Context: an optimization exercise on an open-source flow, tuned for small area, a short achievable clock period and few clock cycles per item. The choices shown serve that exercise and are no tape-out recipe. Where RTL was checked, it was by simulation tests only, not by an equivalence proof against the original. Not every run is shown, and edits may drop behaviour that the tests do not exercise. Function not checked in runs 2 to 10: the RTL went through the layout flow alone.

<file path="design/flow/design.v">
`default_nettype none
module multiply_stage #(parameter data_width = 16, parameter n_blocks = 256, parameter full_width = 2 * data_width + 8, parameter n_channels = 16)
	(
		input wire clk,
		input wire reset,
		input wire enable,
		input  wire in_valid,
		output wire in_ready,
		output reg out_valid,
		input wire out_ready,
		input wire [$clog2(n_blocks) - 1 : 0] block_in,
		output reg [$clog2(n_blocks) - 1 : 0] block_out,
		input wire [4:0] shift_in,
		output reg [4:0] shift_out,
		input wire shift_disable_in,
		output reg shift_disable_out,
		input wire signedness_in,
		output reg signedness_out,
		input wire saturate_disable_in,
		output reg saturate_disable_out,
		input wire signed [	data_width - 1 : 0] arg_a_in,
		input wire signed [	data_width - 1 : 0] arg_b_in,
		output reg signed [full_width - 1 : 0] product_out,
		input wire signed [data_width - 1 : 0] arg_c_in,
		output reg signed [data_width - 1 : 0] arg_c_out,
		input wire [ch_addr_w - 1 : 0] dest_in,
		output reg [ch_addr_w - 1 : 0] dest_out,
		input wire [4 - 1 : 0] commit_id_in,
		output reg [4 - 1 : 0] commit_id_out,
		input wire commit_flag_in,
		output reg commit_flag_out
	);
	localparam ch_addr_w = $clog2(n_channels);
	assign in_ready = ~out_valid | out_ready;
	wire take_in  = in_ready & in_valid;
	wire take_out = out_valid & out_ready;
	wire signed [full_width - 1 : 0] product_signed   = $signed(arg_a_in)   * $signed(arg_b_in);
	wire 	    [full_width - 1 : 0] product_unsigned = $unsigned(arg_a_in) * $unsigned(arg_b_in);
	always @(posedge clk) begin
		out_valid <= out_valid;
		block_out <= block_out;
		shift_out <= shift_out;
		shift_disable_out <= shift_disable_out;
		signedness_out <= signedness_out;
		saturate_disable_out <= saturate_disable_out;
		product_out <= product_out;
		arg_c_out <= arg_c_out;
		dest_out <= dest_out;
		commit_id_out <= commit_id_out;
		commit_flag_out <= commit_flag_out;
		if (reset) begin
			out_valid 	<= 0;
		end else if (enable) begin
			if (take_in) begin
				out_valid <= 1;
				block_out <= block_in;
				shift_out 			 <= shift_in;
				shift_disable_out 	 <= shift_disable_in;
				saturate_disable_out <= saturate_disable_in;
				signedness_out 		 <= signedness_in;
				product_out 		 <= signedness_in ? product_signed : product_unsigned;
				arg_c_out 			 <= arg_c_in;
				dest_out 			 <= dest_in;
				commit_id_out		 <= commit_id_in;
				commit_flag_out 	 <= commit_flag_in;
			end else if (take_out) begin
				out_valid <= 0;
			end
		end
	end
endmodule
module shift_stage_1 #(parameter data_width = 16, parameter n_blocks = 256, parameter full_width = 2 * data_width + 8, parameter n_channels = 16, parameter bit shift_type = 0)
	(
		input wire clk,
		input wire reset,
		input wire enable,
		input  wire in_valid,
		output wire in_ready,
		output reg out_valid,
		input wire out_ready,
		input wire [$clog2(n_blocks) - 1 : 0] block_in,
		output reg [$clog2(n_blocks) - 1 : 0] block_out,
		input wire [4:0] shift_in,
		output reg [4:0] shift_out,
		input wire shift_disable_in,
		output reg shift_disable_out,
		input wire signedness_in,
		output reg signedness_out,
		input wire saturate_disable_in,
		output reg saturate_disable_out,
		input wire signed [full_width - 1 : 0] product_in,
		output reg signed [full_width - 1 : 0] product_out,
		output reg rounding_bit,
		input wire signed [data_width - 1 : 0] arg_c_in,
		output reg signed [data_width - 1 : 0] arg_c_out,
		input wire [ch_addr_w - 1 : 0] dest_in,
		output reg [ch_addr_w - 1 : 0] dest_out,
		input wire [4 - 1 : 0] commit_id_in,
		output reg [4 - 1 : 0] commit_id_out,
		input wire commit_flag_in,
		output reg commit_flag_out
	);
	localparam ch_addr_w = $clog2(n_channels);
	assign in_ready = ~out_valid | out_ready;
	wire take_in  = in_ready & in_valid;
	wire take_out = out_valid & out_ready;
	wire signed [full_width - 1 : 0] sh1;
	wire signed [full_width - 1 : 0] sh2;
	generate
		if (shift_type == 1) begin
			assign sh1 = shift_in[3] ? (product_in << 8) : product_in;
			assign sh2 = shift_in[2] ? (sh1 << 4) : sh1;
		end else begin
			assign sh1 = shift_in[3] ? (product_in >>> 8) : product_in;
			assign sh2 = shift_in[2] ? (sh1 >>> 4) : sh1;
		end
	endgenerate
	always @(posedge clk) begin
		if (reset) begin
			out_valid 	<= 0;
			block_out 			 <= 0;
			shift_out 			 <= 0;
			shift_disable_out 	 <= 0;
			signedness_out 		 <= 0;
			saturate_disable_out <= 0;
			product_out 		 <= 0;
			rounding_bit 		 <= 0;
			arg_c_out 			 <= 0;
			dest_out 			 <= 0;
			commit_id_out 		 <= 0;
			commit_flag_out 	 <= 0;
		end else if (enable) begin
			if (take_in) begin
				out_valid <= 1;
				block_out <= block_in;
				saturate_disable_out 	<= saturate_disable_in;
				signedness_out 			<= signedness_in;
				rounding_bit <= (shift_in == 0) ? 0 : (product_in[shift_in - 1] & ~shift_disable_in);
				if (shift_in > 15) 		   product_out <= 0;
				else if (shift_disable_in) product_out <= product_in;
				else 					   product_out <= sh2;
				shift_disable_out <= shift_disable_in;
				shift_out <= shift_in;
				arg_c_out 		<= arg_c_in;
				dest_out 		<= dest_in;
				commit_id_out	<= commit_id_in;
				commit_flag_out <= commit_flag_in;
			end else if (take_out) begin
				out_valid <= 0;
			end
		end
	end
endmodule
module shift_stage_2 #(parameter data_width = 16, parameter n_blocks = 256, parameter full_width = 2 * data_width + 8, parameter n_channels = 16, parameter bit shift_type = 0)
	(
		input wire clk,
		input wire reset,
		input wire enable,
		input  wire in_valid,
		output wire in_ready,
		output reg out_valid,
		input wire out_ready,
		input wire [$clog2(n_blocks) - 1 : 0] block_in,
		output reg [$clog2(n_blocks) - 1 : 0] block_out,
		input wire [4:0] shift_in,
		input wire shift_disable_in,
		input wire signedness_in,
		output reg signedness_out,
		input wire saturate_disable_in,
		output reg saturate_disable_out,
		input wire signed [full_width - 1 : 0] product_in,
		output reg signed [full_width - 1 : 0] product_out,
		input wire rounding_bit,
		input wire signed [data_width - 1 : 0] arg_c_in,
		output reg signed [data_width - 1 : 0] arg_c_out,
		input wire [ch_addr_w - 1 : 0] dest_in,
		output reg [ch_addr_w - 1 : 0] dest_out,
		input wire [4 - 1 : 0] commit_id_in,
		output reg [4 - 1 : 0] commit_id_out,
		input wire commit_flag_in,
		output reg commit_flag_out
	);
	localparam ch_addr_w = $clog2(n_channels);
	assign in_ready = ~out_valid | out_ready;
	wire take_in  = in_ready & in_valid;
	wire take_out = out_valid & out_ready;
	wire signed [full_width - 1 : 0] sh1;
	wire signed [full_width - 1 : 0] sh2;
	generate
		if (shift_type == 1) begin
			assign sh1 = shift_in[1] ? (product_in << 2) : product_in;
			assign sh2 = shift_in[0] ? (sh1 << 1) : sh1;
		end else begin
			assign sh1 = shift_in[1] ? (product_in >>> 2) : product_in;
			assign sh2 = shift_in[0] ? (sh1 >>> 1) : sh1;
		end
	endgenerate
	always @(posedge clk) begin
		if (reset) begin
			out_valid 	<= 0;
		end else if (enable) begin
			if (take_in) begin
				out_valid <= 1;
				block_out <= block_in;
				saturate_disable_out 	<= saturate_disable_in;
				signedness_out 			<= signedness_in;
				if (shift_disable_in)
					product_out <= product_in;
				else
					product_out <= sh2 + rounding_bit;
				arg_c_out 		<= arg_c_in;
				dest_out 		<= dest_in;
				commit_id_out	<= commit_id_in;
				commit_flag_out <= commit_flag_in;
			end else if (take_out) begin
				out_valid <= 0;
			end
		end
	end
endmodule
module add_stage #(parameter data_width = 16, parameter n_blocks = 256, parameter full_width = 2 * data_width + 8, parameter n_channels = 16)
	(
		input wire clk,
		input wire reset,
		input wire enable,
		input wire [$clog2(n_blocks) - 1 : 0] block_in,
		output reg [$clog2(n_blocks) - 1 : 0] block_out,
		input  wire in_valid,
		output wire in_ready,
		output reg out_valid,
		input wire out_ready,
		input wire saturate_disable_in,
		output reg saturate_disable_out,
		input wire signedness_in,
		input wire signed [full_width - 1 : 0] product_in,
		input wire signed [data_width - 1 : 0] arg_c_in,
		output reg signed [full_width - 1 : 0] result_out,
		input wire [ch_addr_w - 1 : 0] dest_in,
		output reg [ch_addr_w - 1 : 0] dest_out,
		input wire [4 - 1 : 0] commit_id_in,
		output reg [4 - 1 : 0] commit_id_out,
		input wire commit_flag_in,
		output reg commit_flag_out
	);
	localparam ch_addr_w = $clog2(n_channels);
	assign in_ready = ~out_valid | out_ready;
	wire take_in  =  in_ready & in_valid;
	wire take_out = out_valid & out_ready;
	wire signed [full_width - 1 : 0] arg_c_ext = {{(full_width - data_width){signedness_in & arg_c_in[data_width-1]}}, arg_c_in};
	wire signed [full_width - 1 : 0] result = product_in + arg_c_ext;
	always @(posedge clk) begin
		if (reset) begin
			out_valid 	<= 0;
		end else if (enable) begin
			if (take_in) begin
				out_valid <= 1;
				block_out <= block_in;
				saturate_disable_out 	<= saturate_disable_in;
				result_out		<= result;
				dest_out 		<= dest_in;
				commit_id_out	<= commit_id_in;
				commit_flag_out <= commit_flag_in;
			end else if (take_out) begin
				out_valid <= 0;
			end
		end
	end
endmodule
module saturate_stage #(parameter data_width = 16, parameter n_blocks = 256, parameter full_width = 2 * data_width + 8, parameter n_channels = 16)
	(
		input wire clk,
		input wire reset,
		input wire enable,
		input  wire in_valid,
		output wire in_ready,
		input wire [$clog2(n_blocks) - 1 : 0] block_in,
		output reg [$clog2(n_blocks) - 1 : 0] block_out,
		input wire saturate_disable_in,
		input wire signed [full_width - 1 : 0] result_in,
		output reg signed [full_width - 1 : 0] result_out,
		input wire [ch_addr_w - 1 : 0] dest_in,
		output reg [ch_addr_w - 1 : 0] dest_out,
		output reg out_valid,
		input wire out_ready,
		input wire [4 - 1 : 0] commit_id_in,
		output reg [4 - 1 : 0] commit_id_out,
		input wire commit_flag_in,
		output reg commit_flag_out
	);
	localparam ch_addr_w = $clog2(n_channels);
	assign in_ready = ~out_valid | out_ready;
	wire take_in  =  in_ready & in_valid;
	wire take_out = out_valid & out_ready;
	localparam signed [full_width - 1 : 0] sat_max = ( 1 << (data_width - 1)) - 1;
	localparam signed [full_width - 1 : 0] sat_min = (-1 << (data_width - 1));
	wire signed [full_width - 1 : 0] result_in_sat = (result_in > sat_max) ? sat_max : ((result_in < sat_min) ? sat_min : result_in);
	always @(posedge clk) begin
		if (reset) begin
			out_valid <= 0;
			block_out <= 0;
			result_out <= 0;
			dest_out <= 0;
			out_valid <= 0;
			commit_id_out <= 0;
			commit_flag_out <= 0;
		end else if (enable) begin
			if (take_in) begin
				out_valid <= 1;
				result_out <= (saturate_disable_in) ? result_in : result_in_sat;
				dest_out 	  	<= dest_in;
				block_out 	  	<= block_in;
				commit_id_out 	<= commit_id_in;
				commit_flag_out <= commit_flag_in;
			end else if (take_out) begin
				out_valid <= 0;
			end
		end
	end
endmodule
module mac_pipeline #(parameter data_width = 16, parameter n_blocks = 256, parameter full_width = 2 * data_width + 8, parameter n_channels = 16, parameter bit shift_type = 0)
	(
		input wire clk,
		input wire reset,
		input wire enable,
		input  wire in_valid,
		output wire in_ready,
		output wire out_valid,
		input  wire out_ready,
		input  wire [$clog2(n_blocks) - 1 : 0] block_in,
		output wire [$clog2(n_blocks) - 1 : 0] block_out,
		input  wire [4:0] shift,
		input  wire shift_disable,
		input  wire signedness_in,
		output wire signedness_out,
		input  wire saturate_disable_in,
		output wire saturate_disable_out,
		input  wire signed [data_width - 1 : 0] arg_a_in,
		input  wire signed [data_width - 1 : 0] arg_b_in,
		input  wire signed [data_width - 1 : 0] arg_c_in,
		output wire signed [data_width - 1 : 0] arg_c_out,
		output wire signed [full_width - 1 : 0] result_out,
		input  wire [ch_addr_w - 1 : 0] dest_in,
		output wire [ch_addr_w - 1 : 0] dest_out,
		input  wire [4 - 1 : 0] commit_id_in,
		output wire [4 - 1 : 0] commit_id_out,
		input  wire commit_flag_in,
		output wire commit_flag_out
	);
	localparam ch_addr_w = $clog2(n_channels);
	wire out_valid_muls;
	wire [$clog2(n_blocks) - 1 : 0] block_out_muls;
	wire [4:0] shift_out_muls;
	wire shift_disable_out_muls;
	wire saturate_disable_out_muls;
	wire signedness_out_muls;
	wire accumulator_needed_out_muls;
	wire subtract_out_muls;
	wire signed [data_width - 1 : 0] arg_a_out_muls;
	wire signed [data_width - 1 : 0] arg_b_out_muls;
	wire signed [data_width - 1 : 0] arg_c_out_muls;
	wire signed [full_width - 1 : 0] product_out_muls;
	wire signed [full_width - 1 : 0] accumulator_out_muls;
	wire [ch_addr_w - 1 : 0] dest_out_muls;
	wire writes_accumulator_out_muls;
	wire [4 - 1 : 0] commit_id_out_muls;
	wire commit_flag_out_muls;
	multiply_stage #(.data_width(data_width), .n_blocks(n_blocks), .full_width(full_width), .n_channels(n_channels)) multiply_stage
		(
			.clk(clk),
			.reset(reset),
			.enable(enable),
			.in_valid(in_valid),
			.in_ready(in_ready),
			.out_valid(out_valid_muls),
			.out_ready(in_ready_sh1),
			.block_in(block_in),
			.block_out(block_out_muls),
			.shift_in(shift),
			.shift_out(shift_out_muls),
			.shift_disable_in(shift_disable),
			.shift_disable_out(shift_disable_out_muls),
			.signedness_in(signedness_in),
			.signedness_out(signedness_out_muls),
			.saturate_disable_in(saturate_disable_in),
			.saturate_disable_out(saturate_disable_out_muls),
			.arg_a_in(arg_a_in),
			.arg_b_in(arg_b_in),
			.arg_c_in(arg_c_in),
			.product_out(product_out_muls),
			.arg_c_out(arg_c_out_muls),
			.dest_in(dest_in),
			.dest_out(dest_out_muls),
			.commit_id_in(commit_id_in),
			.commit_id_out(commit_id_out_muls),
			.commit_flag_in(commit_flag_in),
			.commit_flag_out(commit_flag_out_muls)
		);
	wire in_ready_sh1;
	wire out_valid_sh1;
	wire [$clog2(n_blocks) - 1 : 0] block_out_sh1;
	wire [4:0] shift_out_sh1;
	wire shift_disable_out_sh1;
	wire saturate_disable_out_sh1;
	wire signedness_out_sh1;
	wire accumulator_needed_out_sh1;
	wire subtract_out_sh1;
	wire signed [data_width - 1 : 0] arg_a_out_sh1;
	wire signed [data_width - 1 : 0] arg_b_out_sh1;
	wire signed [data_width - 1 : 0] arg_c_out_sh1;
	wire signed [full_width - 1 : 0] result_out_sh1;
	wire signed [full_width - 1 : 0] accumulator_out_sh1;
	wire [ch_addr_w - 1 : 0] dest_out_sh1;
	wire writes_accumulator_out_sh1;
	wire [4 - 1 : 0] commit_id_out_sh1;
	wire commit_flag_out_sh1;
	wire rounding_bit;
	shift_stage_1 #(.data_width(data_width), .n_blocks(n_blocks), .full_width(full_width), .shift_type(shift_type)) shift_1
		(
			.clk(clk),
			.reset(reset),
			.enable(enable),
			.in_valid(out_valid_muls),
			.in_ready(in_ready_sh1),
			.out_valid(out_valid_sh1),
			.out_ready(in_ready_sh2),
			.block_in(block_out_muls),
			.block_out(block_out_sh1),
			.shift_in(shift_out_muls),
			.shift_out(shift_out_sh1),
			.shift_disable_in(shift_disable_out_muls),
			.shift_disable_out(shift_disable_out_sh1),
			.saturate_disable_in(saturate_disable_out_muls),
			.saturate_disable_out(saturate_disable_out_sh1),
			.signedness_in(signedness_out_muls),
			.signedness_out(signedness_out_sh1),
			.product_in(product_out_muls),
			.product_out(result_out_sh1),
			.rounding_bit(rounding_bit),
			.arg_c_in(arg_c_out_muls),
			.arg_c_out(arg_c_out_sh1),
			.dest_in(dest_out_muls),
			.dest_out(dest_out_sh1),
			.commit_id_in(commit_id_out_muls),
			.commit_id_out(commit_id_out_sh1),
			.commit_flag_in(commit_flag_out_muls),
			.commit_flag_out(commit_flag_out_sh1)
		);
	wire in_ready_sh2;
	shift_stage_2 #(.data_width(data_width), .n_blocks(n_blocks), .full_width(full_width), .shift_type(shift_type)) shift_2
		(
			.clk(clk),
			.reset(reset),
			.enable(enable),
			.in_valid(out_valid_sh1),
			.in_ready(in_ready_sh2),
			.out_valid(out_valid),
			.out_ready(out_ready),
			.block_in(block_out_sh1),
			.block_out(block_out),
			.shift_in(shift_out_sh1),
			.shift_disable_in(shift_disable_out_sh1),
			.saturate_disable_in(saturate_disable_out_sh1),
			.saturate_disable_out(saturate_disable_out),
			.signedness_in(signedness_out_sh1),
			.signedness_out(signedness_out),
			.product_in(result_out_sh1),
			.product_out(result_out),
			.rounding_bit(rounding_bit),
			.arg_c_in(arg_c_out_sh1),
			.arg_c_out(arg_c_out),
			.dest_in(dest_out_sh1),
			.dest_out(dest_out),
			.commit_id_in(commit_id_out_sh1),
			.commit_id_out(commit_id_out),
			.commit_flag_in(commit_flag_out_sh1),
			.commit_flag_out(commit_flag_out)
		);
endmodule
module madd_pipeline #(parameter data_width = 16, parameter n_blocks = 256, parameter full_width = 2 * data_width + 8, parameter n_channels = 16)
	(
		input wire clk,
		input wire reset,
		input wire enable,
		input  wire in_valid,
		output wire in_ready,
		output wire out_valid,
		input  wire out_ready,
		input  wire [$clog2(n_blocks) - 1 : 0] block_in,
		output wire [$clog2(n_blocks) - 1 : 0] block_out,
		input wire [4:0] shift,
		input wire shift_disable,
		input wire signedness,
		input wire saturate_disable,
		input wire signed [data_width - 1 : 0] arg_a_in,
		input wire signed [data_width - 1 : 0] arg_b_in,
		input wire signed [data_width - 1 : 0] arg_c_in,
		output wire signed [full_width - 1 : 0] result_out,
		input  wire [ch_addr_w - 1 : 0] dest_in,
		output wire [ch_addr_w - 1 : 0] dest_out,
		input  wire [4 - 1 : 0] commit_id_in,
		output wire [4 - 1 : 0] commit_id_out,
		input wire commit_flag_in,
		output wire commit_flag_out
	);
	localparam ch_addr_w = $clog2(n_channels);
	wire [$clog2(n_blocks) - 1 : 0] block_out_mac;
	wire in_ready_mac;
	wire out_valid_mac;
	wire signedness_out_mac;
	wire saturate_disable_out_mac;
	wire signed [data_width - 1 : 0] arg_c_out_mac;
	wire signed [full_width - 1 : 0] accumulator_out_mac;
	wire signed [full_width - 1 : 0] result_out_mac;
	wire [4 - 1 : 0] commit_id_out_mac;
	wire [ch_addr_w - 1 : 0] dest_out_mac;
	wire commit_flag_out_mac;
	mac_pipeline #(.data_width(data_width), .n_blocks(n_blocks), .full_width(full_width), .n_channels(n_channels)) madd_main
	(
		.clk(clk),
		.reset(reset),
		.enable(enable),
		.in_valid(in_valid),
		.in_ready(in_ready),
		.out_valid(out_valid_mac),
		.out_ready(in_ready_add),
		.block_in(block_in),
		.block_out(block_out_mac),
		.shift(data_width - shift - 1),
		.shift_disable(shift_disable),
		.signedness_in(signedness),
		.signedness_out(signedness_out_mac),
		.saturate_disable_in(saturate_disable),
		.saturate_disable_out(saturate_disable_out_mac),
		.arg_a_in(arg_a_in),
		.arg_b_in(arg_b_in),
		.arg_c_in(arg_c_in),
		.arg_c_out(arg_c_out_mac),
		.result_out(result_out_mac),
		.dest_in(dest_in),
		.dest_out(dest_out_mac),
		.commit_id_in(commit_id_in),
		.commit_id_out(commit_id_out_mac),
		.commit_flag_in(commit_flag_in),
		.commit_flag_out(commit_flag_out_mac)
	);
	wire [$clog2(n_blocks) - 1 : 0] block_out_add;
	wire saturate_disable_out_add;
	wire in_ready_add;
	wire out_valid_add;
	wire [full_width - 1 : 0] result_out_add;
	wire [ch_addr_w - 1 : 0] dest_out_add;
	wire [4 - 1 : 0] commit_id_out_add;
	wire commit_flag_out_add;
	add_stage #(.data_width(data_width), .n_blocks(n_blocks), .full_width(full_width), .n_channels(n_channels)) add_stage
		(
			.clk(clk),
			.reset(reset),
			.enable(enable),
			.in_valid(out_valid_mac),
			.in_ready(in_ready_add),
			.out_valid(out_valid_add),
			.out_ready(in_ready_sats),
			.block_in(block_out_mac),
			.block_out(block_out_add),
			.signedness_in(signedness_out_mac),
			.saturate_disable_in(saturate_disable_out_mac),
			.saturate_disable_out(saturate_disable_out_add),
			.product_in(result_out_mac),
			.arg_c_in(arg_c_out_mac),
			.dest_in(dest_out_mac),
			.dest_out(dest_out_add),
			.result_out(result_out_add),
			.commit_id_in(commit_id_out_mac),
			.commit_id_out(commit_id_out_add),
			.commit_flag_in(commit_flag_out_mac),
			.commit_flag_out(commit_flag_out_add)
		);
	wire in_ready_sats;
	saturate_stage #(.data_width(data_width), .n_blocks(n_blocks), .full_width(full_width), .n_channels(n_channels)) saturate_stage
		(
			.clk(clk),
			.reset(reset),
			.enable(enable),
			.in_valid(out_valid_add),
			.in_ready(in_ready_sats),
			.out_valid(out_valid),
			.out_ready(out_ready),
			.block_in(block_out_add),
			.block_out(block_out),
			.saturate_disable_in(saturate_disable_out_add),
			.dest_in(dest_out_add),
			.dest_out(dest_out),
			.result_in(result_out_add),
			.result_out(result_out),
			.commit_id_in(commit_id_out_add),
			.commit_id_out(commit_id_out),
			.commit_flag_in(commit_flag_out_add),
			.commit_flag_out(commit_flag_out)
		);
endmodule
`default_nettype wire
</file>
<file path="design/flow/run.sh">
#!/bin/bash
# synth_recipe.tcl (not shown) runs the flow's synth.tcl, then flattens the netlist and writes it again
# the make line also repeats each setting of config.mk as NAME=value (left out here)
make -C /OpenROAD-flow-scripts/flow DESIGN_CONFIG=/design/flow/config.mk WORK_HOME=/design/flow/orfs CLKGATE_MAP_FILE= SYNTH_SCRIPT=/design/flow/synth_recipe.tcl finish
</file>
<file path="design/flow/config.mk">
export PLATFORM = sky130hd
export DESIGN_NAME = madd_pipeline
export DESIGN_NICKNAME = madd_pipeline
export VERILOG_FILES = /design/flow/design.v
export SDC_FILE = /design/flow/constraint.sdc
export NUM_CORES = 4
export LEC_CHECK = 0
export CAP_MARGIN = 20
export CORE_MARGIN = 2
export CORE_UTILIZATION = 40
export SLEW_MARGIN = 20
</file>
<file path="design/flow/constraint.sdc">
create_clock -name core_clock -period 7.5 [get_ports {clk}]
set_input_delay 1.5000 -clock core_clock [delete_from_list [all_inputs] [get_ports {clk}]]
set_output_delay 1.5000 -clock core_clock [all_outputs]
set_load 0.01 [all_outputs]
</file>
Run 1, M1 wires:
Scale: 2 px per um. Supply wires on this layer in gray. Cells faint in the background.
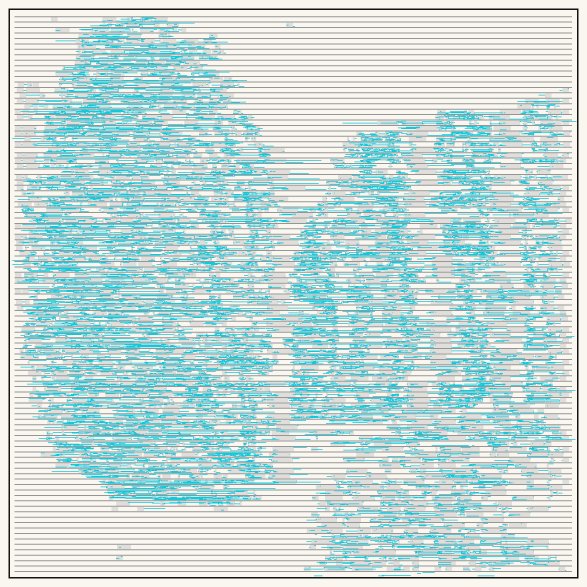
The longest straight run is 50.6 um. The layer carries 33.8 mm of wire. The wires run mostly horizontal.

Run 1, signal wires on met2:
Scale: 1.5 px per um.
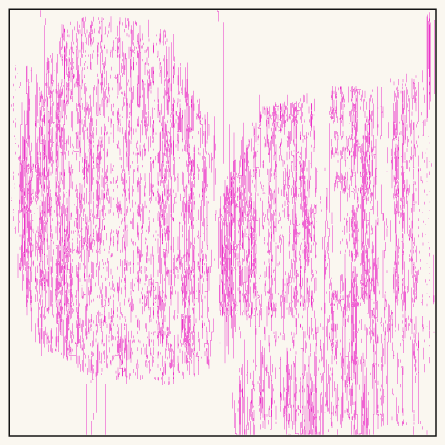
The longest straight run is 94.2 um. The wires run mostly vertical.

Run 1, met3 routing:
Scale: 3 px per um. Cells faint in the background.
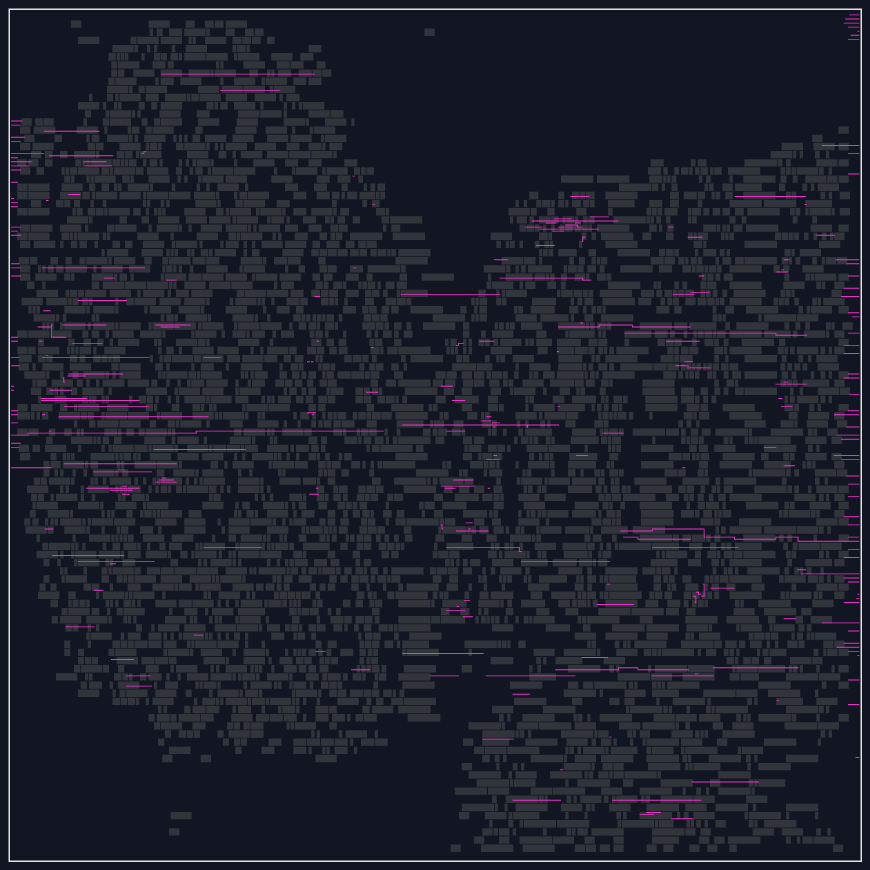
194 nets have wire on it. The layer carries 2200 um of wire.

## run 1: synthesized netlist by cell type, types with 20 or more instances
cell	count	area share
a211oi_1	20	0.0048
edfxtp_1	207	0.20
nand2b_1	32	0.0064
a21oi_1	251	0.040
dfxtp_1	136	0.087
nand2_1	411	0.049
nand3_1	30	0.0048
a21o_1	40	0.0096
mux4_2	30	0.022
xnor2_1	80	0.022
nand4_1	24	0.0048
o221ai_1	22	0.0062
ha_1	197	0.079
mux2i_1	52	0.017
fa_1	367	0.24
and2_1	119	0.024
clkbuf_1	122	0.015
nor3_1	47	0.0075
inv_1	502	0.060
xor2_1	44	0.012
o21ai_0	131	0.021
nor2_1	170	0.020
## run 1: registers in the layout (all words and copies together), names as in the netlist, 5 cells and up
register / count
madd_main.multiply_stage.shift_out: 5
madd_main.shift_1.block_out: 8
madd_main.shift_1.product_out: 35
madd_main.shift_2.arg_c_out: 16
madd_main.multiply_stage.arg_c_out: 16
madd_main.shift_2.block_out: 8
add_stage.result_out: 40
madd_main.shift_1.arg_c_out: 16
madd_main.multiply_stage.block_out: 8
madd_main.shift_2.product_out: 40
add_stage.block_out: 8
saturate_stage.block_out: 8
madd_main.multiply_stage.product_out: 33
saturate_stage.result_out: 40
## run 1: per-stage QoR
stage / utilization / instances / setup TNS (ps) / worst slack, ps / area [um2]
2_1_floorplan: - / 3232 / 0 / 42.0 / 31200
3_3_place_gp: 0.457 / 4516 / -5770 / -526 / 35400
3_5_place_dp: 0.457 / 4516 / -6770 / -631 / 35400
4_1_cts: 0.472 / 4581 / 0 / 49.1 / 36500
5_1_grt: 0.473 / 4583 / -19.1 / -19.1 / 36600
6_report: 0.473 / 4583 / 0 / 168 / 36600
## run 1: worst reg2reg max path: stages, from the launching register on
cell	delay, ps
edfxtp_1	420
nand2_1	160
inv_1	380
ha_1	510
nand2_1	120
nor3_1	290
nand2_1	120
a21oi_1	300
nor2_1	160
o311ai_0	840
a41oi_1	230
xnor2_1	180
## run 1: final cells by class
cell class | instances | area, um2 | area share
clock inverters | 11 | 78.8 | 0.00215
diodes | 1 | 2.50 | 0.0000684
repair buffers | 382 | 3370 | 0.0922
clock buffers | 54 | 1030 | 0.0281
well taps | 1040 | 1300 | 0.0355
multi-input cells | 2249 | 20000 | 0.546
flip-flops and latches | 343 | 8940 | 0.244
inverters | 503 | 1890 | 0.0516
## run 1: layer usage
metal  share of wire  track usage  up-vias  wire length [um]
met4           0.019       0.0402        0              1380
met3           0.031       0.0182       82              2200
met5               0            0        -                 0
met1            0.47        0.242    10900             33800
met2            0.48        0.313      378             34700
li1                -            -    11200                 -
## run 1: cell families after synthesis
logic type,synth area share
AND/OR/NAND/NOR,0.134
buffers and inverters,0.0789
AO/OA/AOI/OAI,0.107
adder cells (fa/ha/maj),0.314
flip-flops,0.286
XOR/XNOR,0.0348
multiplexers,0.0455
## run 1: timing repair
action                     in CTS  in global routing
gates resized for setup         2                 26
setup endpoints to repair       2                 12
pin swaps                       0                  8
## run 1: placed cells by master, fill, tap and decap left out, types with 6 or more instances in the layout
cell             synthesis  routed
and2_1                 119     119
and3_1                  15      12
nor3_1                  47      47
o221ai_1                22      21
mux2i_1                 52      52
a21oi_1                251     245
nand4_1                 24      24
o211ai_1                15      15
xnor2_1                 80      80
a31oi_1                  9       8
o21bai_1                14      14
inv_1                  502     502
o21a_1                   7       7
mux4_2                  30      30
mux2_2                   7       7
or3_1                    6       6
ha_1                   197     194
buf_4                    1     232
dfxtp_1                136     134
clkdlybuf4s50_1          0     132
xor2_1                  44      44
a211oi_1                20      19
edfxtp_1               207     207
nor2b_1                  8       7
clkbuf_16                0      38
a21o_1                  40      40
nand3_1                 30      28
nor2_1                 170     166
nand2_1                411     410
o21ai_0                131     126
clkbuf_1               122      12
nand2b_1                32      32
buf_12                   3      12
a21oi_2                  1       6
fa_1                   367     366
nor4_1                  12      12
==> impl_metrics.env, run 1 <==
export IMPL_yosysSeqAreaShare=0.286
export IMPL_die_x_um=284
export IMPL_setup_viol=0
export IMPL_clock_root_buffer="clkbuf_16"
export IMPL_cts_tree="yes"
export IMPL_max_freq_mhz=136
export IMPL_syn_area_mm2=0.0312
export IMPL_globalplace_congestion=0.848
export IMPL_cp_max_fo=7
export IMPL_r2r_end="add_stage.result_out[38]$_DFFE_PP_"
export IMPL_endpoint_kind="flip-flop"
export IMPL_vias=22600
export IMPL_rows=102
export IMPL_holdPathStages=0
export IMPL_drt_total_wl_um=72000
export IMPL_worst_pin_slew_ps=1090
export IMPL_clk_insertion_delay_late_ps=530
export IMPL_cts_setup_buffers=0
export IMPL_cts_sinks=343
export IMPL_grt_pass1_wl_um=120000
export IMPL_nFillCells=7419
export IMPL_syn_num_nets=3874
export IMPL_yosysWarnings=6
export IMPL_die_y_um=284
export IMPL_run_status="no timing/DRC/antenna violations"
export IMPL_cts_buffers=36
export IMPL_clk_pin_slew_ps=60
export IMPL_clock_path_buffers=3
export IMPL_gr_usage_all_layers=0.180
export IMPL_overflow=0
export IMPL_wl_per_cell_um=15.7
export IMPL_start_kind="primary input"
export IMPL_drv_cap=0
export IMPL_slowest_stage="fa_1"
export IMPL_fin_crit_sh=0.978
export IMPL_dp_final_hpwl_um=58500
export IMPL_slew_violations=0
export IMPL_crit_family="adder cells"
export IMPL_r2r_setup_slack_ps=3520
export IMPL_io_pins=137
export IMPL_ys_async_sr_fraction=0
export IMPL_routed_via_density=4.92
export IMPL_cpPeakStageDelay_ps=570
export IMPL_finalNetCount=4157
export IMPL_hold_path_class="reg2reg"
export IMPL_yosysUniqueCellTypes=79
export IMPL_cp_required_ps=7750
export IMPL_die_area_mm2=0.0804
export IMPL_critPathKind="in2reg"
export IMPL_drtIter0Drc=1198
export IMPL_fin_skew_ps=19.0
export IMPL_syn_inst=3232
export IMPL_synth_edf_count=207
export IMPL_timing_final_hold_violations=0
export IMPL_drive_gt1_frac=0.108
export IMPL_crit_cells=23
export IMPL_cp_num_buf_inv=7
export IMPL_startpoint="arg_a_in[13]"
export IMPL_post_route_min_period_ps=7330
export IMPL_grt_max_degree=80
export IMPL_avgSynthCellArea_um2=9.67
export IMPL_drt_pass1_iter_count=8
export IMPL_core_mm2=0.0773
export IMPL_portBuffers=136
export IMPL_cts_hold_buf=0
export IMPL_rr_worst_depth=11
export IMPL_antenna_left=0
export IMPL_drc_errors=0
export IMPL_start_util=0.404
export IMPL_htree_levels=2
export IMPL_hold_end="add_stage.commit_flag_out$_DFFE_PP_"
export IMPL_synth_seq_cells=343
export IMPL_antenna_found_initial=1
export IMPL_crit_chain="clkdlybuf4s50_1, buf_12, and2_1, fa_1, inv_1, fa_1, fa_1, inv_1, fa_1, fa_1, inv_1, fa_1, inv_1, ha_1, a22o_1, or4_1, a21oi_2, o21ai_2, and4_1, a211oi_1, buf_4, xor2_1, o221ai_1"
export IMPL_arrival_ps=7580
export IMPL_first_global_vias=23300
export IMPL_crit_end="madd_main.multiply_stage.product_out[29]$_DFFE_PP_"
export IMPL_cpMostUsedCell="fa_1"
export IMPL_hold_start="madd_main.shift_2.commit_flag_out$_DFFE_PP_"
export IMPL_synth_flop_cell="edfxtp_1"
export IMPL_syn2layout_area_growth_pct=17.2
export IMPL_slew_headroom=0.275
export IMPL_hold_ws_ps=414
export IMPL_reg2reg_from="madd_main.shift_2.arg_c_out[15]$_DFFE_PP_"
Testbench counts for the RTL of run 1, summed over its fixed seeds: cycles 24,040, items 24,000.
==> run 2: too many edits to list; what changed since run 1 <==
design/flow/design.v: 601 -> 1138 lines; modules unchanged: 0
  madd_pipeline: edited, 122 -> 1136 lines
  removed: multiply_stage, shift_stage_1, shift_stage_2, add_stage, saturate_stage, mac_pipeline
--- a/design/flow/config.mk
+++ b/design/flow/config.mk
@@ -6,4 +6,5 @@
 export NUM_CORES = 4
 export LEC_CHECK = 0
+export ABC_AREA = 1
 export CAP_MARGIN = 20
 export CORE_MARGIN = 2
Run 2, met3 routing:
Scale: 4 px per um. Cells faint in the background.
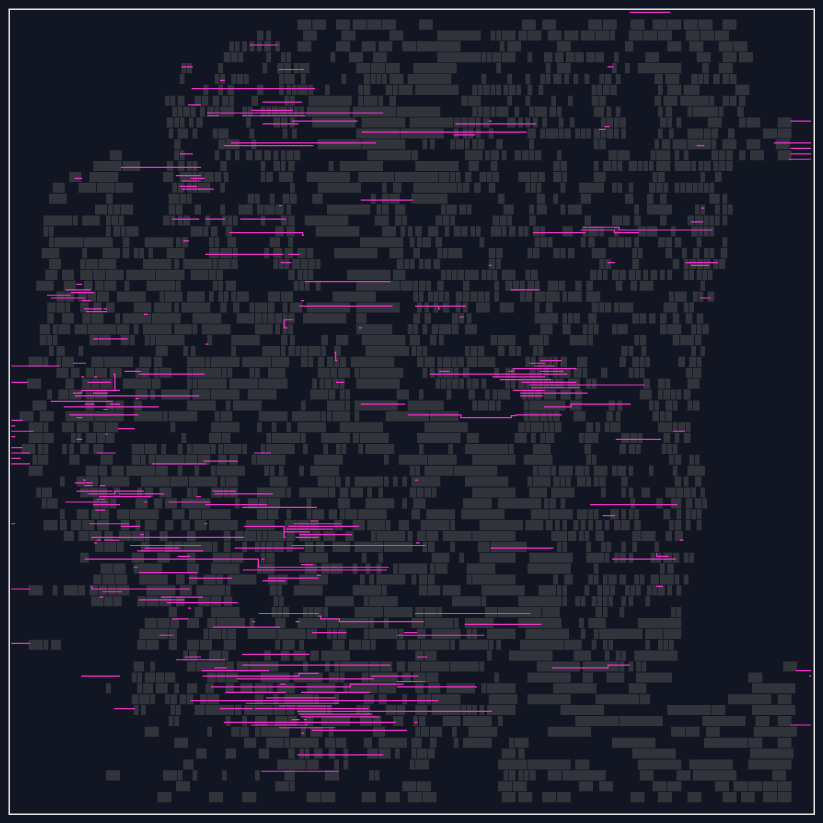
The longest straight run is 61.6 um. The layer carries 2650 um of wire. The wires run mostly horizontal. The layer holds 5.5% of the routed length.

==> run 2 against run 1 <==
Setup slack improved by 350 ps. Design area decreased by 52%. Register-to-register slack better by 2000 ps. Worst hold slack better by 78 ps. Clock skew is 7.8 ps lower. Sequential share of layout area fell by 8.5 points. Global-route usage increased by 5.8 points. Critical path depth stayed put. Flip-flop and latch count down 249. Core utilization down 1.4 points. Maximum frequency rose by 5.1%. Largest cell class unchanged.
==> impl_metrics.env, run 2 <==
export IMPL_routed_via_density=5.32
export IMPL_avgSynthCellArea_um2=7.47
export IMPL_multi_input_area_mm2=0.0109
export IMPL_syn2layout_area_growth_pct=14.1
export IMPL_final_util=0.460
export IMPL_regMostFlops="lo_q"
export IMPL_post_cts_resized=0
export IMPL_clock_path_buffers=2
export IMPL_synth_area_leaders="fa_1 18%, edfxtp_1 18%, nand2_1 11%"
export IMPL_cp_max_fo=27
export IMPL_start_kind="primary input"
export IMPL_fin_skew_ps=11.2
export IMPL_nFillCells=3856
export IMPL_setup_viol=0
export IMPL_max_freq_mhz=143
export IMPL_synth_common_cells="438 x nand2_1, 309 x inv_1, 159 x o21ai_0"
export IMPL_synth_most_common_cell="nand2_1"
export IMPL_drc_errors=0
export IMPL_synth_seq_cells=94
export IMPL_r2r_end="sh_q[2]$_SDFFCE_PP0P_"
export IMPL_gr_usage_all_layers=0.238
export IMPL_rr_worst_depth=4
export IMPL_yosysTopAreaCell="fa_1"
export IMPL_start_util=0.403
export IMPL_drive_gt1_frac=0.0683
export IMPL_clock_root_buffer="clkbuf_16"
export IMPL_cts_tree="yes"
export IMPL_fin_cells=2684
export IMPL_clk_pin_slew_ps=60
export IMPL_die_y_um=201
export IMPL_die_area_mm2=0.0403
export IMPL_slew_headroom=0.371
export IMPL_yosysUniqueCellTypes=55
export IMPL_holdPathStages=2
export IMPL_cts_setup_buffers=0
export IMPL_timing_final_hold_violations=0
export IMPL_seq_area_mm2=0.00281
export IMPL_rows=72
export IMPL_die_x_um=201
export IMPL_crit_end="lo_q[16]$_DFFE_PP_"
export IMPL_first_global_vias=14400
export IMPL_synth_top_family_by_area="adder cells"
export IMPL_muxShareOfSynthArea=0.00969
export IMPL_grt_pass1_wl_um=77100
export IMPL_htree_levels=3
export IMPL_cts_buffers=9
export IMPL_clk_insertion_delay_late_ps=350
export IMPL_final_cell_mix="438 x nand2_1, 308 x inv_1, 159 x o21ai_0"
export IMPL_largest_register_ffs=18
export IMPL_antenna_left=0
export IMPL_portBuffers=136
export IMPL_synth_compound_area_frac=0.156
export IMPL_setup_tns_ps=0
export IMPL_post_route_min_period_ps=6980
export IMPL_wl_per_cell_um=17.9
export IMPL_grt_max_degree=77
export IMPL_syn_area_mm2=0.0155
export IMPL_slew_violations=0
export IMPL_yosysSeqAreaShare=0.181
export IMPL_hold_path_class="reg2reg"
export IMPL_antennaDiodeCount=0
export IMPL_run_status="no timing/DRC/antenna violations"
export IMPL_synthSimpleGateAreaFrac=0.208
export IMPL_synthDominantCellAreaShare=0.182
export IMPL_startpoint="shift[4]"
export IMPL_globalplace_congestion=0.948
export IMPL_synth_edf_count=93
export IMPL_vias=14300
export IMPL_overflow=0
export IMPL_drtIter0Drc=1078
export IMPL_syn_num_nets=2355
export IMPL_ys_async_sr_fraction=0
export IMPL_dp_final_hpwl_um=39200
export IMPL_fin_crit_sh=0.930
export IMPL_synth_xor_area_frac=0.0992
export IMPL_final_common_cell="nand2_1"
export IMPL_rsz0062_at_grt="no"
export IMPL_drt_pass1_iter_count=5
export IMPL_drt_total_wl_um=48000
export IMPL_endpoint_kind="flip-flop"
export IMPL_r2r_setup_slack_ps=5490
export IMPL_yosysWarnings=1
export IMPL_cts_hold_buf=0
export IMPL_critPathKind="in2reg"
export IMPL_cp_required_ps=7580
export IMPL_worst_pin_slew_ps=942
export IMPL_reg_top3="lo_q x18, h0_q x17, h1_q x17"
export IMPL_cts_sinks=94
export IMPL_arrival_ps=7060
export IMPL_finalNetCount=2443
export IMPL_core_mm2=0.0385
export IMPL_synth_flop_cell="edfxtp_1"
export IMPL_reg2reg_from="v_q$_SDFFE_PP0P_"
export IMPL_synthAdderAreaFrac=0.232
export IMPL_io_pins=137
export IMPL_drv_cap=0
export IMPL_post_place_cells=2669
export IMPL_antenna_found_initial=0
export IMPL_syn_inst=2074
Run 2, met4 routing:
Scale: 2 px per um. Supply wires on this layer in gray. Cells faint in the background.
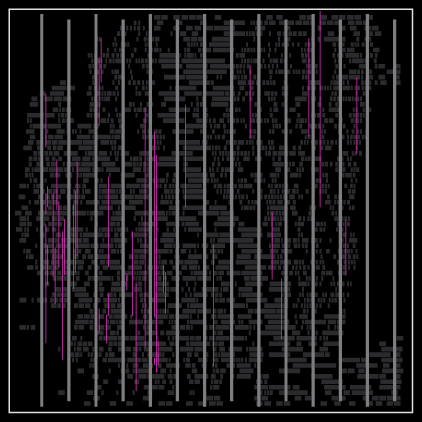
The wires run mostly vertical. The layer holds 3.1% of the routed length. The longest straight run is 120 um. 34 nets have wire on it. The layer carries 1510 um of wire.

## run 2: kinds of logic after synthesis
kind of cell,Yosys count
buffers and inverters,447
adder cells (fa/ha/maj),203
AO/OA/AOI/OAI,423
flip-flops,94
XOR/XNOR,173
AND/OR/NAND/NOR,719
multiplexers,15
## run 2: metrics by stage
stage	setup slack [ps]	instance area, um2	hold slack (ps)
floorplan	1350	15500	488
CTS	678	17700	493
detailed placement	340	17400	484
finish	522	17700	492
global placement	478	17400	461
global route	272	17700	513
## run 2: final cells by class
type | instances | area share
Multi-Input combinational cell | 1533 | 0.618
Sequential cell | 94 | 0.159
Timing Repair Buffer | 188 | 0.0991
Inverter | 336 | 0.0717
Tap cell | 518 | 0.0366
Clock buffer | 9 | 0.0127
Clock inverter | 6 | 0.00262
## run 2: worst min path at each step
stage / from / to / slack [ps]
2_1_floorplan: v_q$_SDFFE_PP0P_ / v_q$_SDFFE_PP0P_ / 490
3_3_place_gp: v_q$_SDFFE_PP0P_ / v_q$_SDFFE_PP0P_ / 460
3_5_place_dp: v_q$_SDFFE_PP0P_ / v_q$_SDFFE_PP0P_ / 480
4_1_cts: v_q$_SDFFE_PP0P_ / v_q$_SDFFE_PP0P_ / 490
5_1_grt: v_q$_SDFFE_PP0P_ / v_q$_SDFFE_PP0P_ / 510
6_report: v_q$_SDFFE_PP0P_ / v_q$_SDFFE_PP0P_ / 490
## run 2: worst max-delay path, stage by stage
cell and delay (ps):
clkdlybuf4s50_1 500, nor2_1 130, inv_1 90, nor2_1 160
clkinv_1 520, a22oi_1 500, o21ai_0 180, o21ai_0 240
o21ai_0 240, fa_1 560, inv_1 50, fa_1 360
inv_1 80, fa_1 400, inv_1 80, fa_1 400
inv_1 60, ha_1 270, a21oi_1 180, o21ai_0 110
a21oi_1 140, o21ai_0 140, xor2_1 160
## run 2: per-layer routing
layer | global-route usage | vias to the layer above | wire length [um]
li1 | - | 6953 | -
met1 | 0.316 | 6802 | 20700
met2 | 0.410 | 454 | 23200
met3 | 0.0221 | 83 | 2650
met4 | 0.0807 | 0 | 1510
met5 | 0 | - | 0
==> inputs of run 3 (changes only) <==
--- a/design/flow/design.v
+++ b/design/flow/design.v
@@ -1070,3 +1070,2 @@
 	wire [33:0] row1 = {c500, s499, c496, c494, c492, c490, s489, s487, c484, c482, c480, s479, s477, s475, s473, s471, s469, s467, s465, s463, s461, s459, s457, s455, s453, s451, s449, s447, s445, s443, s441, s439, s437, s435};
-	wire [17:0] sum_lo = row0[16:0] + row1[16:0];
 	reg        v_q;
@@ -1078,5 +1077,4 @@
 	reg        cf_q;
-	reg [17:0] lo_q;
-	reg [33:17] h0_q;
-	reg [33:17] h1_q;
+	reg [33:0] r0_q;
+	reg [33:0] r1_q;
 	assign in_ready  = ~v_q | out_ready;
@@ -1097,5 +1095,4 @@
 		if (enable & take_in) begin
-			lo_q <= sum_lo;
-			h0_q <= row0[33:17];
-			h1_q <= row1[33:17];
+			r0_q <= row0;
+			r1_q <= row1;
 			sh_q    <= (shift_disable & ~big) ? 4'd0 : s4;
@@ -1112,3 +1109,3 @@
 	end
-	wire [33:0] x = {h0_q + h1_q + lo_q[17], lo_q[16:0]};
+	wire [33:0] x = r0_q + r1_q;
 	wire signed [33:0] y = $signed(x) >>> sh_q;
Run 3, met3 routing:
Scale: 4 px per um. Cells faint in the background.
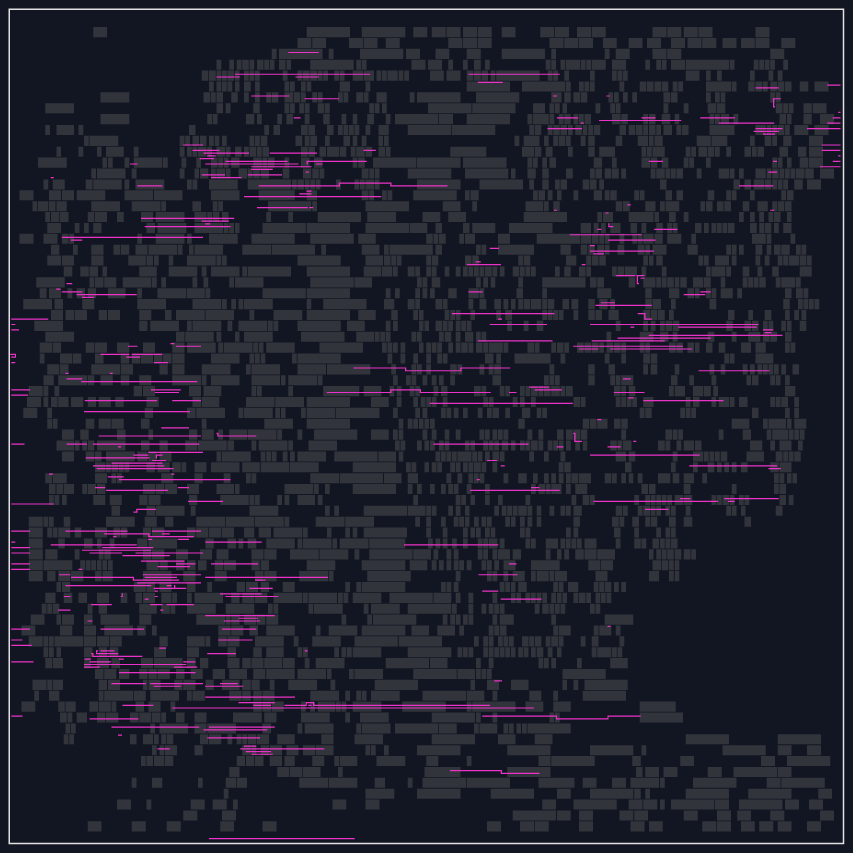
The wires run mostly horizontal. The layer holds 5.0% of the routed length.

==> run 3 against run 2 <==
Flip-flop and latch count increased by 16. Worst hold slack got worse by 3.6 ps. Maximum frequency increased by 7.6%. Via count increased by 9.8%. Clock skew decreased by 3.7 ps. Still clean on timing, DRC and antenna. Cell count increased by 10%. Routed wire length increased by 13%. Sequential share of layout area increased by 1.6 points.
==> impl_metrics.env, run 3 <==
export IMPL_htree_levels=3
export IMPL_globalplace_congestion=0.942
export IMPL_drtIter0Drc=1306
export IMPL_cpPeakStageDelay_ps=580
export IMPL_start_util=0.407
export IMPL_ys_async_sr_fraction=0
export IMPL_critPathKind="reg2out"
export IMPL_vias=15700
export IMPL_crit_cells=25
export IMPL_rsz0062_at_grt="no"
export IMPL_core_mm2=0.0410
export IMPL_post_route_min_period_ps=6480
export IMPL_clk_pin_slew_ps=70
export IMPL_fin_area_mm2=0.0188
export IMPL_drc_errors=0
export IMPL_slew_violations=0
export IMPL_cp_required_ps=6000
export IMPL_yosysTopAreaCell="edfxtp_1"
export IMPL_routed_via_density=5.31
export IMPL_cpMostUsedCell="nand2_1"
export IMPL_clock_root_buffer="clkbuf_16"
export IMPL_io_pins=137
export IMPL_post_cts_resized=0
export IMPL_portBuffers=136
export IMPL_run_status="no timing/DRC/antenna violations"
export IMPL_arrival_ps=4980
export IMPL_yosysUniqueCellTypes=52
export IMPL_cp_num_buf_inv=4
export IMPL_grt_max_degree=61
export IMPL_synthSimpleGateAreaFrac=0.232
export IMPL_hold_ws_ps=489
export IMPL_first_global_vias=15400
export IMPL_finalNetCount=2703
export IMPL_wl_per_cell_um=18.3
export IMPL_antenna_left=0
export IMPL_synth_most_common_cell="nand2_1"
export IMPL_yosysSeqAreaShare=0.198
export IMPL_muxShareOfSynthArea=0.00495
export IMPL_drv_cap=0
export IMPL_rows=74
export IMPL_yosysWarnings=1
export IMPL_drt_pass1_iter_count=6
export IMPL_synthAdderAreaFrac=0.215
export IMPL_cp_max_fo=18
export IMPL_syn2layout_area_growth_pct=13.0
export IMPL_drt_total_wl_um=54300
export IMPL_die_x_um=208
export IMPL_synth_flop_cell="edfxtp_1"
export IMPL_die_area_mm2=0.0433
export IMPL_final_cell_mix="605 x nand2_1, 413 x inv_1, 149 x o21ai_0"
export IMPL_worst_pin_slew_ps=1010
export IMPL_synth_common_cells="605 x nand2_1, 414 x inv_1, 149 x o21ai_0"
export IMPL_setup_viol=0
export IMPL_antenna_found_initial=0
export IMPL_clock_path_buffers=2
export IMPL_clk_insertion_delay_late_ps=380
export IMPL_max_freq_mhz=154
export IMPL_syn_area_mm2=0.0167
export IMPL_dp_final_hpwl_um=44400
export IMPL_avgSynthCellArea_um2=7.09
export IMPL_cts_tree="yes"
export IMPL_reg_top3="r0_q x34, r1_q x34, c_q x16"
export IMPL_drive_gt1_frac=0.0396
export IMPL_synth_seq_cells=110
export IMPL_endpoint_kind="output port"
export IMPL_start_kind="flip-flop"
export IMPL_grt_pass1_wl_um=85500
export IMPL_dpl_cell_area_mm2=0.0185
export IMPL_die_y_um=208
export IMPL_rr_worst_depth=4
export IMPL_synth_top_family_by_area="simple AND/OR/NAND/NOR gates"
export IMPL_holdPathStages=2
export IMPL_synth_xor_area_frac=0.0829
export IMPL_slew_headroom=0.328
export IMPL_synth_area_leaders="edfxtp_1 20%, fa_1 17%, nand2_1 14%"
export IMPL_synthDominantCellAreaShare=0.196
export IMPL_crit_family="simple AND/OR/NAND/NOR gates"
export IMPL_cts_buffers=9
export IMPL_syn_num_nets=2633
export IMPL_setup_tns_ps=0
export IMPL_final_common_cell="nand2_1"
export IMPL_timing_final_hold_violations=0
export IMPL_synth_edf_count=109
export IMPL_fin_crit_sh=0.865
export IMPL_slowest_stage="clkdlybuf4s50_1"
export IMPL_cts_setup_buffers=0
export IMPL_hold_path_class="reg2reg"
export IMPL_antennaDiodeCount=0
export IMPL_synth_compound_area_frac=0.143
export IMPL_cts_sinks=110
export IMPL_overflow=0
export IMPL_fin_skew_ps=7.43
export IMPL_gr_usage_all_layers=0.252
export IMPL_syn_inst=2352
export IMPL_cts_hold_buf=0
Run 3, signal wires on met2:
Scale: 2 px per um.
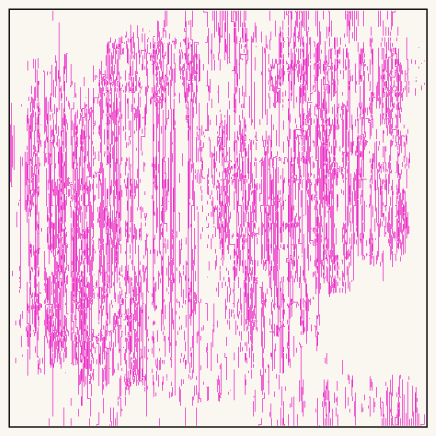
The layer carries 26.1 mm of wire. The wires run mostly vertical. The layer holds 48% of the routed length. 2195 nets have wire on it.

## run 3: cell type report
cell class / instances / area, um2
Sequential cell: 110 / 3290
Clock inverter: 6 / 116
Tap cell: 532 / 666
Timing Repair Buffer: 168 / 1600
Inverter: 432 / 1620
Fill cell: 4268 / 22200
Multi-Input combinational cell: 1701 / 11300
Clock buffer: 10 / 229
## run 3: routing by layer
metal / share of wire / routed length [um] / vias to the layer above / GRT usage
li1: - / - / 7683 / -
met1: 0.44 / 23800 / 7409 / 0.334
met2: 0.48 / 26100 / 526 / 0.431
met3: 0.050 / 2740 / 80 / 0.0273
met4: 0.030 / 1610 / 0 / 0.0821
met5: 0 / 0 / - / 0
## run 3: path summary, 6_finish.rpt
path / slack, ps / end / from
max reg2reg: 5290 / r0_q[0]$_SDFFCE_PP0P_ / v_q$_SDFFE_PP0P_
min reg2reg: 490 / v_q$_SDFFE_PP0P_ / v_q$_SDFFE_PP0P_
min: 490 / v_q$_SDFFE_PP0P_ / v_q$_SDFFE_PP0P_
max: 1020 / result_out[39] / r0_q[0]$_SDFFCE_PP0P_
## run 3: kinds of logic after synthesis
| kind of cell | after synthesis |
|---|---|
| and+or+nand+nor | 919 |
| buffers and inverters | 541 |
| AOI/OAI and AO/OA | 414 |
| adders and majority gates | 203 |
| xor gates and xnor gates | 157 |
| DFF | 110 |
| muxes | 8 |
## run 3: worst register-to-register path, cell delays in order, from the launching register on
cell,delay (ps)
dfxtp_1,330
nand2_1,110
nand3_1,140
inv_4,480
buf_4,730
## run 3: through the flow
step,util,instances,setup slack (ps)
after floorplan,-,2352,2000
after global placement,0.451,2943,1280
after detailed placement,0.451,2943,1220
after CTS,0.459,2959,1000
after global routing,0.459,2959,588
final,0.459,2959,1020
Run 3, met4 routing:
Scale: 2 px per um. Supply wires on this layer in gray. Cells faint in the background.
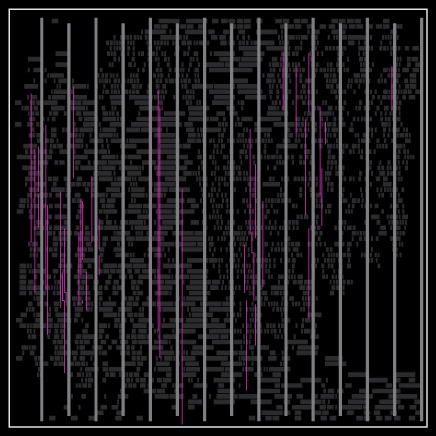

==> inputs of run 4 (changes only) <==
--- a/design/flow/config.mk
+++ b/design/flow/config.mk
@@ -11,2 +11,3 @@
 export CORE_UTILIZATION = 40
+export SETUP_SLACK_MARGIN = 1.0
 export SLEW_MARGIN = 20
Run 4, met4 routing:
Scale: 2 px per um. Supply wires on this layer in gray. Cells faint in the background.
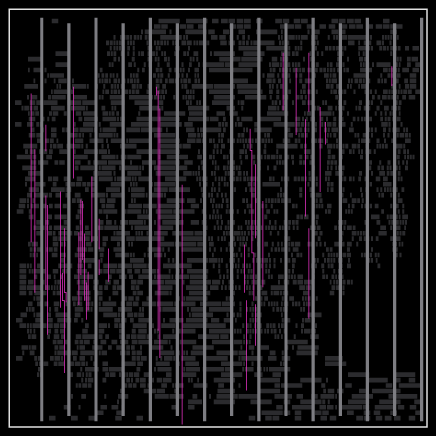
36 nets have wire on it. The longest straight run is 124 um. The layer holds 2.9% of the routed length. The wires run mostly vertical.

==> run 4 against run 3 <==
Clock-buffer cell count stayed put. Flip-flop and latch count stayed put. Clock skew is 1.8 ps higher. Design area is 0.31% higher. Synthesized cell count stayed put. Critical path depth is 1 lower. Global-route usage stayed put. Critical endpoint is now result_out[11].
==> impl_metrics.env, run 4 <==
export IMPL_setup_tns_ps=0
export IMPL_cp_max_fo=16
export IMPL_routed_via_density=5.31
export IMPL_gr_usage_all_layers=0.252
export IMPL_slew_headroom=0.329
export IMPL_yosysTopAreaCell="edfxtp_1"
export IMPL_reg_top3="r0_q x34, r1_q x34, c_q x16"
export IMPL_clk_insertion_delay_late_ps=380
export IMPL_syn_num_nets=2633
export IMPL_die_x_um=208
export IMPL_max_freq_mhz=164
export IMPL_overflow=0
export IMPL_die_y_um=208
export IMPL_cts_buffers=9
export IMPL_synth_edf_count=109
export IMPL_finalNetCount=2707
export IMPL_fin_crit_sh=0.814
export IMPL_drc_errors=0
export IMPL_drt_pass1_iter_count=6
export IMPL_avgSynthCellArea_um2=7.09
export IMPL_antennaDiodeCount=0
export IMPL_first_global_vias=15400
export IMPL_yosysSeqAreaShare=0.198
export IMPL_run_status="no timing/DRC/antenna violations"
export IMPL_portBuffers=136
export IMPL_die_area_mm2=0.0433
export IMPL_wl_per_cell_um=18.3
export IMPL_io_pins=137
export IMPL_syn_inst=2352
export IMPL_grt_max_degree=61
export IMPL_arrival_ps=4610
export IMPL_synth_common_cells="605 x nand2_1, 414 x inv_1, 149 x o21ai_0"
export IMPL_cts_tree="yes"
export IMPL_syn2layout_area_growth_pct=13.3
export IMPL_antenna_left=0
export IMPL_drtIter0Drc=1425
export IMPL_fin_area_mm2=0.0189
export IMPL_antenna_found_initial=0
export IMPL_dp_final_hpwl_um=44400
export IMPL_final_cell_mix="604 x nand2_1, 413 x inv_1, 149 x o21ai_0"
export IMPL_endpoint_kind="output port"
export IMPL_clock_root_buffer="clkbuf_16"
export IMPL_yosysUniqueCellTypes=52
export IMPL_slew_violations=0
export IMPL_synth_seq_cells=110
export IMPL_rsz0062_at_grt="no"
export IMPL_rows=74
export IMPL_fin_skew_ps=9.27
export IMPL_dpl_cell_area_mm2=0.0185
export IMPL_syn_area_mm2=0.0167
export IMPL_vias=15700
export IMPL_drv_cap=0
export IMPL_clock_path_buffers=2
export IMPL_start_kind="flip-flop"
export IMPL_synth_flop_cell="edfxtp_1"
export IMPL_cp_required_ps=6000
export IMPL_synth_area_leaders="edfxtp_1 20%, fa_1 17%, nand2_1 14%"
export IMPL_core_mm2=0.0410
export IMPL_setup_viol=0
export IMPL_globalplace_congestion=0.942
export IMPL_cts_sinks=110
export IMPL_critPathKind="reg2out"
export IMPL_synth_most_common_cell="nand2_1"
export IMPL_grt_pass1_wl_um=85500
export IMPL_final_common_cell="nand2_1"
export IMPL_worst_pin_slew_ps=1000
Run 4, critical path on the layout:
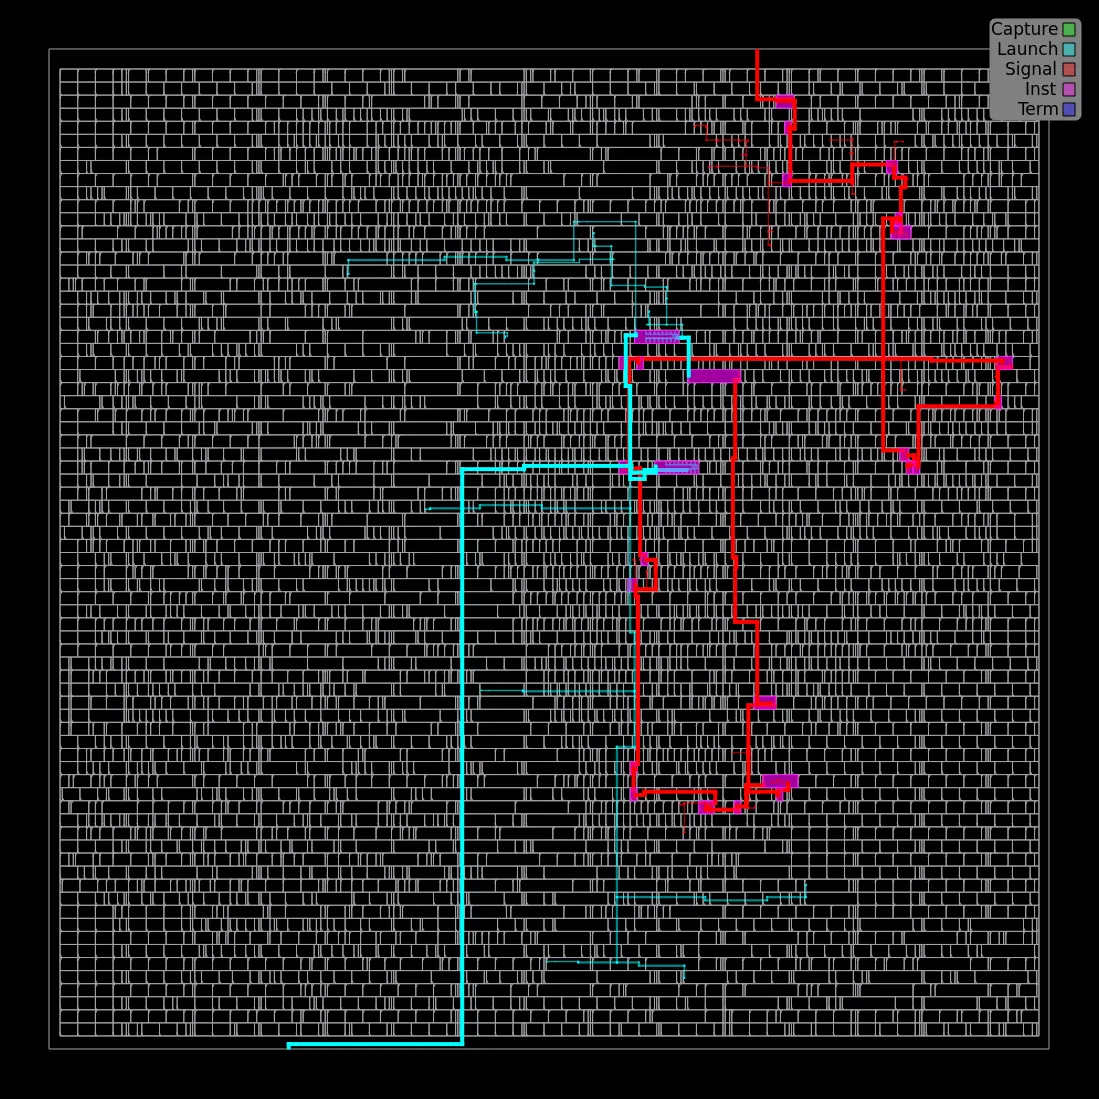
post-layout util: 0.461
final critical-path required period: 6110 ps

[run 4: cell counts after synthesis]
Identical to the previous run, type by type.
[run 4: cells by family (layout without fill, tap and decap cells)]
kind of cell | after synthesis | count (layout) | share of synthesized area
XOR/XNOR | 157 | 157 | 0.0829
multiplexers | 8 | 8 | 0.00495
AO/OA/AOI/OAI | 414 | 414 | 0.143
buffers and inverters | 541 | 620 | 0.124
flip-flops | 110 | 110 | 0.198
AND/OR/NAND/NOR | 919 | 919 | 0.232
adder cells (fa/ha/maj) | 203 | 203 | 0.215
[run 4: layout make-up]
class                   instances  area, um2
fillers                      4261      22100
multi-input cells            1701      11300
flip-flops and latches        110       3290
repair buffers                172       1640
inverters                     432       1620
well taps                     532        666
clock buffers                  10        229
clock inverters                 6        116
[run 4: final timing paths]
kind,from,endpoint,slack [ps],depth (start not counted)
setup / recovery,r0_q[0]$_SDFFCE_PP0P_,result_out[11],1390,24
hold / removal,v_q$_SDFFE_PP0P_,v_q$_SDFFE_PP0P_,490,2
setup reg to reg,v_q$_SDFFE_PP0P_,r0_q[0]$_SDFFCE_PP0P_,5290,4
hold reg to reg,v_q$_SDFFE_PP0P_,v_q$_SDFFE_PP0P_,490,2
[run 4: worst max-delay path: stages (launching register included)]
cell             delay [ps]
edfxtp_1                410
ha_1                    240
inv_1                    70
fa_1                    400
inv_1                   120
nand3_1                  70
nand2_1                 130
nand2_1                  70
nand2_1                 130
nand3_1                 120
nand2_1                 120
nand4_1                 120
nand3_1                 100
nand2_1                 180
xor2_1                  220
nor2_1                  170
nand2_1                  70
nor2_1                   90
nand3_1                 130
nand2_1                 150
nand2_4                 100
nand2_2                 230
o21ai_0                 150
nand2_1                  90
clkdlybuf4s50_1         550
[run 4: routing by layer]
metal | global-route usage | share of wire | vias up
met2 | 0.431 | 0.48 | 530
met1 | 0.334 | 0.44 | 7438
met5 | 0 | 0 | -
li1 | - | - | 7685
met3 | 0.0273 | 0.052 | 78
met4 | 0.0821 | 0.029 | 0
[run 4: what timing repair did]
| action | CTS | global route |
|---|---|---|
| gates resized for setup | 0 | 3 |
| endpoints found under the setup margin | 0 | 31 |
| setup buffers | 0 | 4 |
| hold buffers | 0 | 0 |
[run 4: through the flow]
step                utilization  std cells  hold slack, ps  worst slack (ps)
CTS                       0.459       2959             490              1000
global route              0.461       2963             517              1060
finish                    0.461       2963             489              1390
floorplan                     -       2352             488              2000
global placement          0.451       2943             462              1280
detailed placement        0.451       2943             479              1220
==> inputs of run 5 (changes only) <==
--- a/design/flow/config.mk
+++ b/design/flow/config.mk
@@ -11,3 +11,3 @@
 export CORE_UTILIZATION = 40
-export SETUP_SLACK_MARGIN = 1.0
+export SETUP_SLACK_MARGIN = 2.0
 export SLEW_MARGIN = 20
Run 5, signal wires on met2:
Scale: 2 px per um.
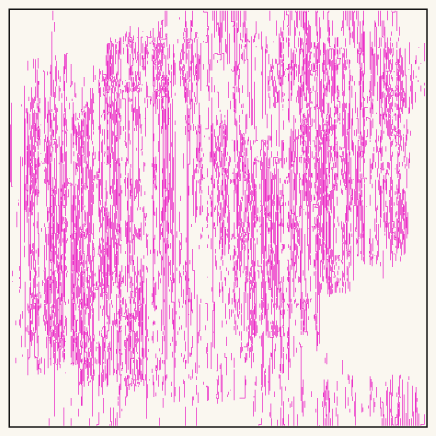
The wires run mostly vertical. 2256 nets have wire on it.

Run 5, M1 wires:
Scale: 3 px per um. Supply wires on this layer in gray. Cells faint in the background.
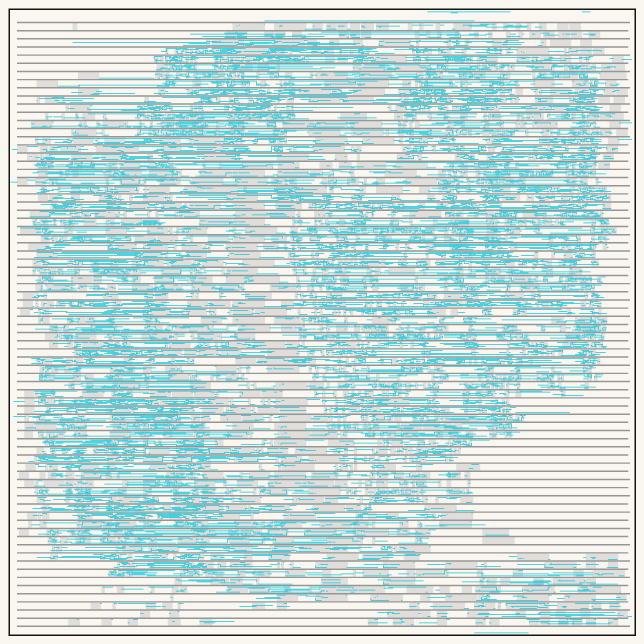
The layer carries 24.4 mm of wire. 2579 nets have wire on it.

==> run 5 against run 4 <==
Still clean. Sequential share of layout area down 0.98 points. First-iteration DRC count decreased by 17%. Flip-flop and latch count unchanged. Clock skew down 1.5 ps. Global-route usage rose by 0.32 points. Non-clock buffer count is 32 higher. Synthesized cell count stayed put. Routed wire length rose by 3.1%. Critical path type is now in2reg. Highest routed layer unchanged.
==> impl_metrics.env, run 5 <==
export IMPL_cpMostUsedCell="fa_1"
export IMPL_avgSynthCellArea_um2=7.09
export IMPL_drv_cap=0
export IMPL_cts_sinks=110
export IMPL_endpoint_kind="flip-flop"
export IMPL_die_y_um=208
export IMPL_drt_total_wl_um=55900
export IMPL_cp_required_ps=7610
export IMPL_overflow=0
export IMPL_die_x_um=208
export IMPL_final_common_cell="nand2_1"
export IMPL_globalplace_congestion=0.942
export IMPL_core_mm2=0.0410
export IMPL_critPathKind="in2reg"
export IMPL_cts_buffers=9
export IMPL_drive_gt1_frac=0.130
export IMPL_yosysUniqueCellTypes=52
export IMPL_grt_max_degree=61
export IMPL_syn2layout_area_growth_pct=20.0
export IMPL_clock_root_buffer="clkbuf_16"
export IMPL_drtIter0Drc=1179
export IMPL_arrival_ps=5560
export IMPL_fin_crit_sh=0.726
export IMPL_r2r_end="r0_q[0]$_SDFFCE_PP0P_"
export IMPL_syn_inst=2352
export IMPL_worst_pin_slew_ps=1020
export IMPL_rr_worst_depth=4
export IMPL_multi_input_area_mm2=0.0121
export IMPL_vias=16000
export IMPL_first_global_vias=15500
export IMPL_clk_insertion_delay_late_ps=380
export IMPL_crit_end="r1_q[18]$_DFFE_PP_"
export IMPL_cpPeakStageDelay_ps=530
export IMPL_gr_usage_all_layers=0.255
export IMPL_reg2reg_from="v_q$_SDFFE_PP0P_"
export IMPL_cts_hold_buf=0
export IMPL_rsz0062_at_grt="yes"
export IMPL_synthDominantCellAreaShare=0.196
export IMPL_dpl_cell_area_mm2=0.0185
export IMPL_finalNetCount=2744
export IMPL_slew_violations=0
export IMPL_clock_path_buffers=2
export IMPL_drc_errors=0
export IMPL_die_area_mm2=0.0433
export IMPL_drt_pass1_iter_count=8
export IMPL_wl_per_cell_um=18.6
export IMPL_antenna_found_initial=0
export IMPL_nFillCells=4154
export IMPL_dp_final_hpwl_um=44400
export IMPL_yosysSeqAreaShare=0.198
export IMPL_synth_area_leaders="edfxtp_1 20%, fa_1 17%, nand2_1 14%"
export IMPL_fin_skew_ps=7.74
export IMPL_crit_chain="clkdlybuf4s50_1, clkinv_1, o22ai_1, xor2_1, fa_1, fa_1, inv_1, fa_1, inv_1, fa_1, inv_1, fa_1"
export IMPL_antennaDiodeCount=0
export IMPL_setup_tns_ps=0
export IMPL_synth_common_cells="605 x nand2_1, 414 x inv_1, 149 x o21ai_0"
export IMPL_cp_max_fo=17
export IMPL_grt_pass1_wl_um=86500
export IMPL_fin_area_mm2=0.0200
export IMPL_synth_flop_cell="edfxtp_1"
export IMPL_slew_headroom=0.320
export IMPL_syn_area_mm2=0.0167
export IMPL_rows=74
export IMPL_setup_viol=0
export IMPL_clk_pin_slew_ps=70
export IMPL_yosysWarnings=1
export IMPL_run_status="no timing/DRC/antenna violations"
export IMPL_antenna_left=0
export IMPL_syn_num_nets=2633
export IMPL_synth_edf_count=109
export IMPL_ys_async_sr_fraction=0
export IMPL_r2r_setup_slack_ps=5280
export IMPL_synth_seq_cells=110
export IMPL_startpoint="arg_a_in[14]"
export IMPL_seq_area_mm2=0.00329
export IMPL_post_route_min_period_ps=5450
export IMPL_cts_tree="yes"
export IMPL_final_cell_mix="564 x nand2_1, 405 x inv_1, 146 x xor2_1"
[run 5: routing by layer]
layer | share of wire | track usage | wire [um] | vias up
li1 | - | - | - | 7779
met1 | 0.44 | 0.337 | 24400 | 7651
met2 | 0.48 | 0.440 | 27100 | 484
met3 | 0.047 | 0.0270 | 2600 | 84
met4 | 0.032 | 0.0816 | 1800 | 0
met5 | 0 | 0 | 0 | -
[run 5: worst min path at each step]
stage,slack (ps),end
after floorplan,490,v_q$_SDFFE_PP0P_
after CTS,490,v_q$_SDFFE_PP0P_
after detailed placement,480,v_q$_SDFFE_PP0P_
after global routing,520,v_q$_SDFFE_PP0P_
final,490,v_q$_SDFFE_PP0P_
after global placement,460,v_q$_SDFFE_PP0P_
[run 5: cell type report]
type	count	share of cell area
clock buffers	10	0.0114
clock inverters	6	0.00581
inverters	432	0.0823
multi-input cells	1703	0.607
flip-flops and latches	110	0.165
well taps	532	0.0333
repair buffers	204	0.0951
repair inverters	3	0.000875
[run 5: critical path, delay by kind of cell]
kind                       cells  cell delay [ps]
adders and majority gates      5             2180
buffers and inverters          5             1190
AOI/OAI and AO/OA              1              380
xor gates and xnor gates       1              300
[run 5: cells by family (layout without fill, tap and decap cells)]
| group | after synthesis | in the layout | synth area share |
|---|---|---|---|
| simple gates | 919 | 921 | 0.232 |
| buf+inv | 541 | 655 | 0.124 |
| compound gates | 414 | 414 | 0.143 |
| fa+ha+maj | 203 | 203 | 0.215 |
| xor+xnor | 157 | 157 | 0.0829 |
| flops | 110 | 110 | 0.198 |
| mux | 8 | 8 | 0.00495 |
[run 5: per-stage QoR]
step	utilization	instances	hold slack, ps	setup WS (ps)
after global placement	0.451	2943	462	1280
after floorplan	-	2352	488	2000
final	0.488	3000	487	2050
after global routing	0.488	3000	517	1890
after detailed placement	0.451	2943	479	1220
after CTS	0.467	2979	490	1780
[run 5: timing repair]
| item | CTS | global route |
|---|---|---|
| pin swaps | 11 | 30 |
| setup endpoints to repair | 65 | 61 |
| resized for setup | 91 | 300 |
| buffers inserted | 17 | 18 |
| cloned | 3 | 3 |
==> inputs of run 6 (changes only) <==
--- a/design/flow/config.mk
+++ b/design/flow/config.mk
@@ -11,3 +11,3 @@
 export CORE_UTILIZATION = 40
-export SETUP_SLACK_MARGIN = 2.0
+export SETUP_SLACK_MARGIN = 3.0
 export SLEW_MARGIN = 20
==> run 6 against run 5 <==
Routed wire length grew 14%. Still clean. First-iteration DRC count grew 36%. Critical path depth grew 10. Die area is the same. Worst hold slack is essentially flat.
==> impl_metrics.env, run 6 <==
export IMPL_hold_path_class="reg2reg"
export IMPL_gr_usage_all_layers=0.282
export IMPL_final_common_cell="nand2_1"
export IMPL_clk_insertion_delay_late_ps=360
export IMPL_slew_headroom=0.336
export IMPL_cts_hold_buf=0
export IMPL_r2r_end="c_q[13]$_DFFE_PP_"
export IMPL_rows=74
export IMPL_critPathKind="reg2out"
export IMPL_fin_crit_sh=0.703
export IMPL_vias=17500
export IMPL_synth_area_leaders="edfxtp_1 20%, fa_1 17%, nand2_1 14%"
export IMPL_setup_viol=0
export IMPL_cts_sinks=110
export IMPL_multi_input_area_mm2=0.0140
export IMPL_arrival_ps=3770
export IMPL_die_y_um=208
export IMPL_reg_top3="r0_q x34, r1_q x34, c_q x16"
export IMPL_synth_seq_cells=110
export IMPL_rr_worst_depth=4
export IMPL_ys_async_sr_fraction=0
export IMPL_first_global_vias=17200
export IMPL_fin_skew_ps=6.45
export IMPL_seq_area_mm2=0.00329
export IMPL_drv_cap=0
export IMPL_grt_max_degree=59
export IMPL_post_route_min_period_ps=5270
export IMPL_cp_max_fo=7
export IMPL_max_freq_mhz=190
export IMPL_clock_root_buffer="clkbuf_16"
export IMPL_cp_required_ps=6000
export IMPL_syn_inst=2352
export IMPL_slew_violations=0
export IMPL_synth_flop_cell="edfxtp_1"
export IMPL_yosysSeqAreaShare=0.198
export IMPL_start_util=0.407
export IMPL_nFillCells=3687
export IMPL_syn2layout_area_growth_pct=42.6
export IMPL_endpoint_kind="output port"
export IMPL_start_kind="flip-flop"
export IMPL_htree_levels=3
export IMPL_reg2reg_from="v_q$_SDFFE_PP0P_"
export IMPL_rsz0062_at_grt="yes"
export IMPL_die_area_mm2=0.0433
export IMPL_synth_common_cells="605 x nand2_1, 414 x inv_1, 149 x o21ai_0"
export IMPL_finalNetCount=2925
export IMPL_hold_start="v_q$_SDFFE_PP0P_"
export IMPL_drt_pass1_iter_count=5
export IMPL_routed_via_density=5.50
export IMPL_final_cell_mix="462 x nand2_1, 348 x inv_1, 178 x buf_4"
export IMPL_avgSynthCellArea_um2=7.09
export IMPL_yosysTopAreaCell="edfxtp_1"
export IMPL_syn_area_mm2=0.0167
export IMPL_holdPathStages=2
export IMPL_yosysWarnings=1
export IMPL_setup_tns_ps=0
export IMPL_io_pins=137
export IMPL_drt_total_wl_um=63500
export IMPL_drtIter0Drc=1606
export IMPL_worst_pin_slew_ps=996
export IMPL_startpoint="r0_q[22]$_DFFE_PP_"
export IMPL_cts_tree="yes"
export IMPL_hold_end="v_q$_SDFFE_PP0P_"
export IMPL_run_status="no timing/DRC/antenna violations"
export IMPL_antenna_left=0
export IMPL_yosysUniqueCellTypes=52
export IMPL_overflow=0
export IMPL_synthDominantCellAreaShare=0.196
export IMPL_drc_errors=0
export IMPL_wl_per_cell_um=20.0
export IMPL_syn_num_nets=2633
export IMPL_globalplace_congestion=0.940
export IMPL_core_mm2=0.0410
export IMPL_grt_pass1_wl_um=95500
export IMPL_timing_final_hold_violations=0
export IMPL_synth_most_common_cell="nand2_1"
export IMPL_clock_path_buffers=2
export IMPL_die_x_um=208
export IMPL_synth_edf_count=109
export IMPL_portBuffers=136
export IMPL_dp_final_hpwl_um=44400
export IMPL_clk_pin_slew_ps=70
export IMPL_drive_gt1_frac=0.325
export IMPL_antenna_found_initial=2
export IMPL_cts_buffers=9
export IMPL_r2r_setup_slack_ps=5290
## run 6: cell counts after synthesis
No cell type changed its count.
## run 6: worst max-delay path by stage
stage                         end  slack (ps)  cells past startpoint
2_1_floorplan  r1_q[17]$_DFFE_PP_        2700                     14
3_3_place_gp   r1_q[20]$_DFFE_PP_        1270                     12
3_5_place_dp   r1_q[20]$_DFFE_PP_        1190                     13
4_1_cts            result_out[37]        2190                     26
5_1_grt            result_out[36]        2030                     25
6_report           result_out[38]        2230                     22
## run 6: cell families after synthesis
logic type	after synthesis	share of synthesized area
AND/OR/NAND/NOR	919	0.232
multiplexers	8	0.00495
adder cells (fa/ha/maj)	203	0.215
flip-flops	110	0.198
buffers and inverters	541	0.124
AO/OA/AOI/OAI	414	0.143
XOR/XNOR	157	0.0829
## run 6: stage by stage
step                cells  cell area (um2)  hold WS (ps)   util  setup WS (ps)
floorplan            2352            17300           488      -           2700
global placement     2931            18700           463  0.457           1270
detailed placement   2931            18700           482  0.457           1190
CTS                  3109            22000           492  0.536           2190
global route         3181            23800           530  0.580           2030
finish               3182            23800           487  0.580           2230
## run 6: timing repair
action,in CTS,in global routing
cloned,10,2
setup endpoints to repair,94,77
pin swaps,119,170
buffers inserted,152,70
gates resized for setup,682,341
## run 6: area by class of cell
class / instances / share of cell area
Timing Repair Buffer: 382 / 0.158
Clock inverter: 7 / 0.00337
Tap cell: 532 / 0.0280
Timing Repair inverter: 4 / 0.00121
Multi-Input combinational cell: 1705 / 0.587
Sequential cell: 110 / 0.138
Inverter: 432 / 0.0744
Antenna cell: 1 / 0.000105
Clock buffer: 9 / 0.00947
## run 6: critical path, cell delays in order (launching register included)
cell      delay, ps
edfxtp_1        440
ha_4            340
nand2_2          90
nor2_2          170
inv_1            90
nor3_2          180
nand2_2          80
nand4_1         190
buf_4           170
nand2_2          70
xor2_1          160
o21ai_0          90
nand4_1         140
nor2_2          170
nand3_2         130
nand2_2         110
nand2_4          80
buf_6           120
nand2_4          50
nand3_4         130
buf_12          210
nand2_8          80
buf_6           110
## run 6: per-layer routing
layer	track usage	part of all wire	wire, um
met1	0.356	0.40	25600
met5	0	0.00049	31
met3	0.0315	0.061	3900
met4	0.147	0.065	4150
met2	0.477	0.47	29900
Run 6, signal wires on met2:
Scale: 2 px per um.
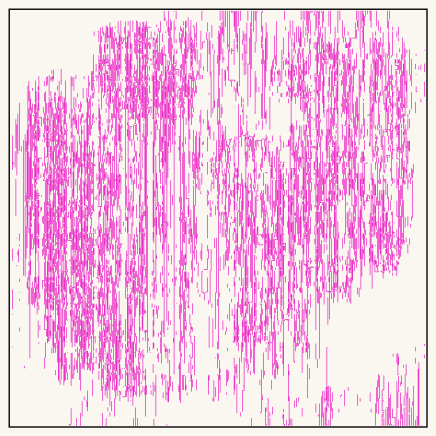
2477 nets have wire on it. The layer carries 29.9 mm of wire. The layer holds 47% of the routed length.

Run 6, met4 routing:
Scale: 2 px per um. Supply wires on this layer in gray. Cells faint in the background.
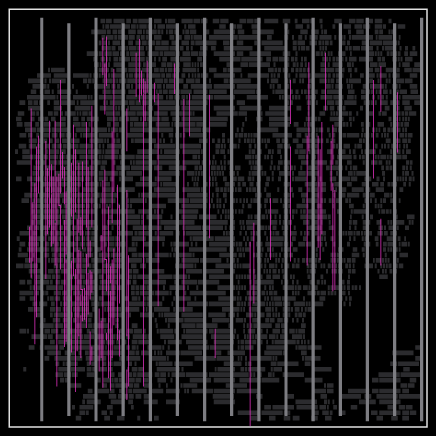
The layer holds 6.5% of the routed length. The wires run mostly vertical. The longest straight run is 146 um. 91 nets have wire on it.

Run 6, critical path on the layout:
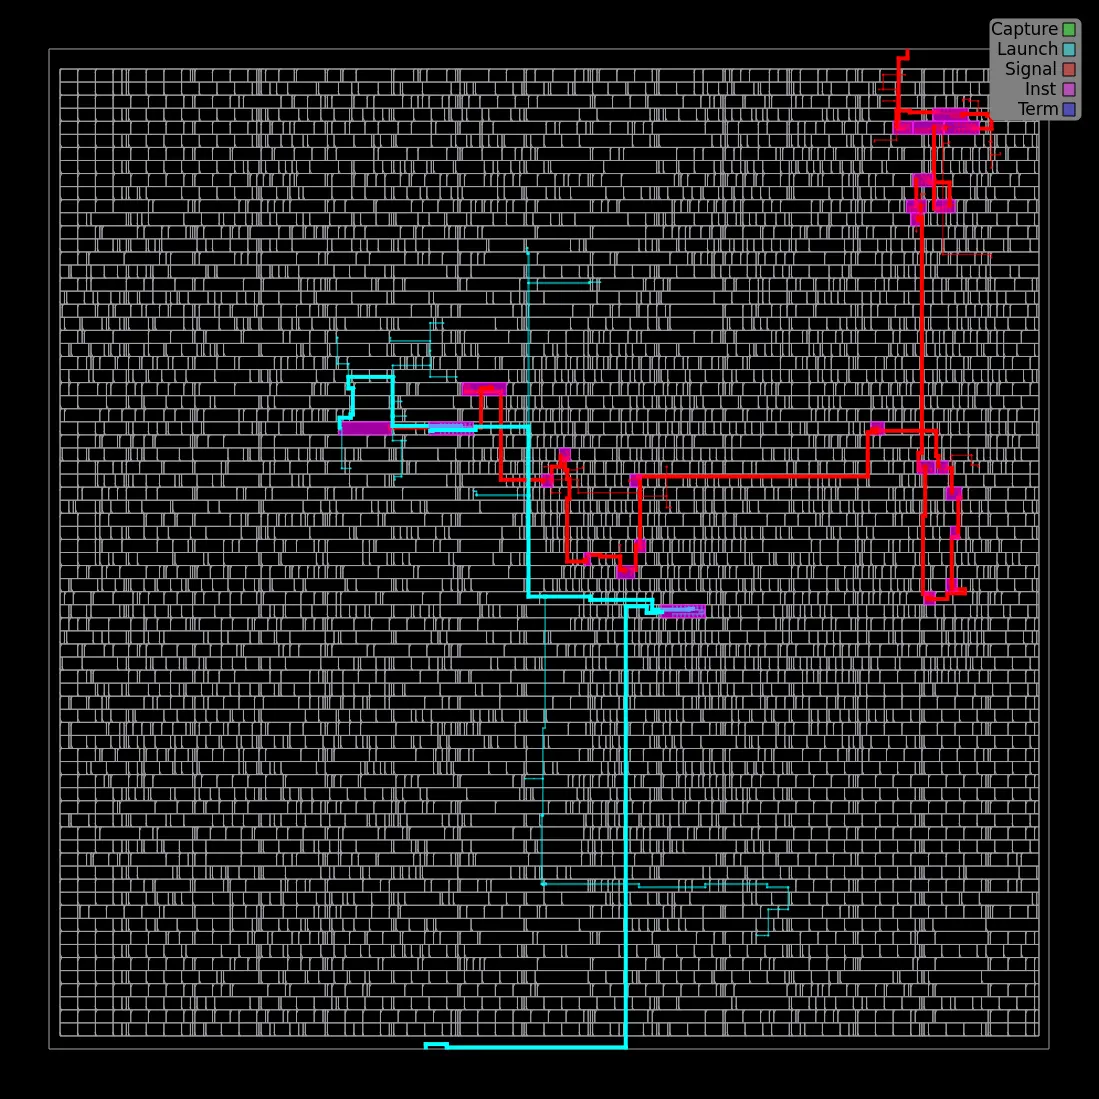

==> inputs of run 7 (changes only) <==
==> design/flow/flow/run.sh (new file) <==
#!/bin/bash
# Own layout flow: the standard flow (standard.sh, unchanged synthesis),
# with the port buffers that buffer_ports inserts made plain sky130 buffers
# (buffer_ports otherwise picks clkdlybuf4s50_1, a slow 10 um2 delay cell).
# The full output of the flow goes to flow_standard.log in this folder.
set -euo pipefail
cd "$(dirname "$0")/.."
EXTRA=()
if [[ -f flow/extra.mk ]]; then
  while IFS= read -r line; do
    [[ -z "$line" || "$line" == \#* ]] && continue
    EXTRA+=("$line")
  done < flow/extra.mk
fi
bash standard.sh "BUFFER_PORTS_ARGS=-buffer_cell sky130_fd_sc_hd__buf_2" ${EXTRA[@]+"${EXTRA[@]}"} finish > flow_standard.log 2>&1
==> design/flow/standard.sh (new file) <==
#!/bin/bash
# synth_recipe.tcl (not shown) runs the flow's synth.tcl, then flattens the netlist and writes it again
# the make line also repeats each setting of config.mk as NAME=value (left out here)
make -C /OpenROAD-flow-scripts/flow DESIGN_CONFIG=/design/flow/config.mk WORK_HOME=/design/flow/orfs CLKGATE_MAP_FILE= SYNTH_SCRIPT=/design/flow/synth_recipe.tcl "${@:-finish}"
--- a/design/flow/config.mk
+++ b/design/flow/config.mk
@@ -11,3 +11,3 @@
 export CORE_UTILIZATION = 40
-export SETUP_SLACK_MARGIN = 3.0
+export SETUP_SLACK_MARGIN = 2.0
 export SLEW_MARGIN = 20
removed: design/flow/run.sh
Run 7, critical path on the layout:
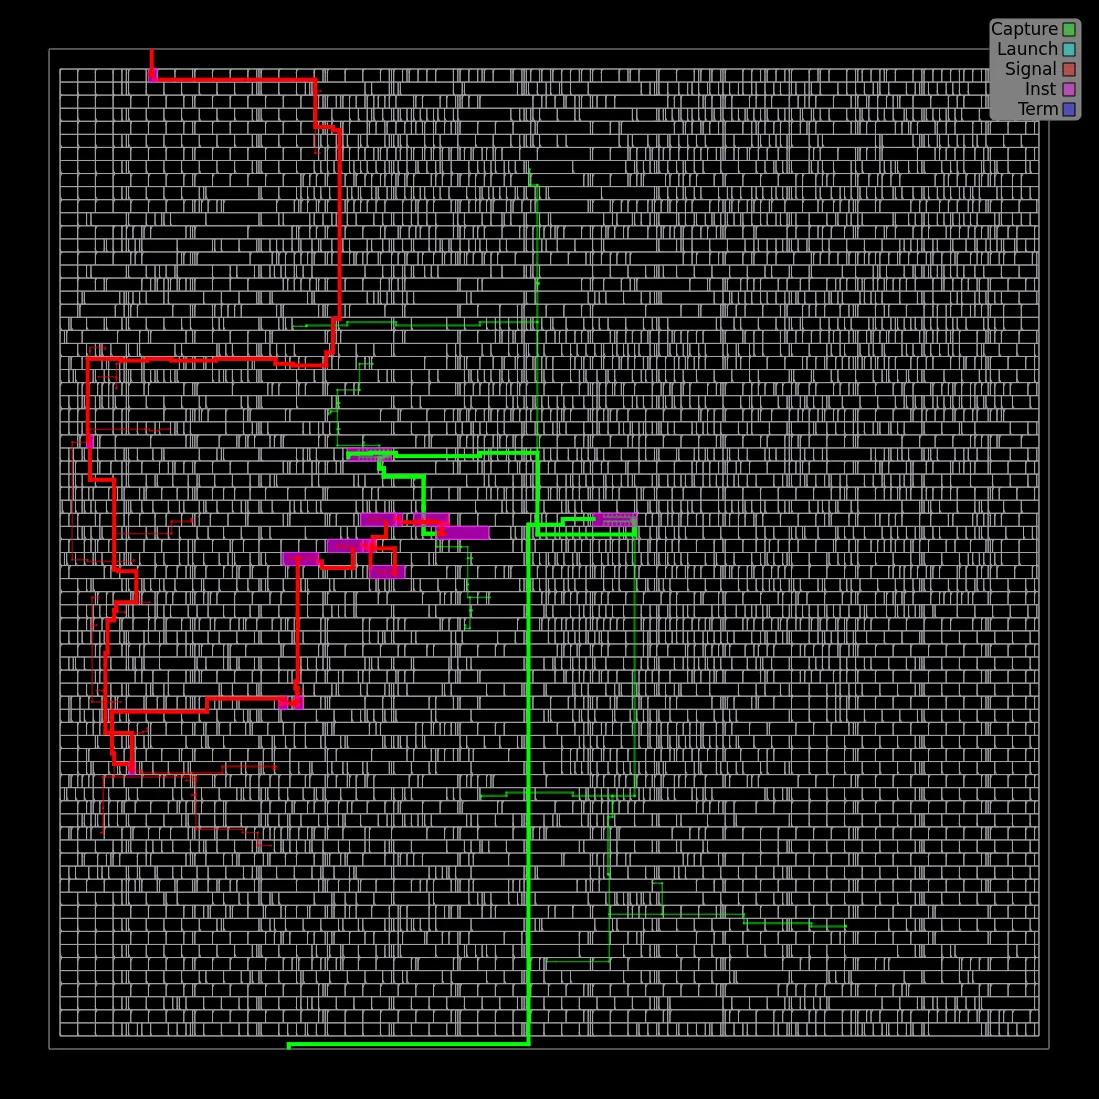
Setup WS post-layout: 2170 ps
final critical-path required period: 5330 ps
Fin Setup TNS: 0 ps
fin cells: 2965
post-layout util: 0.454

==> run 7 against run 6 <==
Register-to-register slack about the same. Via count decreased by 9.5%. Critical endpoint is now r1_q[18]$_DFFE_PP_. Design area decreased by 22%.
==> impl_metrics.env, run 7 <==
export IMPL_run_status="no timing/DRC/antenna violations"
export IMPL_critPathKind="in2reg"
export IMPL_drtIter0Drc=1462
export IMPL_timing_final_hold_violations=0
export IMPL_setup_viol=0
export IMPL_start_kind="primary input"
export IMPL_ys_async_sr_fraction=0
export IMPL_cts_buffers=9
export IMPL_synth_flop_cell="edfxtp_1"
export IMPL_yosysUniqueCellTypes=52
export IMPL_vias=15800
export IMPL_rows=74
export IMPL_cts_hold_buf=0
export IMPL_syn_area_mm2=0.0167
export IMPL_grt_pass1_wl_um=83900
export IMPL_rsz0062_at_grt="no"
export IMPL_wl_per_cell_um=18.1
export IMPL_final_common_cell="nand2_1"
export IMPL_slew_violations=0
export IMPL_hold_ws_ps=478
export IMPL_synthDominantCellAreaShare=0.196
export IMPL_gr_usage_all_layers=0.247
export IMPL_die_area_mm2=0.0433
export IMPL_die_x_um=208
export IMPL_grt_max_degree=66
export IMPL_endpoint_kind="flip-flop"
export IMPL_dp_final_hpwl_um=43100
export IMPL_hold_path_class="reg2reg"
export IMPL_dpl_cell_area_mm2=0.0177
export IMPL_drt_total_wl_um=53700
export IMPL_fin_area_mm2=0.0186
export IMPL_antenna_left=0
export IMPL_clk_insertion_delay_late_ps=370
export IMPL_syn2layout_area_growth_pct=11.8
export IMPL_finalNetCount=2709
export IMPL_antenna_found_initial=0
export IMPL_synth_most_common_cell="nand2_1"
export IMPL_htree_levels=3
export IMPL_fin_skew_ps=7.20
export IMPL_cp_max_fo=12
export IMPL_arrival_ps=5440
export IMPL_die_y_um=208
export IMPL_final_cell_mix="588 x nand2_1, 411 x inv_1, 149 x o21ai_0"
export IMPL_met1_usage=0.331
export IMPL_routed_via_density=5.34
export IMPL_use_met2=0.406
export IMPL_avgSynthCellArea_um2=7.09
export IMPL_drv_cap=0
export IMPL_syn_inst=2352
export IMPL_max_freq_mhz=188
export IMPL_slew_headroom=0.350
export IMPL_rr_worst_depth=4
export IMPL_syn_num_nets=2633
export IMPL_core_mm2=0.0410
export IMPL_synth_area_leaders="edfxtp_1 20%, fa_1 17%, nand2_1 14%"
export IMPL_yosysTopAreaCell="edfxtp_1"
export IMPL_drc_errors=0
export IMPL_grt_most_used_layer="met2"
export IMPL_globalplace_congestion=0.949
export IMPL_cts_sinks=110
export IMPL_yosysWarnings=1
export IMPL_synth_seq_cells=110
export IMPL_start_util=0.407
export IMPL_first_global_vias=15200
export IMPL_synth_common_cells="605 x nand2_1, 414 x inv_1, 149 x o21ai_0"
export IMPL_reg_top3="r0_q x34, r1_q x34, c_q x16"
export IMPL_post_place_cells=2934
export IMPL_holdPathStages=2
export IMPL_cp_required_ps=7620
export IMPL_drt_pass1_iter_count=6
export IMPL_cts_tree="yes"
export IMPL_clk_pin_slew_ps=70
export IMPL_clock_root_buffer="clkbuf_16"
export IMPL_portBuffers=136
export IMPL_synth_edf_count=109
export IMPL_clock_path_buffers=2
export IMPL_fin_crit_sh=0.710
export IMPL_overflow=0
export IMPL_io_pins=137
export IMPL_drive_gt1_frac=0.129
export IMPL_yosysSeqAreaShare=0.198
export IMPL_grt_met3_usage=0.0287
export IMPL_worst_pin_slew_ps=974
Run 7, met3 routing:
Scale: 4 px per um. Cells faint in the background.
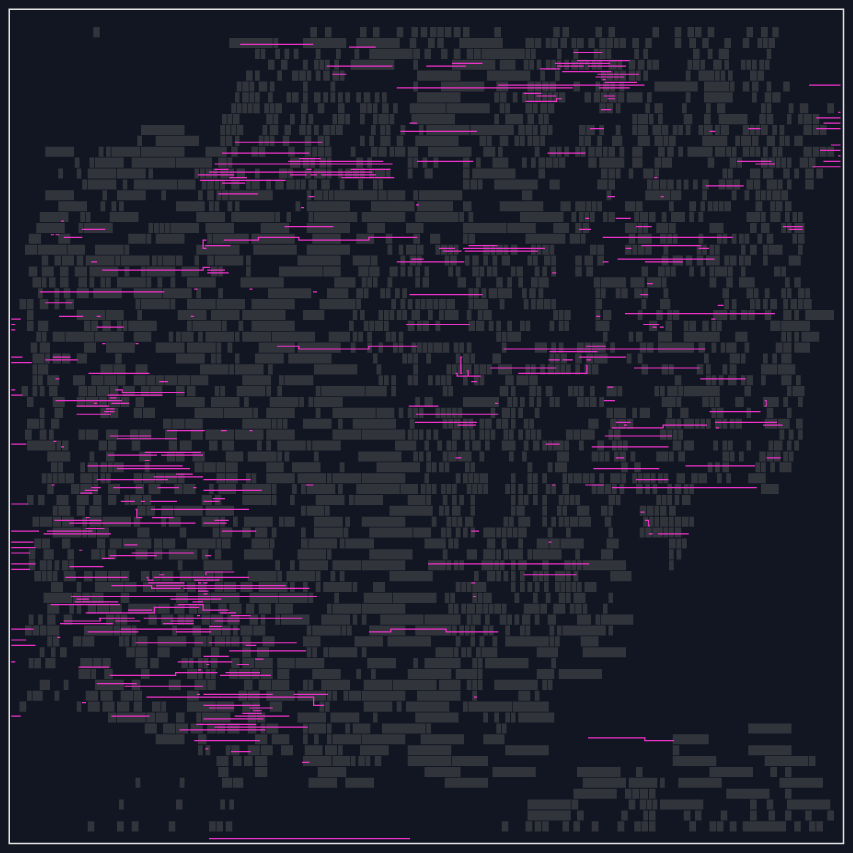
The wires run mostly horizontal. The longest straight run is 61.2 um.

==> run 7: cell counts after synthesis <==
Identical to the previous run, type by type.
==> run 7: repair_timing <==
| item | in CTS | in global routing |
|---|---|---|
| endpoints found under the hold margin | 0 | 0 |
| endpoints found under the setup margin | 45 | 45 |
| pin swaps | 2 | 6 |
| setup buffers | 5 | 7 |
| cloned | 0 | 3 |
| gates resized for setup | 14 | 93 |
==> run 7: critical path, cell delays in order <==
cell and delay (ps):
buf_2 260, nand2_1 410, inv_1 510, a21oi_1 160
a21oi_1 260, fa_1 490, fa_1 490, inv_1 50
fa_1 350, inv_1 80, fa_1 400, inv_1 80
fa_1 400
==> run 7: area by class of cell <==
class | instances | area (um2)
repair buffers | 174 | 1070
clock buffers | 9 | 225
flip-flops and latches | 110 | 3290
well taps | 532 | 666
fillers | 4278 | 22400
clock inverters | 6 | 61.3
diodes | 1 | 2.50
inverters | 432 | 1640
multi-input cells | 1701 | 11700
==> run 7: metal layers <==
layer,vias up,part of all wire
li1,7697,-
met1,7459,0.44
met2,581,0.47
met3,104,0.057
met4,0,0.040
met5,-,0
==> run 7: logic make-up after synthesis <==
logic type | after synthesis | share of synthesized area
AO/OA/AOI/OAI | 414 | 0.143
XOR/XNOR | 157 | 0.0829
adder cells (fa/ha/maj) | 203 | 0.215
buffers and inverters | 541 | 0.124
flip-flops | 110 | 0.198
multiplexers | 8 | 0.00495
AND/OR/NAND/NOR | 919 | 0.232
==> run 7: final timing paths <==
| path | slack (ps) | endpoint | start |
|---|---|---|---|
| hold / removal | 480 | v_q$_SDFFE_PP0P_ | v_q$_SDFFE_PP0P_ |
| setup / recovery | 2170 | r1_q[18]$_DFFE_PP_ | signedness |
| setup reg to reg | 5300 | sh_q[0]$_SDFFCE_PP0P_ | v_q$_SDFFE_PP0P_ |
| hold reg to reg | 480 | v_q$_SDFFE_PP0P_ | v_q$_SDFFE_PP0P_ |
==> run 7: stage by stage <==
stage	setup WS (ps)
after floorplan	2000
after global placement	1510
after detailed placement	1450
after CTS	2020
after global routing	1970
final	2170
==> inputs of run 8 (changes only) <==
--- a/design/flow/design.v
+++ b/design/flow/design.v
@@ -34,5 +34,5 @@
 	wire [33:0] c_ext = {{18{signedness & arg_c_in[15]}}, arg_c_in};
-	wire [33:0] c_sh = c_ext << sa;
-	wire [33:0] rnd  = (sa == 4'd0) ? 34'd0 : (34'd1 << (sa - 4'd1));
-	wire [33:0] crow = big ? 34'd0 : (c_sh | rnd);
+	wire [33:0] c_sh  = c_ext << sa;
+	wire [33:0] rnd   = (sa == 4'd0) ? 34'd0 : (34'd1 << (sa - 4'd1));
+	wire [33:0] crow  = big ? 34'd0 : (c_sh | rnd);
 	wire pp1;
@@ -1068,4 +1068,4 @@
 	assign c502 = (pp162 & c434) | (pp162 & crow[33]) | (c434 & crow[33]);
-	wire [33:0] row0 = {s501, c498, s497, s495, s493, s491, c488, c486, s485, s483, s481, c478, c476, c474, c472, c470, c468, c466, c464, c462, c460, c458, c456, c454, c452, c450, c448, c446, c444, c442, c440, c438, c436, crow[0]};
-	wire [33:0] row1 = {c500, s499, c496, c494, c492, c490, s489, s487, c484, c482, c480, s479, s477, s475, s473, s471, s469, s467, s465, s463, s461, s459, s457, s455, s453, s451, s449, s447, s445, s443, s441, s439, s437, s435};
+	wire [33:0] row0 = {s501, s499, s497, s495, s493, s491, c488, c486, s485, s483, s481, c478, c476, c474, c472, c470, c468, c466, c464, c462, c460, c458, c456, c454, c452, c450, c448, c446, c444, c442, c440, c438, c436, crow[0]};
+	wire [33:0] row1 = {c500, c498, c496, c494, c492, c490, s489, s487, c484, c482, c480, s479, s477, s475, s473, s471, s469, s467, s465, s463, s461, s459, s457, s455, s453, s451, s449, s447, s445, s443, s441, s439, s437, s435};
 	reg        v_q;
--- a/design/flow/config.mk
+++ b/design/flow/config.mk
@@ -11,3 +11,3 @@
 export CORE_UTILIZATION = 40
-export SETUP_SLACK_MARGIN = 2.0
+export SETUP_SLACK_MARGIN = 2.5
 export SLEW_MARGIN = 20
Run 8, signal wires on met2:
Scale: 2 px per um.
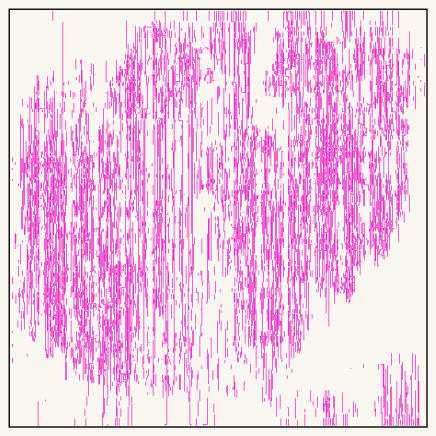
The layer holds 47% of the routed length. The layer carries 27.4 mm of wire.

==> run 8 against run 7 <==
Critical endpoint is now result_out[26]. Via count increased by 5.7%. Die area did not move. Critical path type is now reg2out. First-iteration DRC count fell by 3.0%. Design area increased by 13%. Maximum frequency rose by 2.1%. Core utilization increased by 5.8 points. Sequential share of layout area fell by 2.0 points.
==> impl_metrics.env, run 8 <==
export IMPL_post_place_ws_ps=1430
export IMPL_routed_via_density=5.46
export IMPL_hold_ws_ps=468
export IMPL_drc_errors=0
export IMPL_grt_pass1_wl_um=89200
export IMPL_cp_max_fo=7
export IMPL_synth_most_common_cell="nand2_1"
export IMPL_syn_num_nets=2633
export IMPL_globalplace_congestion=0.962
export IMPL_yosysSeqAreaShare=0.198
export IMPL_setup_tns_ps=0
export IMPL_cts_buffers=9
export IMPL_cpPeakStageDelay_ps=400
export IMPL_die_area_mm2=0.0433
export IMPL_worst_pin_slew_ps=1010
export IMPL_grt_max_degree=66
export IMPL_gr_usage_all_layers=0.262
export IMPL_critPathKind="reg2out"
export IMPL_hold_path_class="reg2reg"
export IMPL_final_cell_mix="502 x nand2_1, 391 x inv_1, 144 x xor2_1"
export IMPL_vias=16700
export IMPL_rsz0062_at_grt="yes"
export IMPL_drt_total_wl_um=58000
export IMPL_fin_skew_ps=22.6
export IMPL_clk_insertion_delay_late_ps=390
export IMPL_yosysTopAreaCell="edfxtp_1"
export IMPL_syn_area_mm2=0.0167
export IMPL_core_mm2=0.0410
export IMPL_clock_root_buffer="clkbuf_16"
export IMPL_reg_top3="r0_q x34, r1_q x34, c_q x16"
export IMPL_wl_per_cell_um=18.9
export IMPL_slew_headroom=0.328
export IMPL_syn_inst=2352
export IMPL_run_status="no timing/DRC/antenna violations"
export IMPL_synth_common_cells="605 x nand2_1, 414 x inv_1, 149 x o21ai_0"
export IMPL_start_util=0.407
export IMPL_synth_flop_cell="edfxtp_1"
export IMPL_cts_sinks=110
export IMPL_start_kind="flip-flop"
export IMPL_synth_edf_count=109
export IMPL_crit_family="simple AND/OR/NAND/NOR gates"
export IMPL_cp_num_buf_inv=4
export IMPL_synthDominantCellAreaShare=0.196
export IMPL_final_common_cell="nand2_1"
export IMPL_setup_viol=0
export IMPL_die_x_um=208
export IMPL_first_global_vias=16300
export IMPL_avgSynthCellArea_um2=7.09
export IMPL_io_pins=137
export IMPL_endpoint_kind="output port"
export IMPL_max_freq_mhz=192
export IMPL_drt_pass1_iter_count=5
export IMPL_fin_crit_sh=0.696
export IMPL_antenna_left=0
export IMPL_cts_tree="yes"
export IMPL_cp_required_ps=6000
export IMPL_antennaDiodeCount=0
export IMPL_clk_pin_slew_ps=70
export IMPL_clock_path_buffers=2
export IMPL_synth_area_leaders="edfxtp_1 20%, fa_1 17%, nand2_1 14%"
export IMPL_drtIter0Drc=1418
export IMPL_drive_gt1_frac=0.242
export IMPL_slew_violations=0
export IMPL_arrival_ps=3720
export IMPL_antenna_found_initial=0
export IMPL_dp_final_hpwl_um=43300
export IMPL_timing_final_hold_violations=0
export IMPL_die_y_um=208
export IMPL_drv_cap=0
export IMPL_cpMostUsedCell="nand2_4"
export IMPL_ys_async_sr_fraction=0
export IMPL_slowest_stage="edfxtp_1"
export IMPL_finalNetCount=2808
export IMPL_overflow=0
export IMPL_yosysWarnings=1
export IMPL_portBuffers=136
export IMPL_yosysUniqueCellTypes=52
export IMPL_rows=74
export IMPL_syn2layout_area_growth_pct=26.2
export IMPL_synth_seq_cells=110
export IMPL_htree_levels=3
Run 8, critical path on the layout:
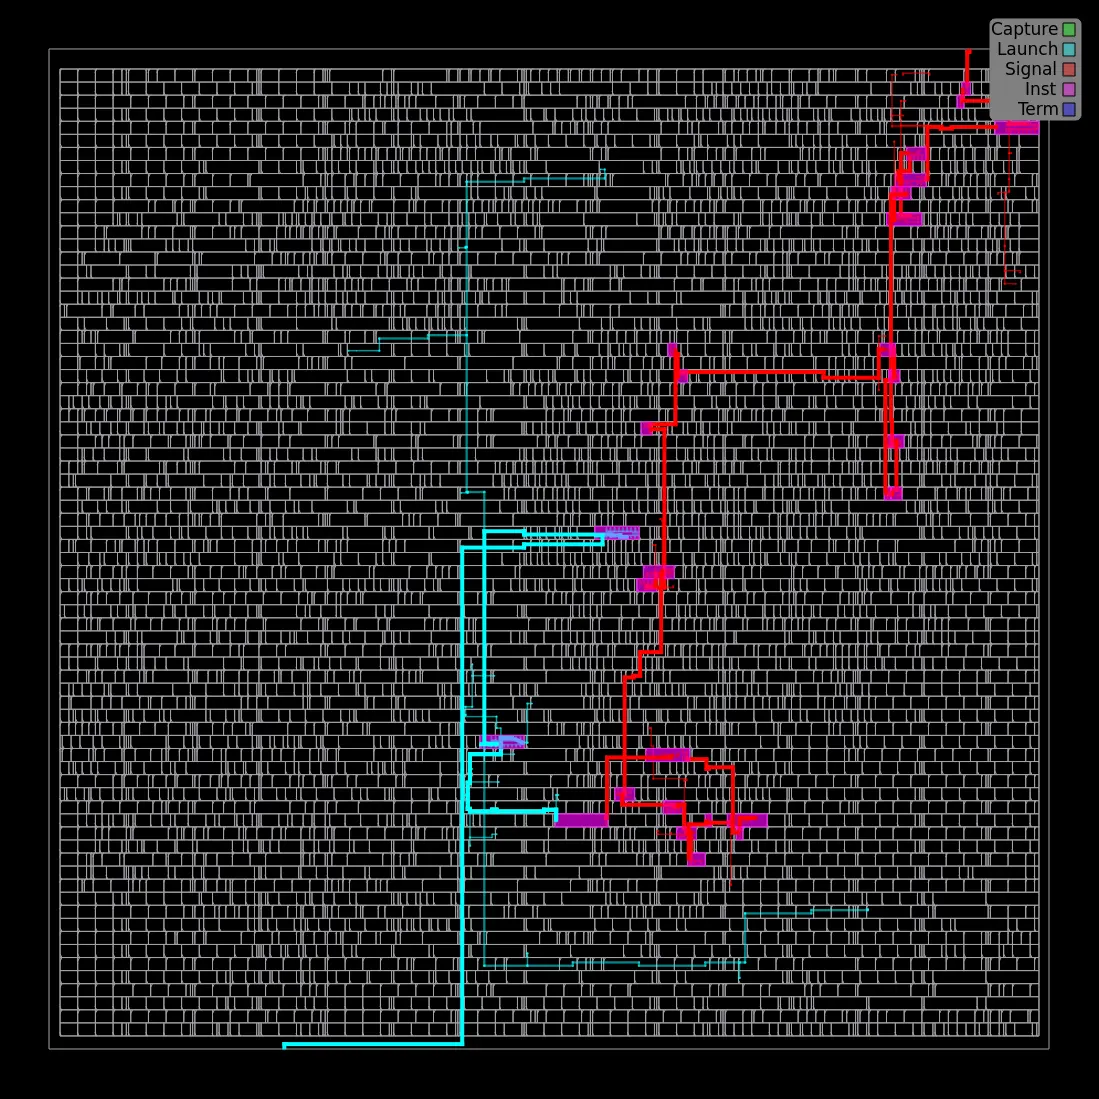
fin cells: 3064
Setup WS post-layout: 2280 ps
post-layout util: 0.513
final critical-path required period: 5220 ps

[run 8: cell counts after synthesis]
Identical to the previous run, type by type.
[run 8: final cells by class]
cell class / instances / area, um2
clock buffers: 10 / 229
clock inverters: 6 / 92.6
fillers: 3990 / 20000
inverters: 432 / 1690
multi-input cells: 1703 / 13000
flip-flops and latches: 110 / 3290
well taps: 532 / 666
repair buffers: 268 / 2080
repair inverters: 3 / 21.3
[run 8: timing repair]
| item | 4_1_cts | 5_1_grt |
|---|---|---|
| buffers inserted | 47 | 62 |
| pin swaps | 39 | 85 |
| setup endpoints to repair | 73 | 63 |
| gates cloned | 8 | 4 |
| resized for setup | 256 | 220 |
| hold endpoints to repair | 0 | 0 |
| hold buffers | 0 | 0 |
[run 8: path summary, 6_finish.rpt]
| path | slack (ps) | depth (start not counted) | endpoint | startpoint |
|---|---|---|---|---|
| max reg2reg | 5300 | 4 | r0_q[27]$_DFFE_PP_ | v_q$_SDFFE_PP0P_ |
| min reg2reg | 470 | 2 | v_q$_SDFFE_PP0P_ | v_q$_SDFFE_PP0P_ |
| min | 470 | 2 | v_q$_SDFFE_PP0P_ | v_q$_SDFFE_PP0P_ |
| max | 2280 | 25 | result_out[26] | r1_q[0]$_DFFE_PP_ |
[run 8: cell families (layout without fill, tap and decap cells)]
| kind of cell | Yosys count | after routing | share of synthesized area |
|---|---|---|---|
| AO/OA/AOI/OAI | 414 | 414 | 0.143 |
| multiplexers | 8 | 8 | 0.00495 |
| adder cells (fa/ha/maj) | 203 | 203 | 0.215 |
| AND/OR/NAND/NOR | 919 | 921 | 0.232 |
| flip-flops | 110 | 110 | 0.198 |
| buffers and inverters | 541 | 719 | 0.124 |
| XOR/XNOR | 157 | 157 | 0.0829 |
[run 8: routing by layer]
metal | track usage | routed length, um | vias up
met3 | 0.0264 | 3450 | 159
met5 | 0 | 0 | -
met1 | 0.340 | 24300 | 7968
met2 | 0.441 | 27400 | 702
met4 | 0.118 | 2780 | 0
li1 | - | - | 7915
[run 8: metrics by stage]
step | std cells | instance area [um2]
floorplan | 2352 | 16700
global placement | 2927 | 17700
detailed placement | 2927 | 17700
CTS | 2998 | 19700
global route | 3064 | 21000
finish | 3064 | 21000
[run 8: worst reg2reg max path: stages, from the launching register on]
cell and delay, ps:
dfxtp_1 320, nand2_1 100, nand3_1 140, inv_4 450
buf_4 760
Run 8, met3 routing:
Scale: 4 px per um. Cells faint in the background.
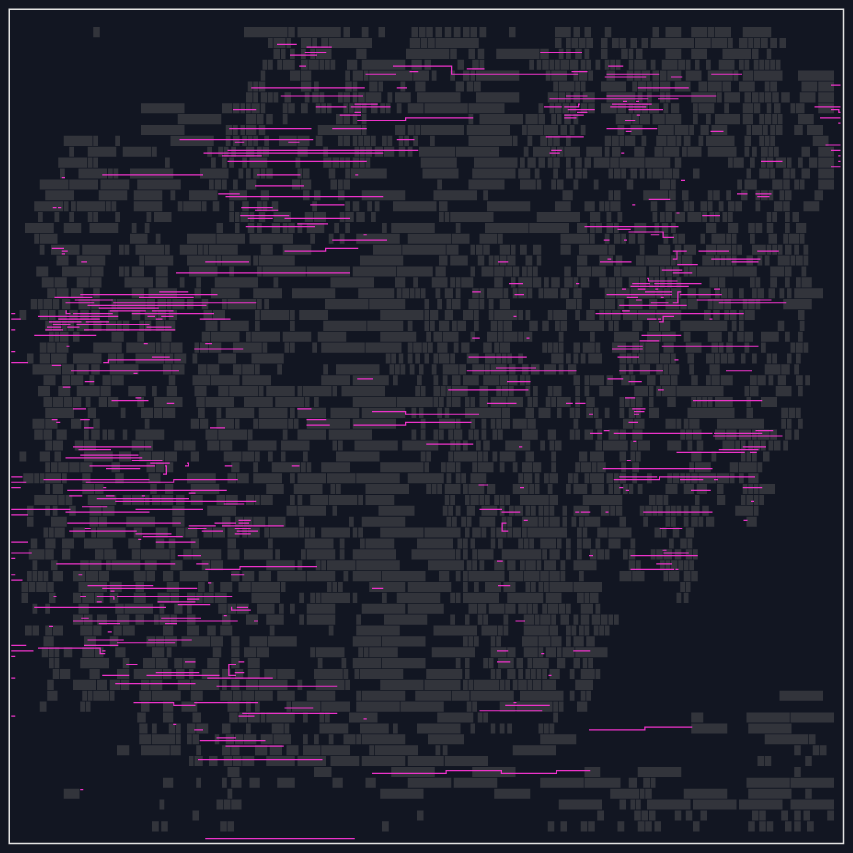

==> inputs of run 9 (changes only) <==
--- a/design/flow/design.v
+++ b/design/flow/design.v
@@ -1070,2 +1070,3 @@
 	wire [33:0] row1 = {c500, c498, c496, c494, c492, c490, s489, s487, c484, c482, c480, s479, s477, s475, s473, s471, s469, s467, s465, s463, s461, s459, s457, s455, s453, s451, s449, s447, s445, s443, s441, s439, s437, s435};
+	wire [10:0] sum_lo = row0[9:0] + row1[9:0];
 	reg        v_q;
@@ -1077,4 +1078,5 @@
 	reg        cf_q;
-	reg [33:0] r0_q;
-	reg [33:0] r1_q;
+	reg [10:0] lo_q;
+	reg [33:10] h0_q;
+	reg [33:10] h1_q;
 	assign in_ready  = ~v_q | out_ready;
@@ -1095,4 +1097,5 @@
 		if (enable & take_in) begin
-			r0_q <= row0;
-			r1_q <= row1;
+			lo_q <= sum_lo;
+			h0_q <= row0[33:10];
+			h1_q <= row1[33:10];
 			sh_q    <= (shift_disable & ~big) ? 4'd0 : s4;
@@ -1109,3 +1112,3 @@
 	end
-	wire [33:0] x = r0_q + r1_q;
+	wire [33:0] x = {h0_q + h1_q + lo_q[10], lo_q[9:0]};
 	wire signed [33:0] y = $signed(x) >>> sh_q;
--- a/design/flow/config.mk
+++ b/design/flow/config.mk
@@ -11,3 +11,3 @@
 export CORE_UTILIZATION = 40
-export SETUP_SLACK_MARGIN = 2.5
+export SETUP_SLACK_MARGIN = 2.0
 export SLEW_MARGIN = 20
Run 9, met3 routing:
Scale: 4 px per um. Cells faint in the background.
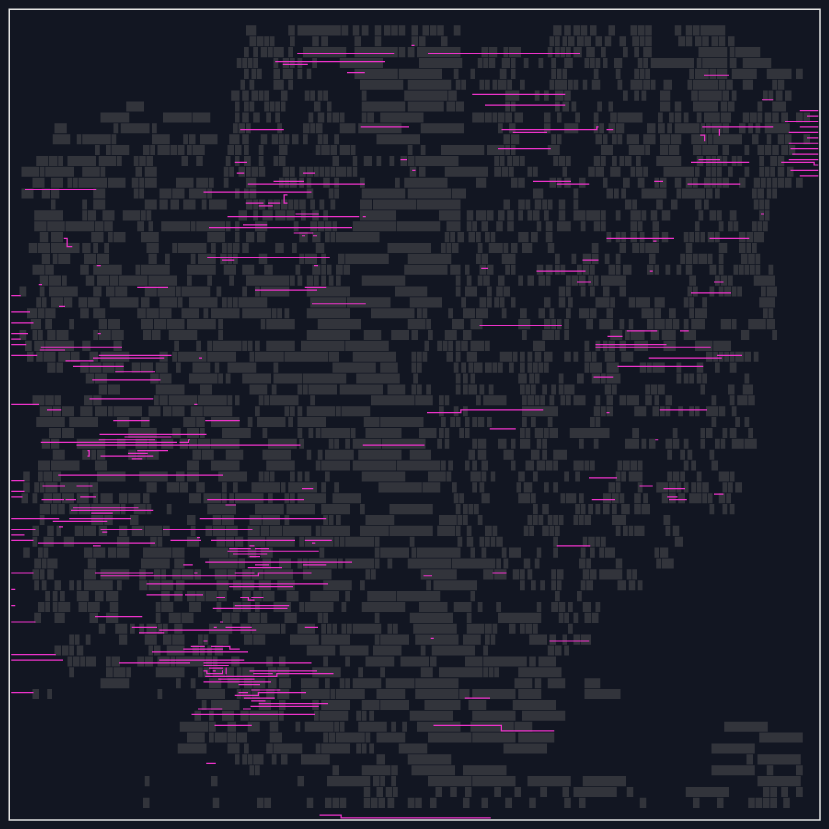
The longest straight run is 55.7 um. The layer holds 4.9% of the routed length. The layer carries 2410 um of wire. The wires run mostly horizontal. 186 nets have wire on it.

==> run 9 against run 8 <==
Clock skew is 12 ps lower. Maximum frequency decreased by 2.3%. Sequential share of layout area is 1.5 points higher. Register-to-register slack better by 110 ps. Critical path depth decreased by 9. Cell count decreased by 9.8%. Global-route usage decreased by 2.5 points. Die area shrank 5.6%.
==> impl_metrics.env, run 9 <==
export IMPL_start_util=0.406
export IMPL_yosysSeqAreaShare=0.192
export IMPL_drc_errors=0
export IMPL_drv_cap=0
export IMPL_synth_area_leaders="edfxtp_1 19%, fa_1 18%, nand2_1 12%"
export IMPL_syn_inst=2165
export IMPL_syn2layout_area_growth_pct=12.0
export IMPL_globalplace_congestion=0.937
export IMPL_slew_headroom=0.372
export IMPL_synth_common_cells="516 x nand2_1, 332 x inv_1, 158 x xor2_1"
export IMPL_grt_max_degree=75
export IMPL_antenna_found_initial=0
export IMPL_grt_pass1_wl_um=76700
export IMPL_worst_pin_slew_ps=942
export IMPL_first_global_vias=13900
export IMPL_drt_total_wl_um=49100
export IMPL_drive_gt1_frac=0.126
export IMPL_antennaDiodeCount=0
export IMPL_start_kind="primary input"
export IMPL_reg_top3="h0_q x24, h1_q x24, c_q x16"
export IMPL_clk_pin_slew_ps=70
export IMPL_yosysTopAreaCell="edfxtp_1"
export IMPL_crit_family="adder cells"
export IMPL_cp_max_fo=13
export IMPL_core_mm2=0.0387
export IMPL_fin_area_mm2=0.0176
export IMPL_cts_tree="yes"
export IMPL_fin_skew_ps=10.6
export IMPL_yosysWarnings=1
export IMPL_dp_final_hpwl_um=39200
export IMPL_yosysUniqueCellTypes=50
export IMPL_run_status="no timing/DRC/antenna violations"
export IMPL_r2r_setup_slack_ps=5410
export IMPL_arrival_ps=5460
export IMPL_finalNetCount=2521
export IMPL_cp_required_ps=7610
export IMPL_clock_root_buffer="clkbuf_16"
export IMPL_synth_seq_cells=101
export IMPL_syn_num_nets=2446
export IMPL_final_cell_mix="495 x nand2_1, 329 x inv_1, 157 x xor2_1"
export IMPL_synthDominantCellAreaShare=0.191
export IMPL_wl_per_cell_um=17.8
export IMPL_setup_tns_ps=0
export IMPL_synth_flop_cell="edfxtp_1"
export IMPL_clock_path_buffers=2
export IMPL_syn_area_mm2=0.0157
export IMPL_rows=72
export IMPL_dpl_cell_area_mm2=0.0167
export IMPL_synth_edf_count=100
export IMPL_timing_final_hold_violations=0
export IMPL_die_x_um=202
export IMPL_cts_sinks=101
export IMPL_fin_crit_sh=0.713
export IMPL_die_area_mm2=0.0409
export IMPL_synth_most_common_cell="nand2_1"
export IMPL_crit_chain="buf_2, inv_1, o21ai_2, buf_4, o22ai_1, xor2_1, fa_1, fa_1, fa_1, ha_1, inv_1, nor2_1, nor2_1, nor2_1, nor2_1, xnor2_1"
export IMPL_vias=14600
export IMPL_htree_levels=3
export IMPL_critPathKind="in2reg"
export IMPL_max_freq_mhz=187
export IMPL_routed_via_density=5.30
export IMPL_overflow=0
export IMPL_portBuffers=136
export IMPL_rsz0062_at_grt="yes"
export IMPL_drtIter0Drc=1042
export IMPL_slew_violations=0
Run 9, M1 wires:
Scale: 3 px per um. Supply wires on this layer in gray. Cells faint in the background.
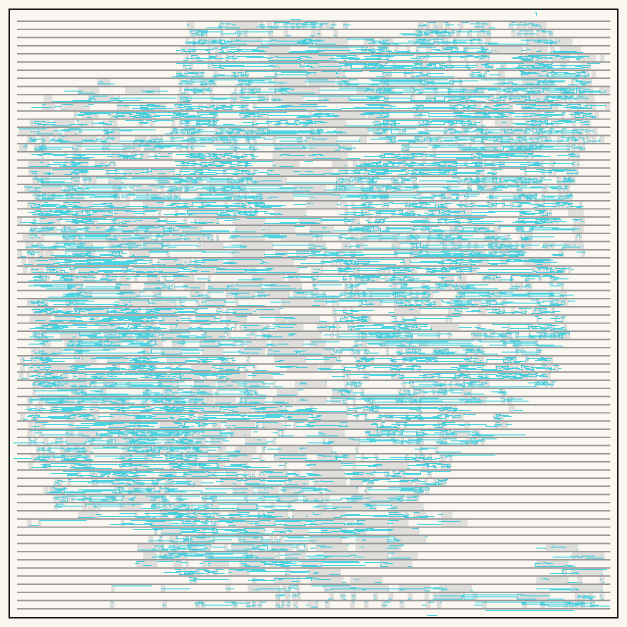
The layer carries 22.3 mm of wire. The longest straight run is 51.5 um. 2374 nets have wire on it.

## run 9: changes by cell type in the layout (fill, tap and decap cells not counted), moves of 21 or more
cell,delta
ha_4,-29
ha_1,+26
buf_2,+23
nand2_2,-57
nor2_1,+22
inv_1,-62
nor2_4,-21
nand3_1,+30
buf_4,-80
o21ai_0,+23
buf_6,-28
nand2_4,-39
## run 9: layout make-up
type / count / area (um2)
multi-input cells: 1607 / 11400
well taps: 518 / 648
fillers: 4070 / 21100
clock buffers: 9 / 225
repair buffers: 172 / 991
flip-flops and latches: 101 / 3020
inverters: 349 / 1320
clock inverters: 7 / 68.8
## run 9: kinds of logic (layout without fill, tap and decap cells)
family / after synthesis / count (layout) / share of synthesized area
AOI/OAI and AO/OA: 403 / 403 / 0.146
xor gates and xnor gates: 175 / 175 / 0.0984
and+or+nand+nor: 812 / 818 / 0.216
adders and majority gates: 203 / 203 / 0.229
DFF: 101 / 101 / 0.192
muxes: 8 / 8 / 0.00517
buffers and inverters: 463 / 537 / 0.113
## run 9: per-stage QoR
stage	hold WS (ps)	util	std cells	setup slack [ps]
6_report	468	0.455	2763	2150
5_1_grt	495	0.455	2763	1950
4_1_cts	473	0.443	2747	2000
3_5_place_dp	462	0.432	2723	1500
3_3_place_gp	456	0.432	2723	1550
2_1_floorplan	488	-	2165	2000
## run 9: repair_timing
action,CTS,global route
gates cloned,3,3
pin swaps,5,14
setup endpoints to repair,45,57
hold buffers,0,0
setup buffers,5,13
resized for setup,19,86
endpoints found under the hold margin,0,0
## run 9: worst paths after layout
kind | startpoint | end | cells after the start
hold reg to reg | v_q$_SDFFE_PP0P_ | v_q$_SDFFE_PP0P_ | 2
hold / removal | v_q$_SDFFE_PP0P_ | v_q$_SDFFE_PP0P_ | 2
setup reg to reg | v_q$_SDFFE_PP0P_ | c_q[9]$_DFFE_PP_ | 4
setup / recovery | arg_b_in[7] | lo_q[9]$_DFFE_PP_ | 16
## run 9: layer usage
| metal | vias up | global-route usage | routed length, um |
|---|---|---|---|
| met5 | - | 0 | 0 |
| met2 | 425 | 0.398 | 23100 |
| met4 | 0 | 0.0594 | 1220 |
| li1 | 7182 | - | - |
| met1 | 6964 | 0.328 | 22300 |
| met3 | 69 | 0.0216 | 2410 |
## run 9: worst min-delay path: stages (launching register included)
cell and delay (ps):
dfxtp_1 320, nand2_1 60, a21oi_1 50
Run 9, critical path on the layout:
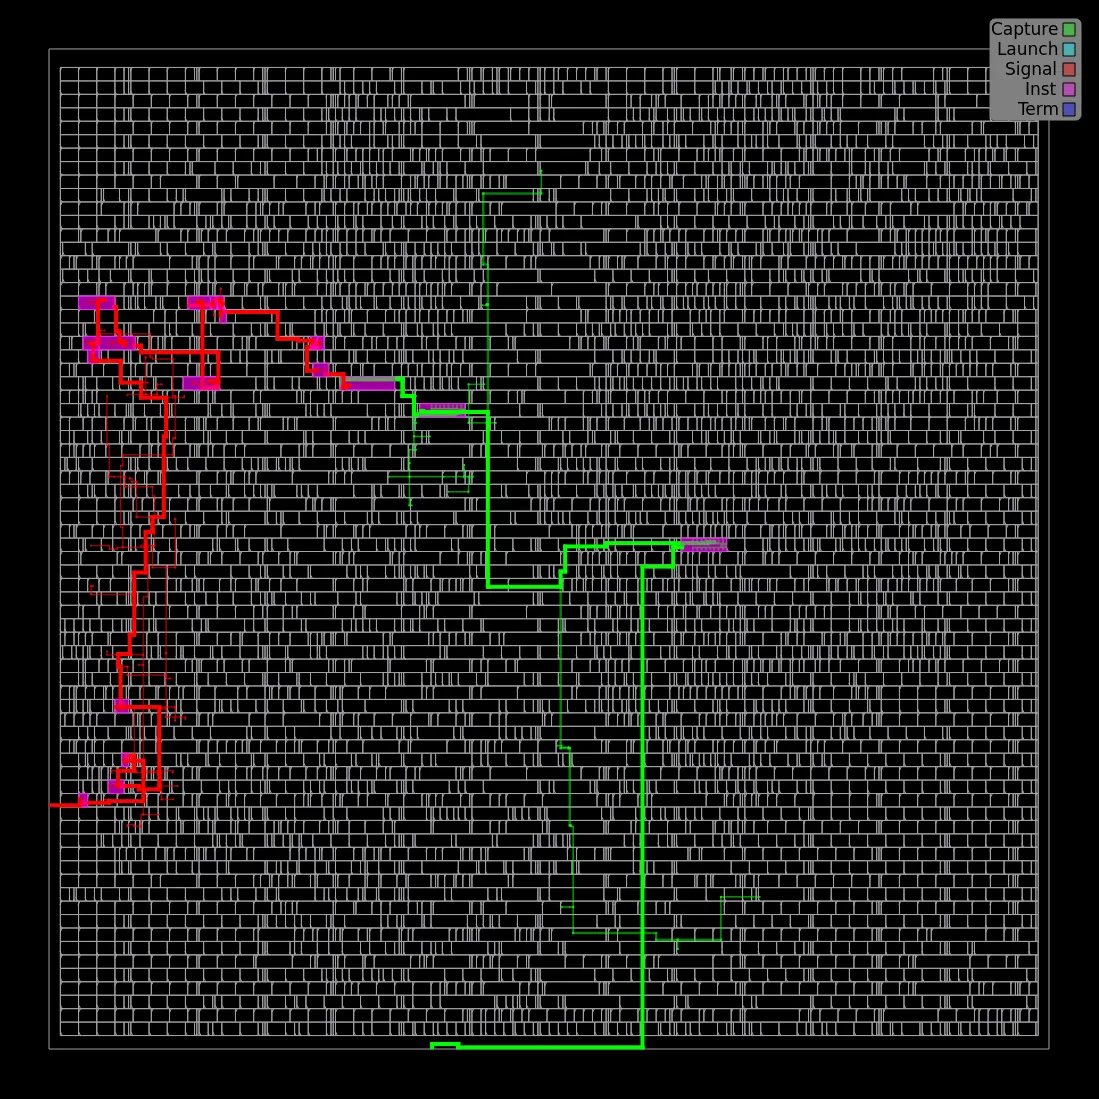

## Run 10: large edit since run 9, in outline
design/flow/design.v: 1138 -> 1357 lines; modules unchanged: 0
  madd_pipeline: edited, 1136 -> 1355 lines
Run 10, critical path on the layout:
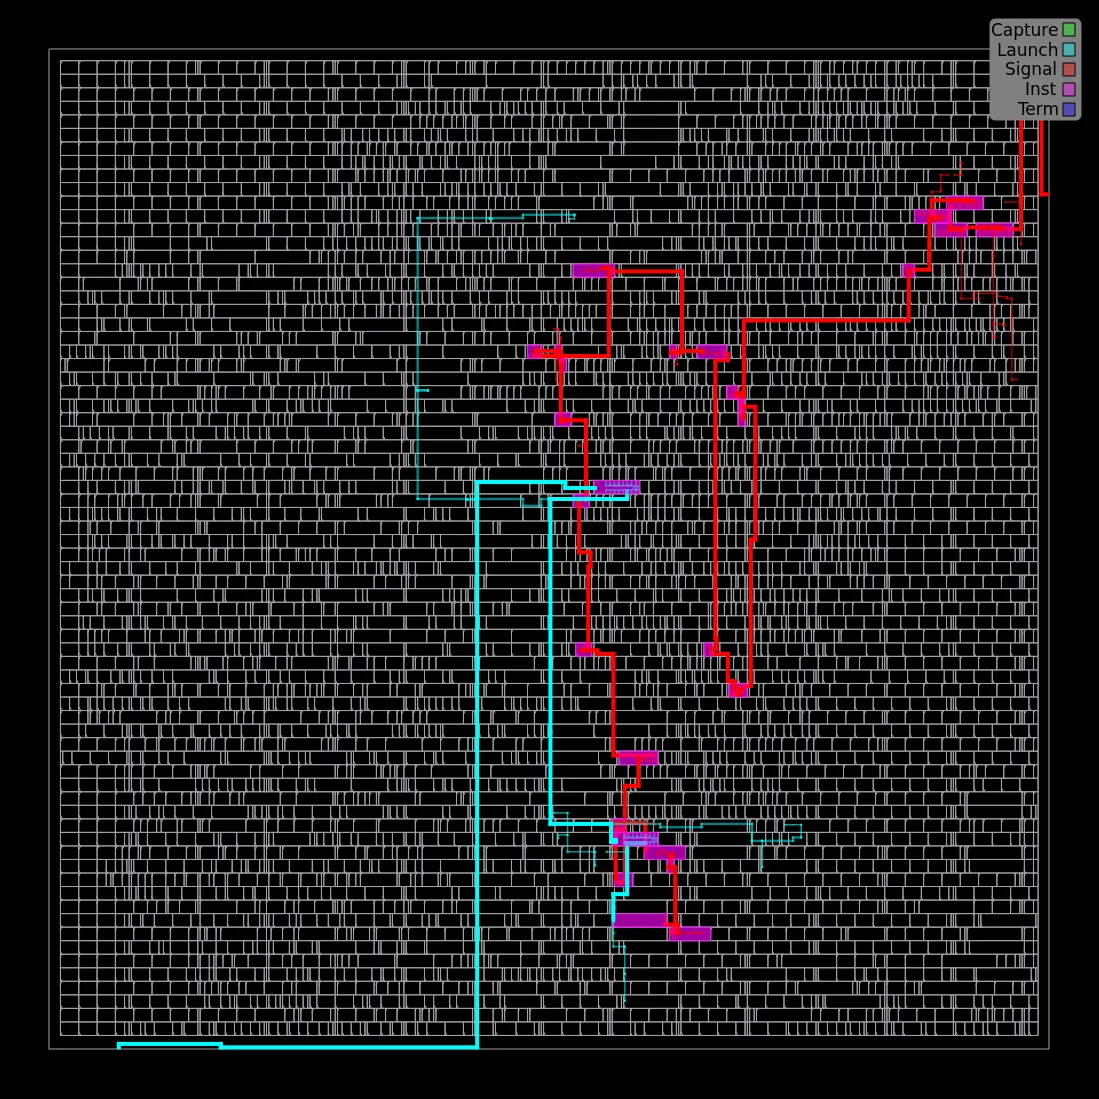
fin cells: 2670
Setup WS post-layout: 1240 ps
post-layout util: 0.454
final critical-path required period: 6260 ps

Run 10, signal wires on met2:
Scale: 2 px per um.
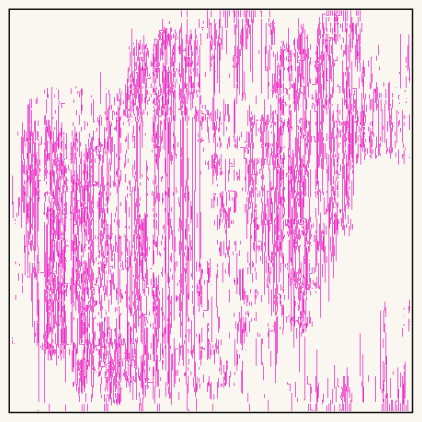
The layer carries 23.5 mm of wire. The wires run mostly vertical.

==> run 10 against run 9 <==
Critical path type is now reg2out. First-iteration DRC count up 11%. Critical path depth increased by 11. Largest cell class unchanged. Sequential share of layout area up 0.17 points. Still clean on timing, DRC and antenna. Maximum frequency fell by 15%. Setup slack worse by 910 ps. Cell count fell by 3.4%. Global-route usage grew 0.41 points. Die area down 1.4%.
==> impl_metrics.env, run 10 <==
export IMPL_run_status="no timing/DRC/antenna violations"
export IMPL_gr_usage_all_layers=0.241
export IMPL_hold_path_class="reg2reg"
export IMPL_wl_met1_um=21000
export IMPL_synth_edf_count=100
export IMPL_grt_pass1_wl_um=76400
export IMPL_clock_root_buffer="clkbuf_16"
export IMPL_holdPathStages=2
export IMPL_rr_worst_depth=4
export IMPL_endpoint_kind="output port"
export IMPL_clock_area_frac=0.0171
==> run 10: cell count changes after synthesis, sizes merged, moves of 4 or more <==
cell    change
nand2      -49
nand3      -30
o21ai      +22
nor2       -18
fa         +15
nor3       -15
xnor2       -9
inv         +7
a31oi       +5
nand3b      -4
nand4       -4
==> run 10: cells by family after synthesis <==
logic type / after synthesis / synth area share
xor gates and xnor gates: 164 / 0.0926
DFF: 101 / 0.195
muxes: 9 / 0.00581
adders and majority gates: 215 / 0.249
buffers and inverters: 470 / 0.119
AOI/OAI and AO/OA: 418 / 0.151
and+or+nand+nor: 685 / 0.187

re-timing with driven ports:
The flow's constraints put no driver on any port. The routed layouts listed below were extracted and timed again, unchanged, in two steps. Step 1, drivers: a clkbuf_16 drives clk and a buf_2 each remaining input, both assumed. Step 2 also shifts input and output timing later by t, the mid clock arrival at the registers, as if the neighbouring blocks saw the same clock. Three values: ideal ports, drivers, drivers and shift; two values: the first two.
| run | shift t [ns] | slack for setup (ns) | worst register clock-pin slew, ns | cell pins on the clock port's net |
|---|---|---|---|---|
| run 1 | 0.573 | 0.168 / 0.195 / -0.378 | 0.06 / 0.06 | 1 |
| run 2 | 0.389 | 0.522 / 0.545 / 0.156 | 0.07 / 0.07 | 1 |
| run 3 | 0.430 | 1.016 / 0.962 / 1.166 | 0.08 / 0.08 | 1 |
| run 4 | 0.431 | 1.394 / 1.340 / 1.155 | 0.08 / 0.08 | 1 |
| run 5 | 0.430 | 2.055 / 2.055 / 1.656 | 0.08 / 0.08 | 1 |
| run 6 | 0.405 | 2.228 / 2.183 / 2.248 | 0.08 / 0.08 | 1 |
| run 7 | 0.421 | 2.171 / 2.158 / 1.778 | 0.08 / 0.08 | 1 |
| run 8 | 0.424 | 2.279 / 2.228 / 2.158 | 0.09 / 0.09 | 1 |
| run 9 | 0.405 | 2.155 / 2.111 / 1.775 | 0.08 / 0.08 | 1 |
| run 10 | 0.413 | 1.242 / 1.187 / 1.600 | 0.08 / 0.08 | 1 |
Met with ideal ports but missed after step 2: setup timing in run 1. The setup slack of run 1, which loses most, moves by +0.027 ns with the drivers and by -0.546 ns with both steps.
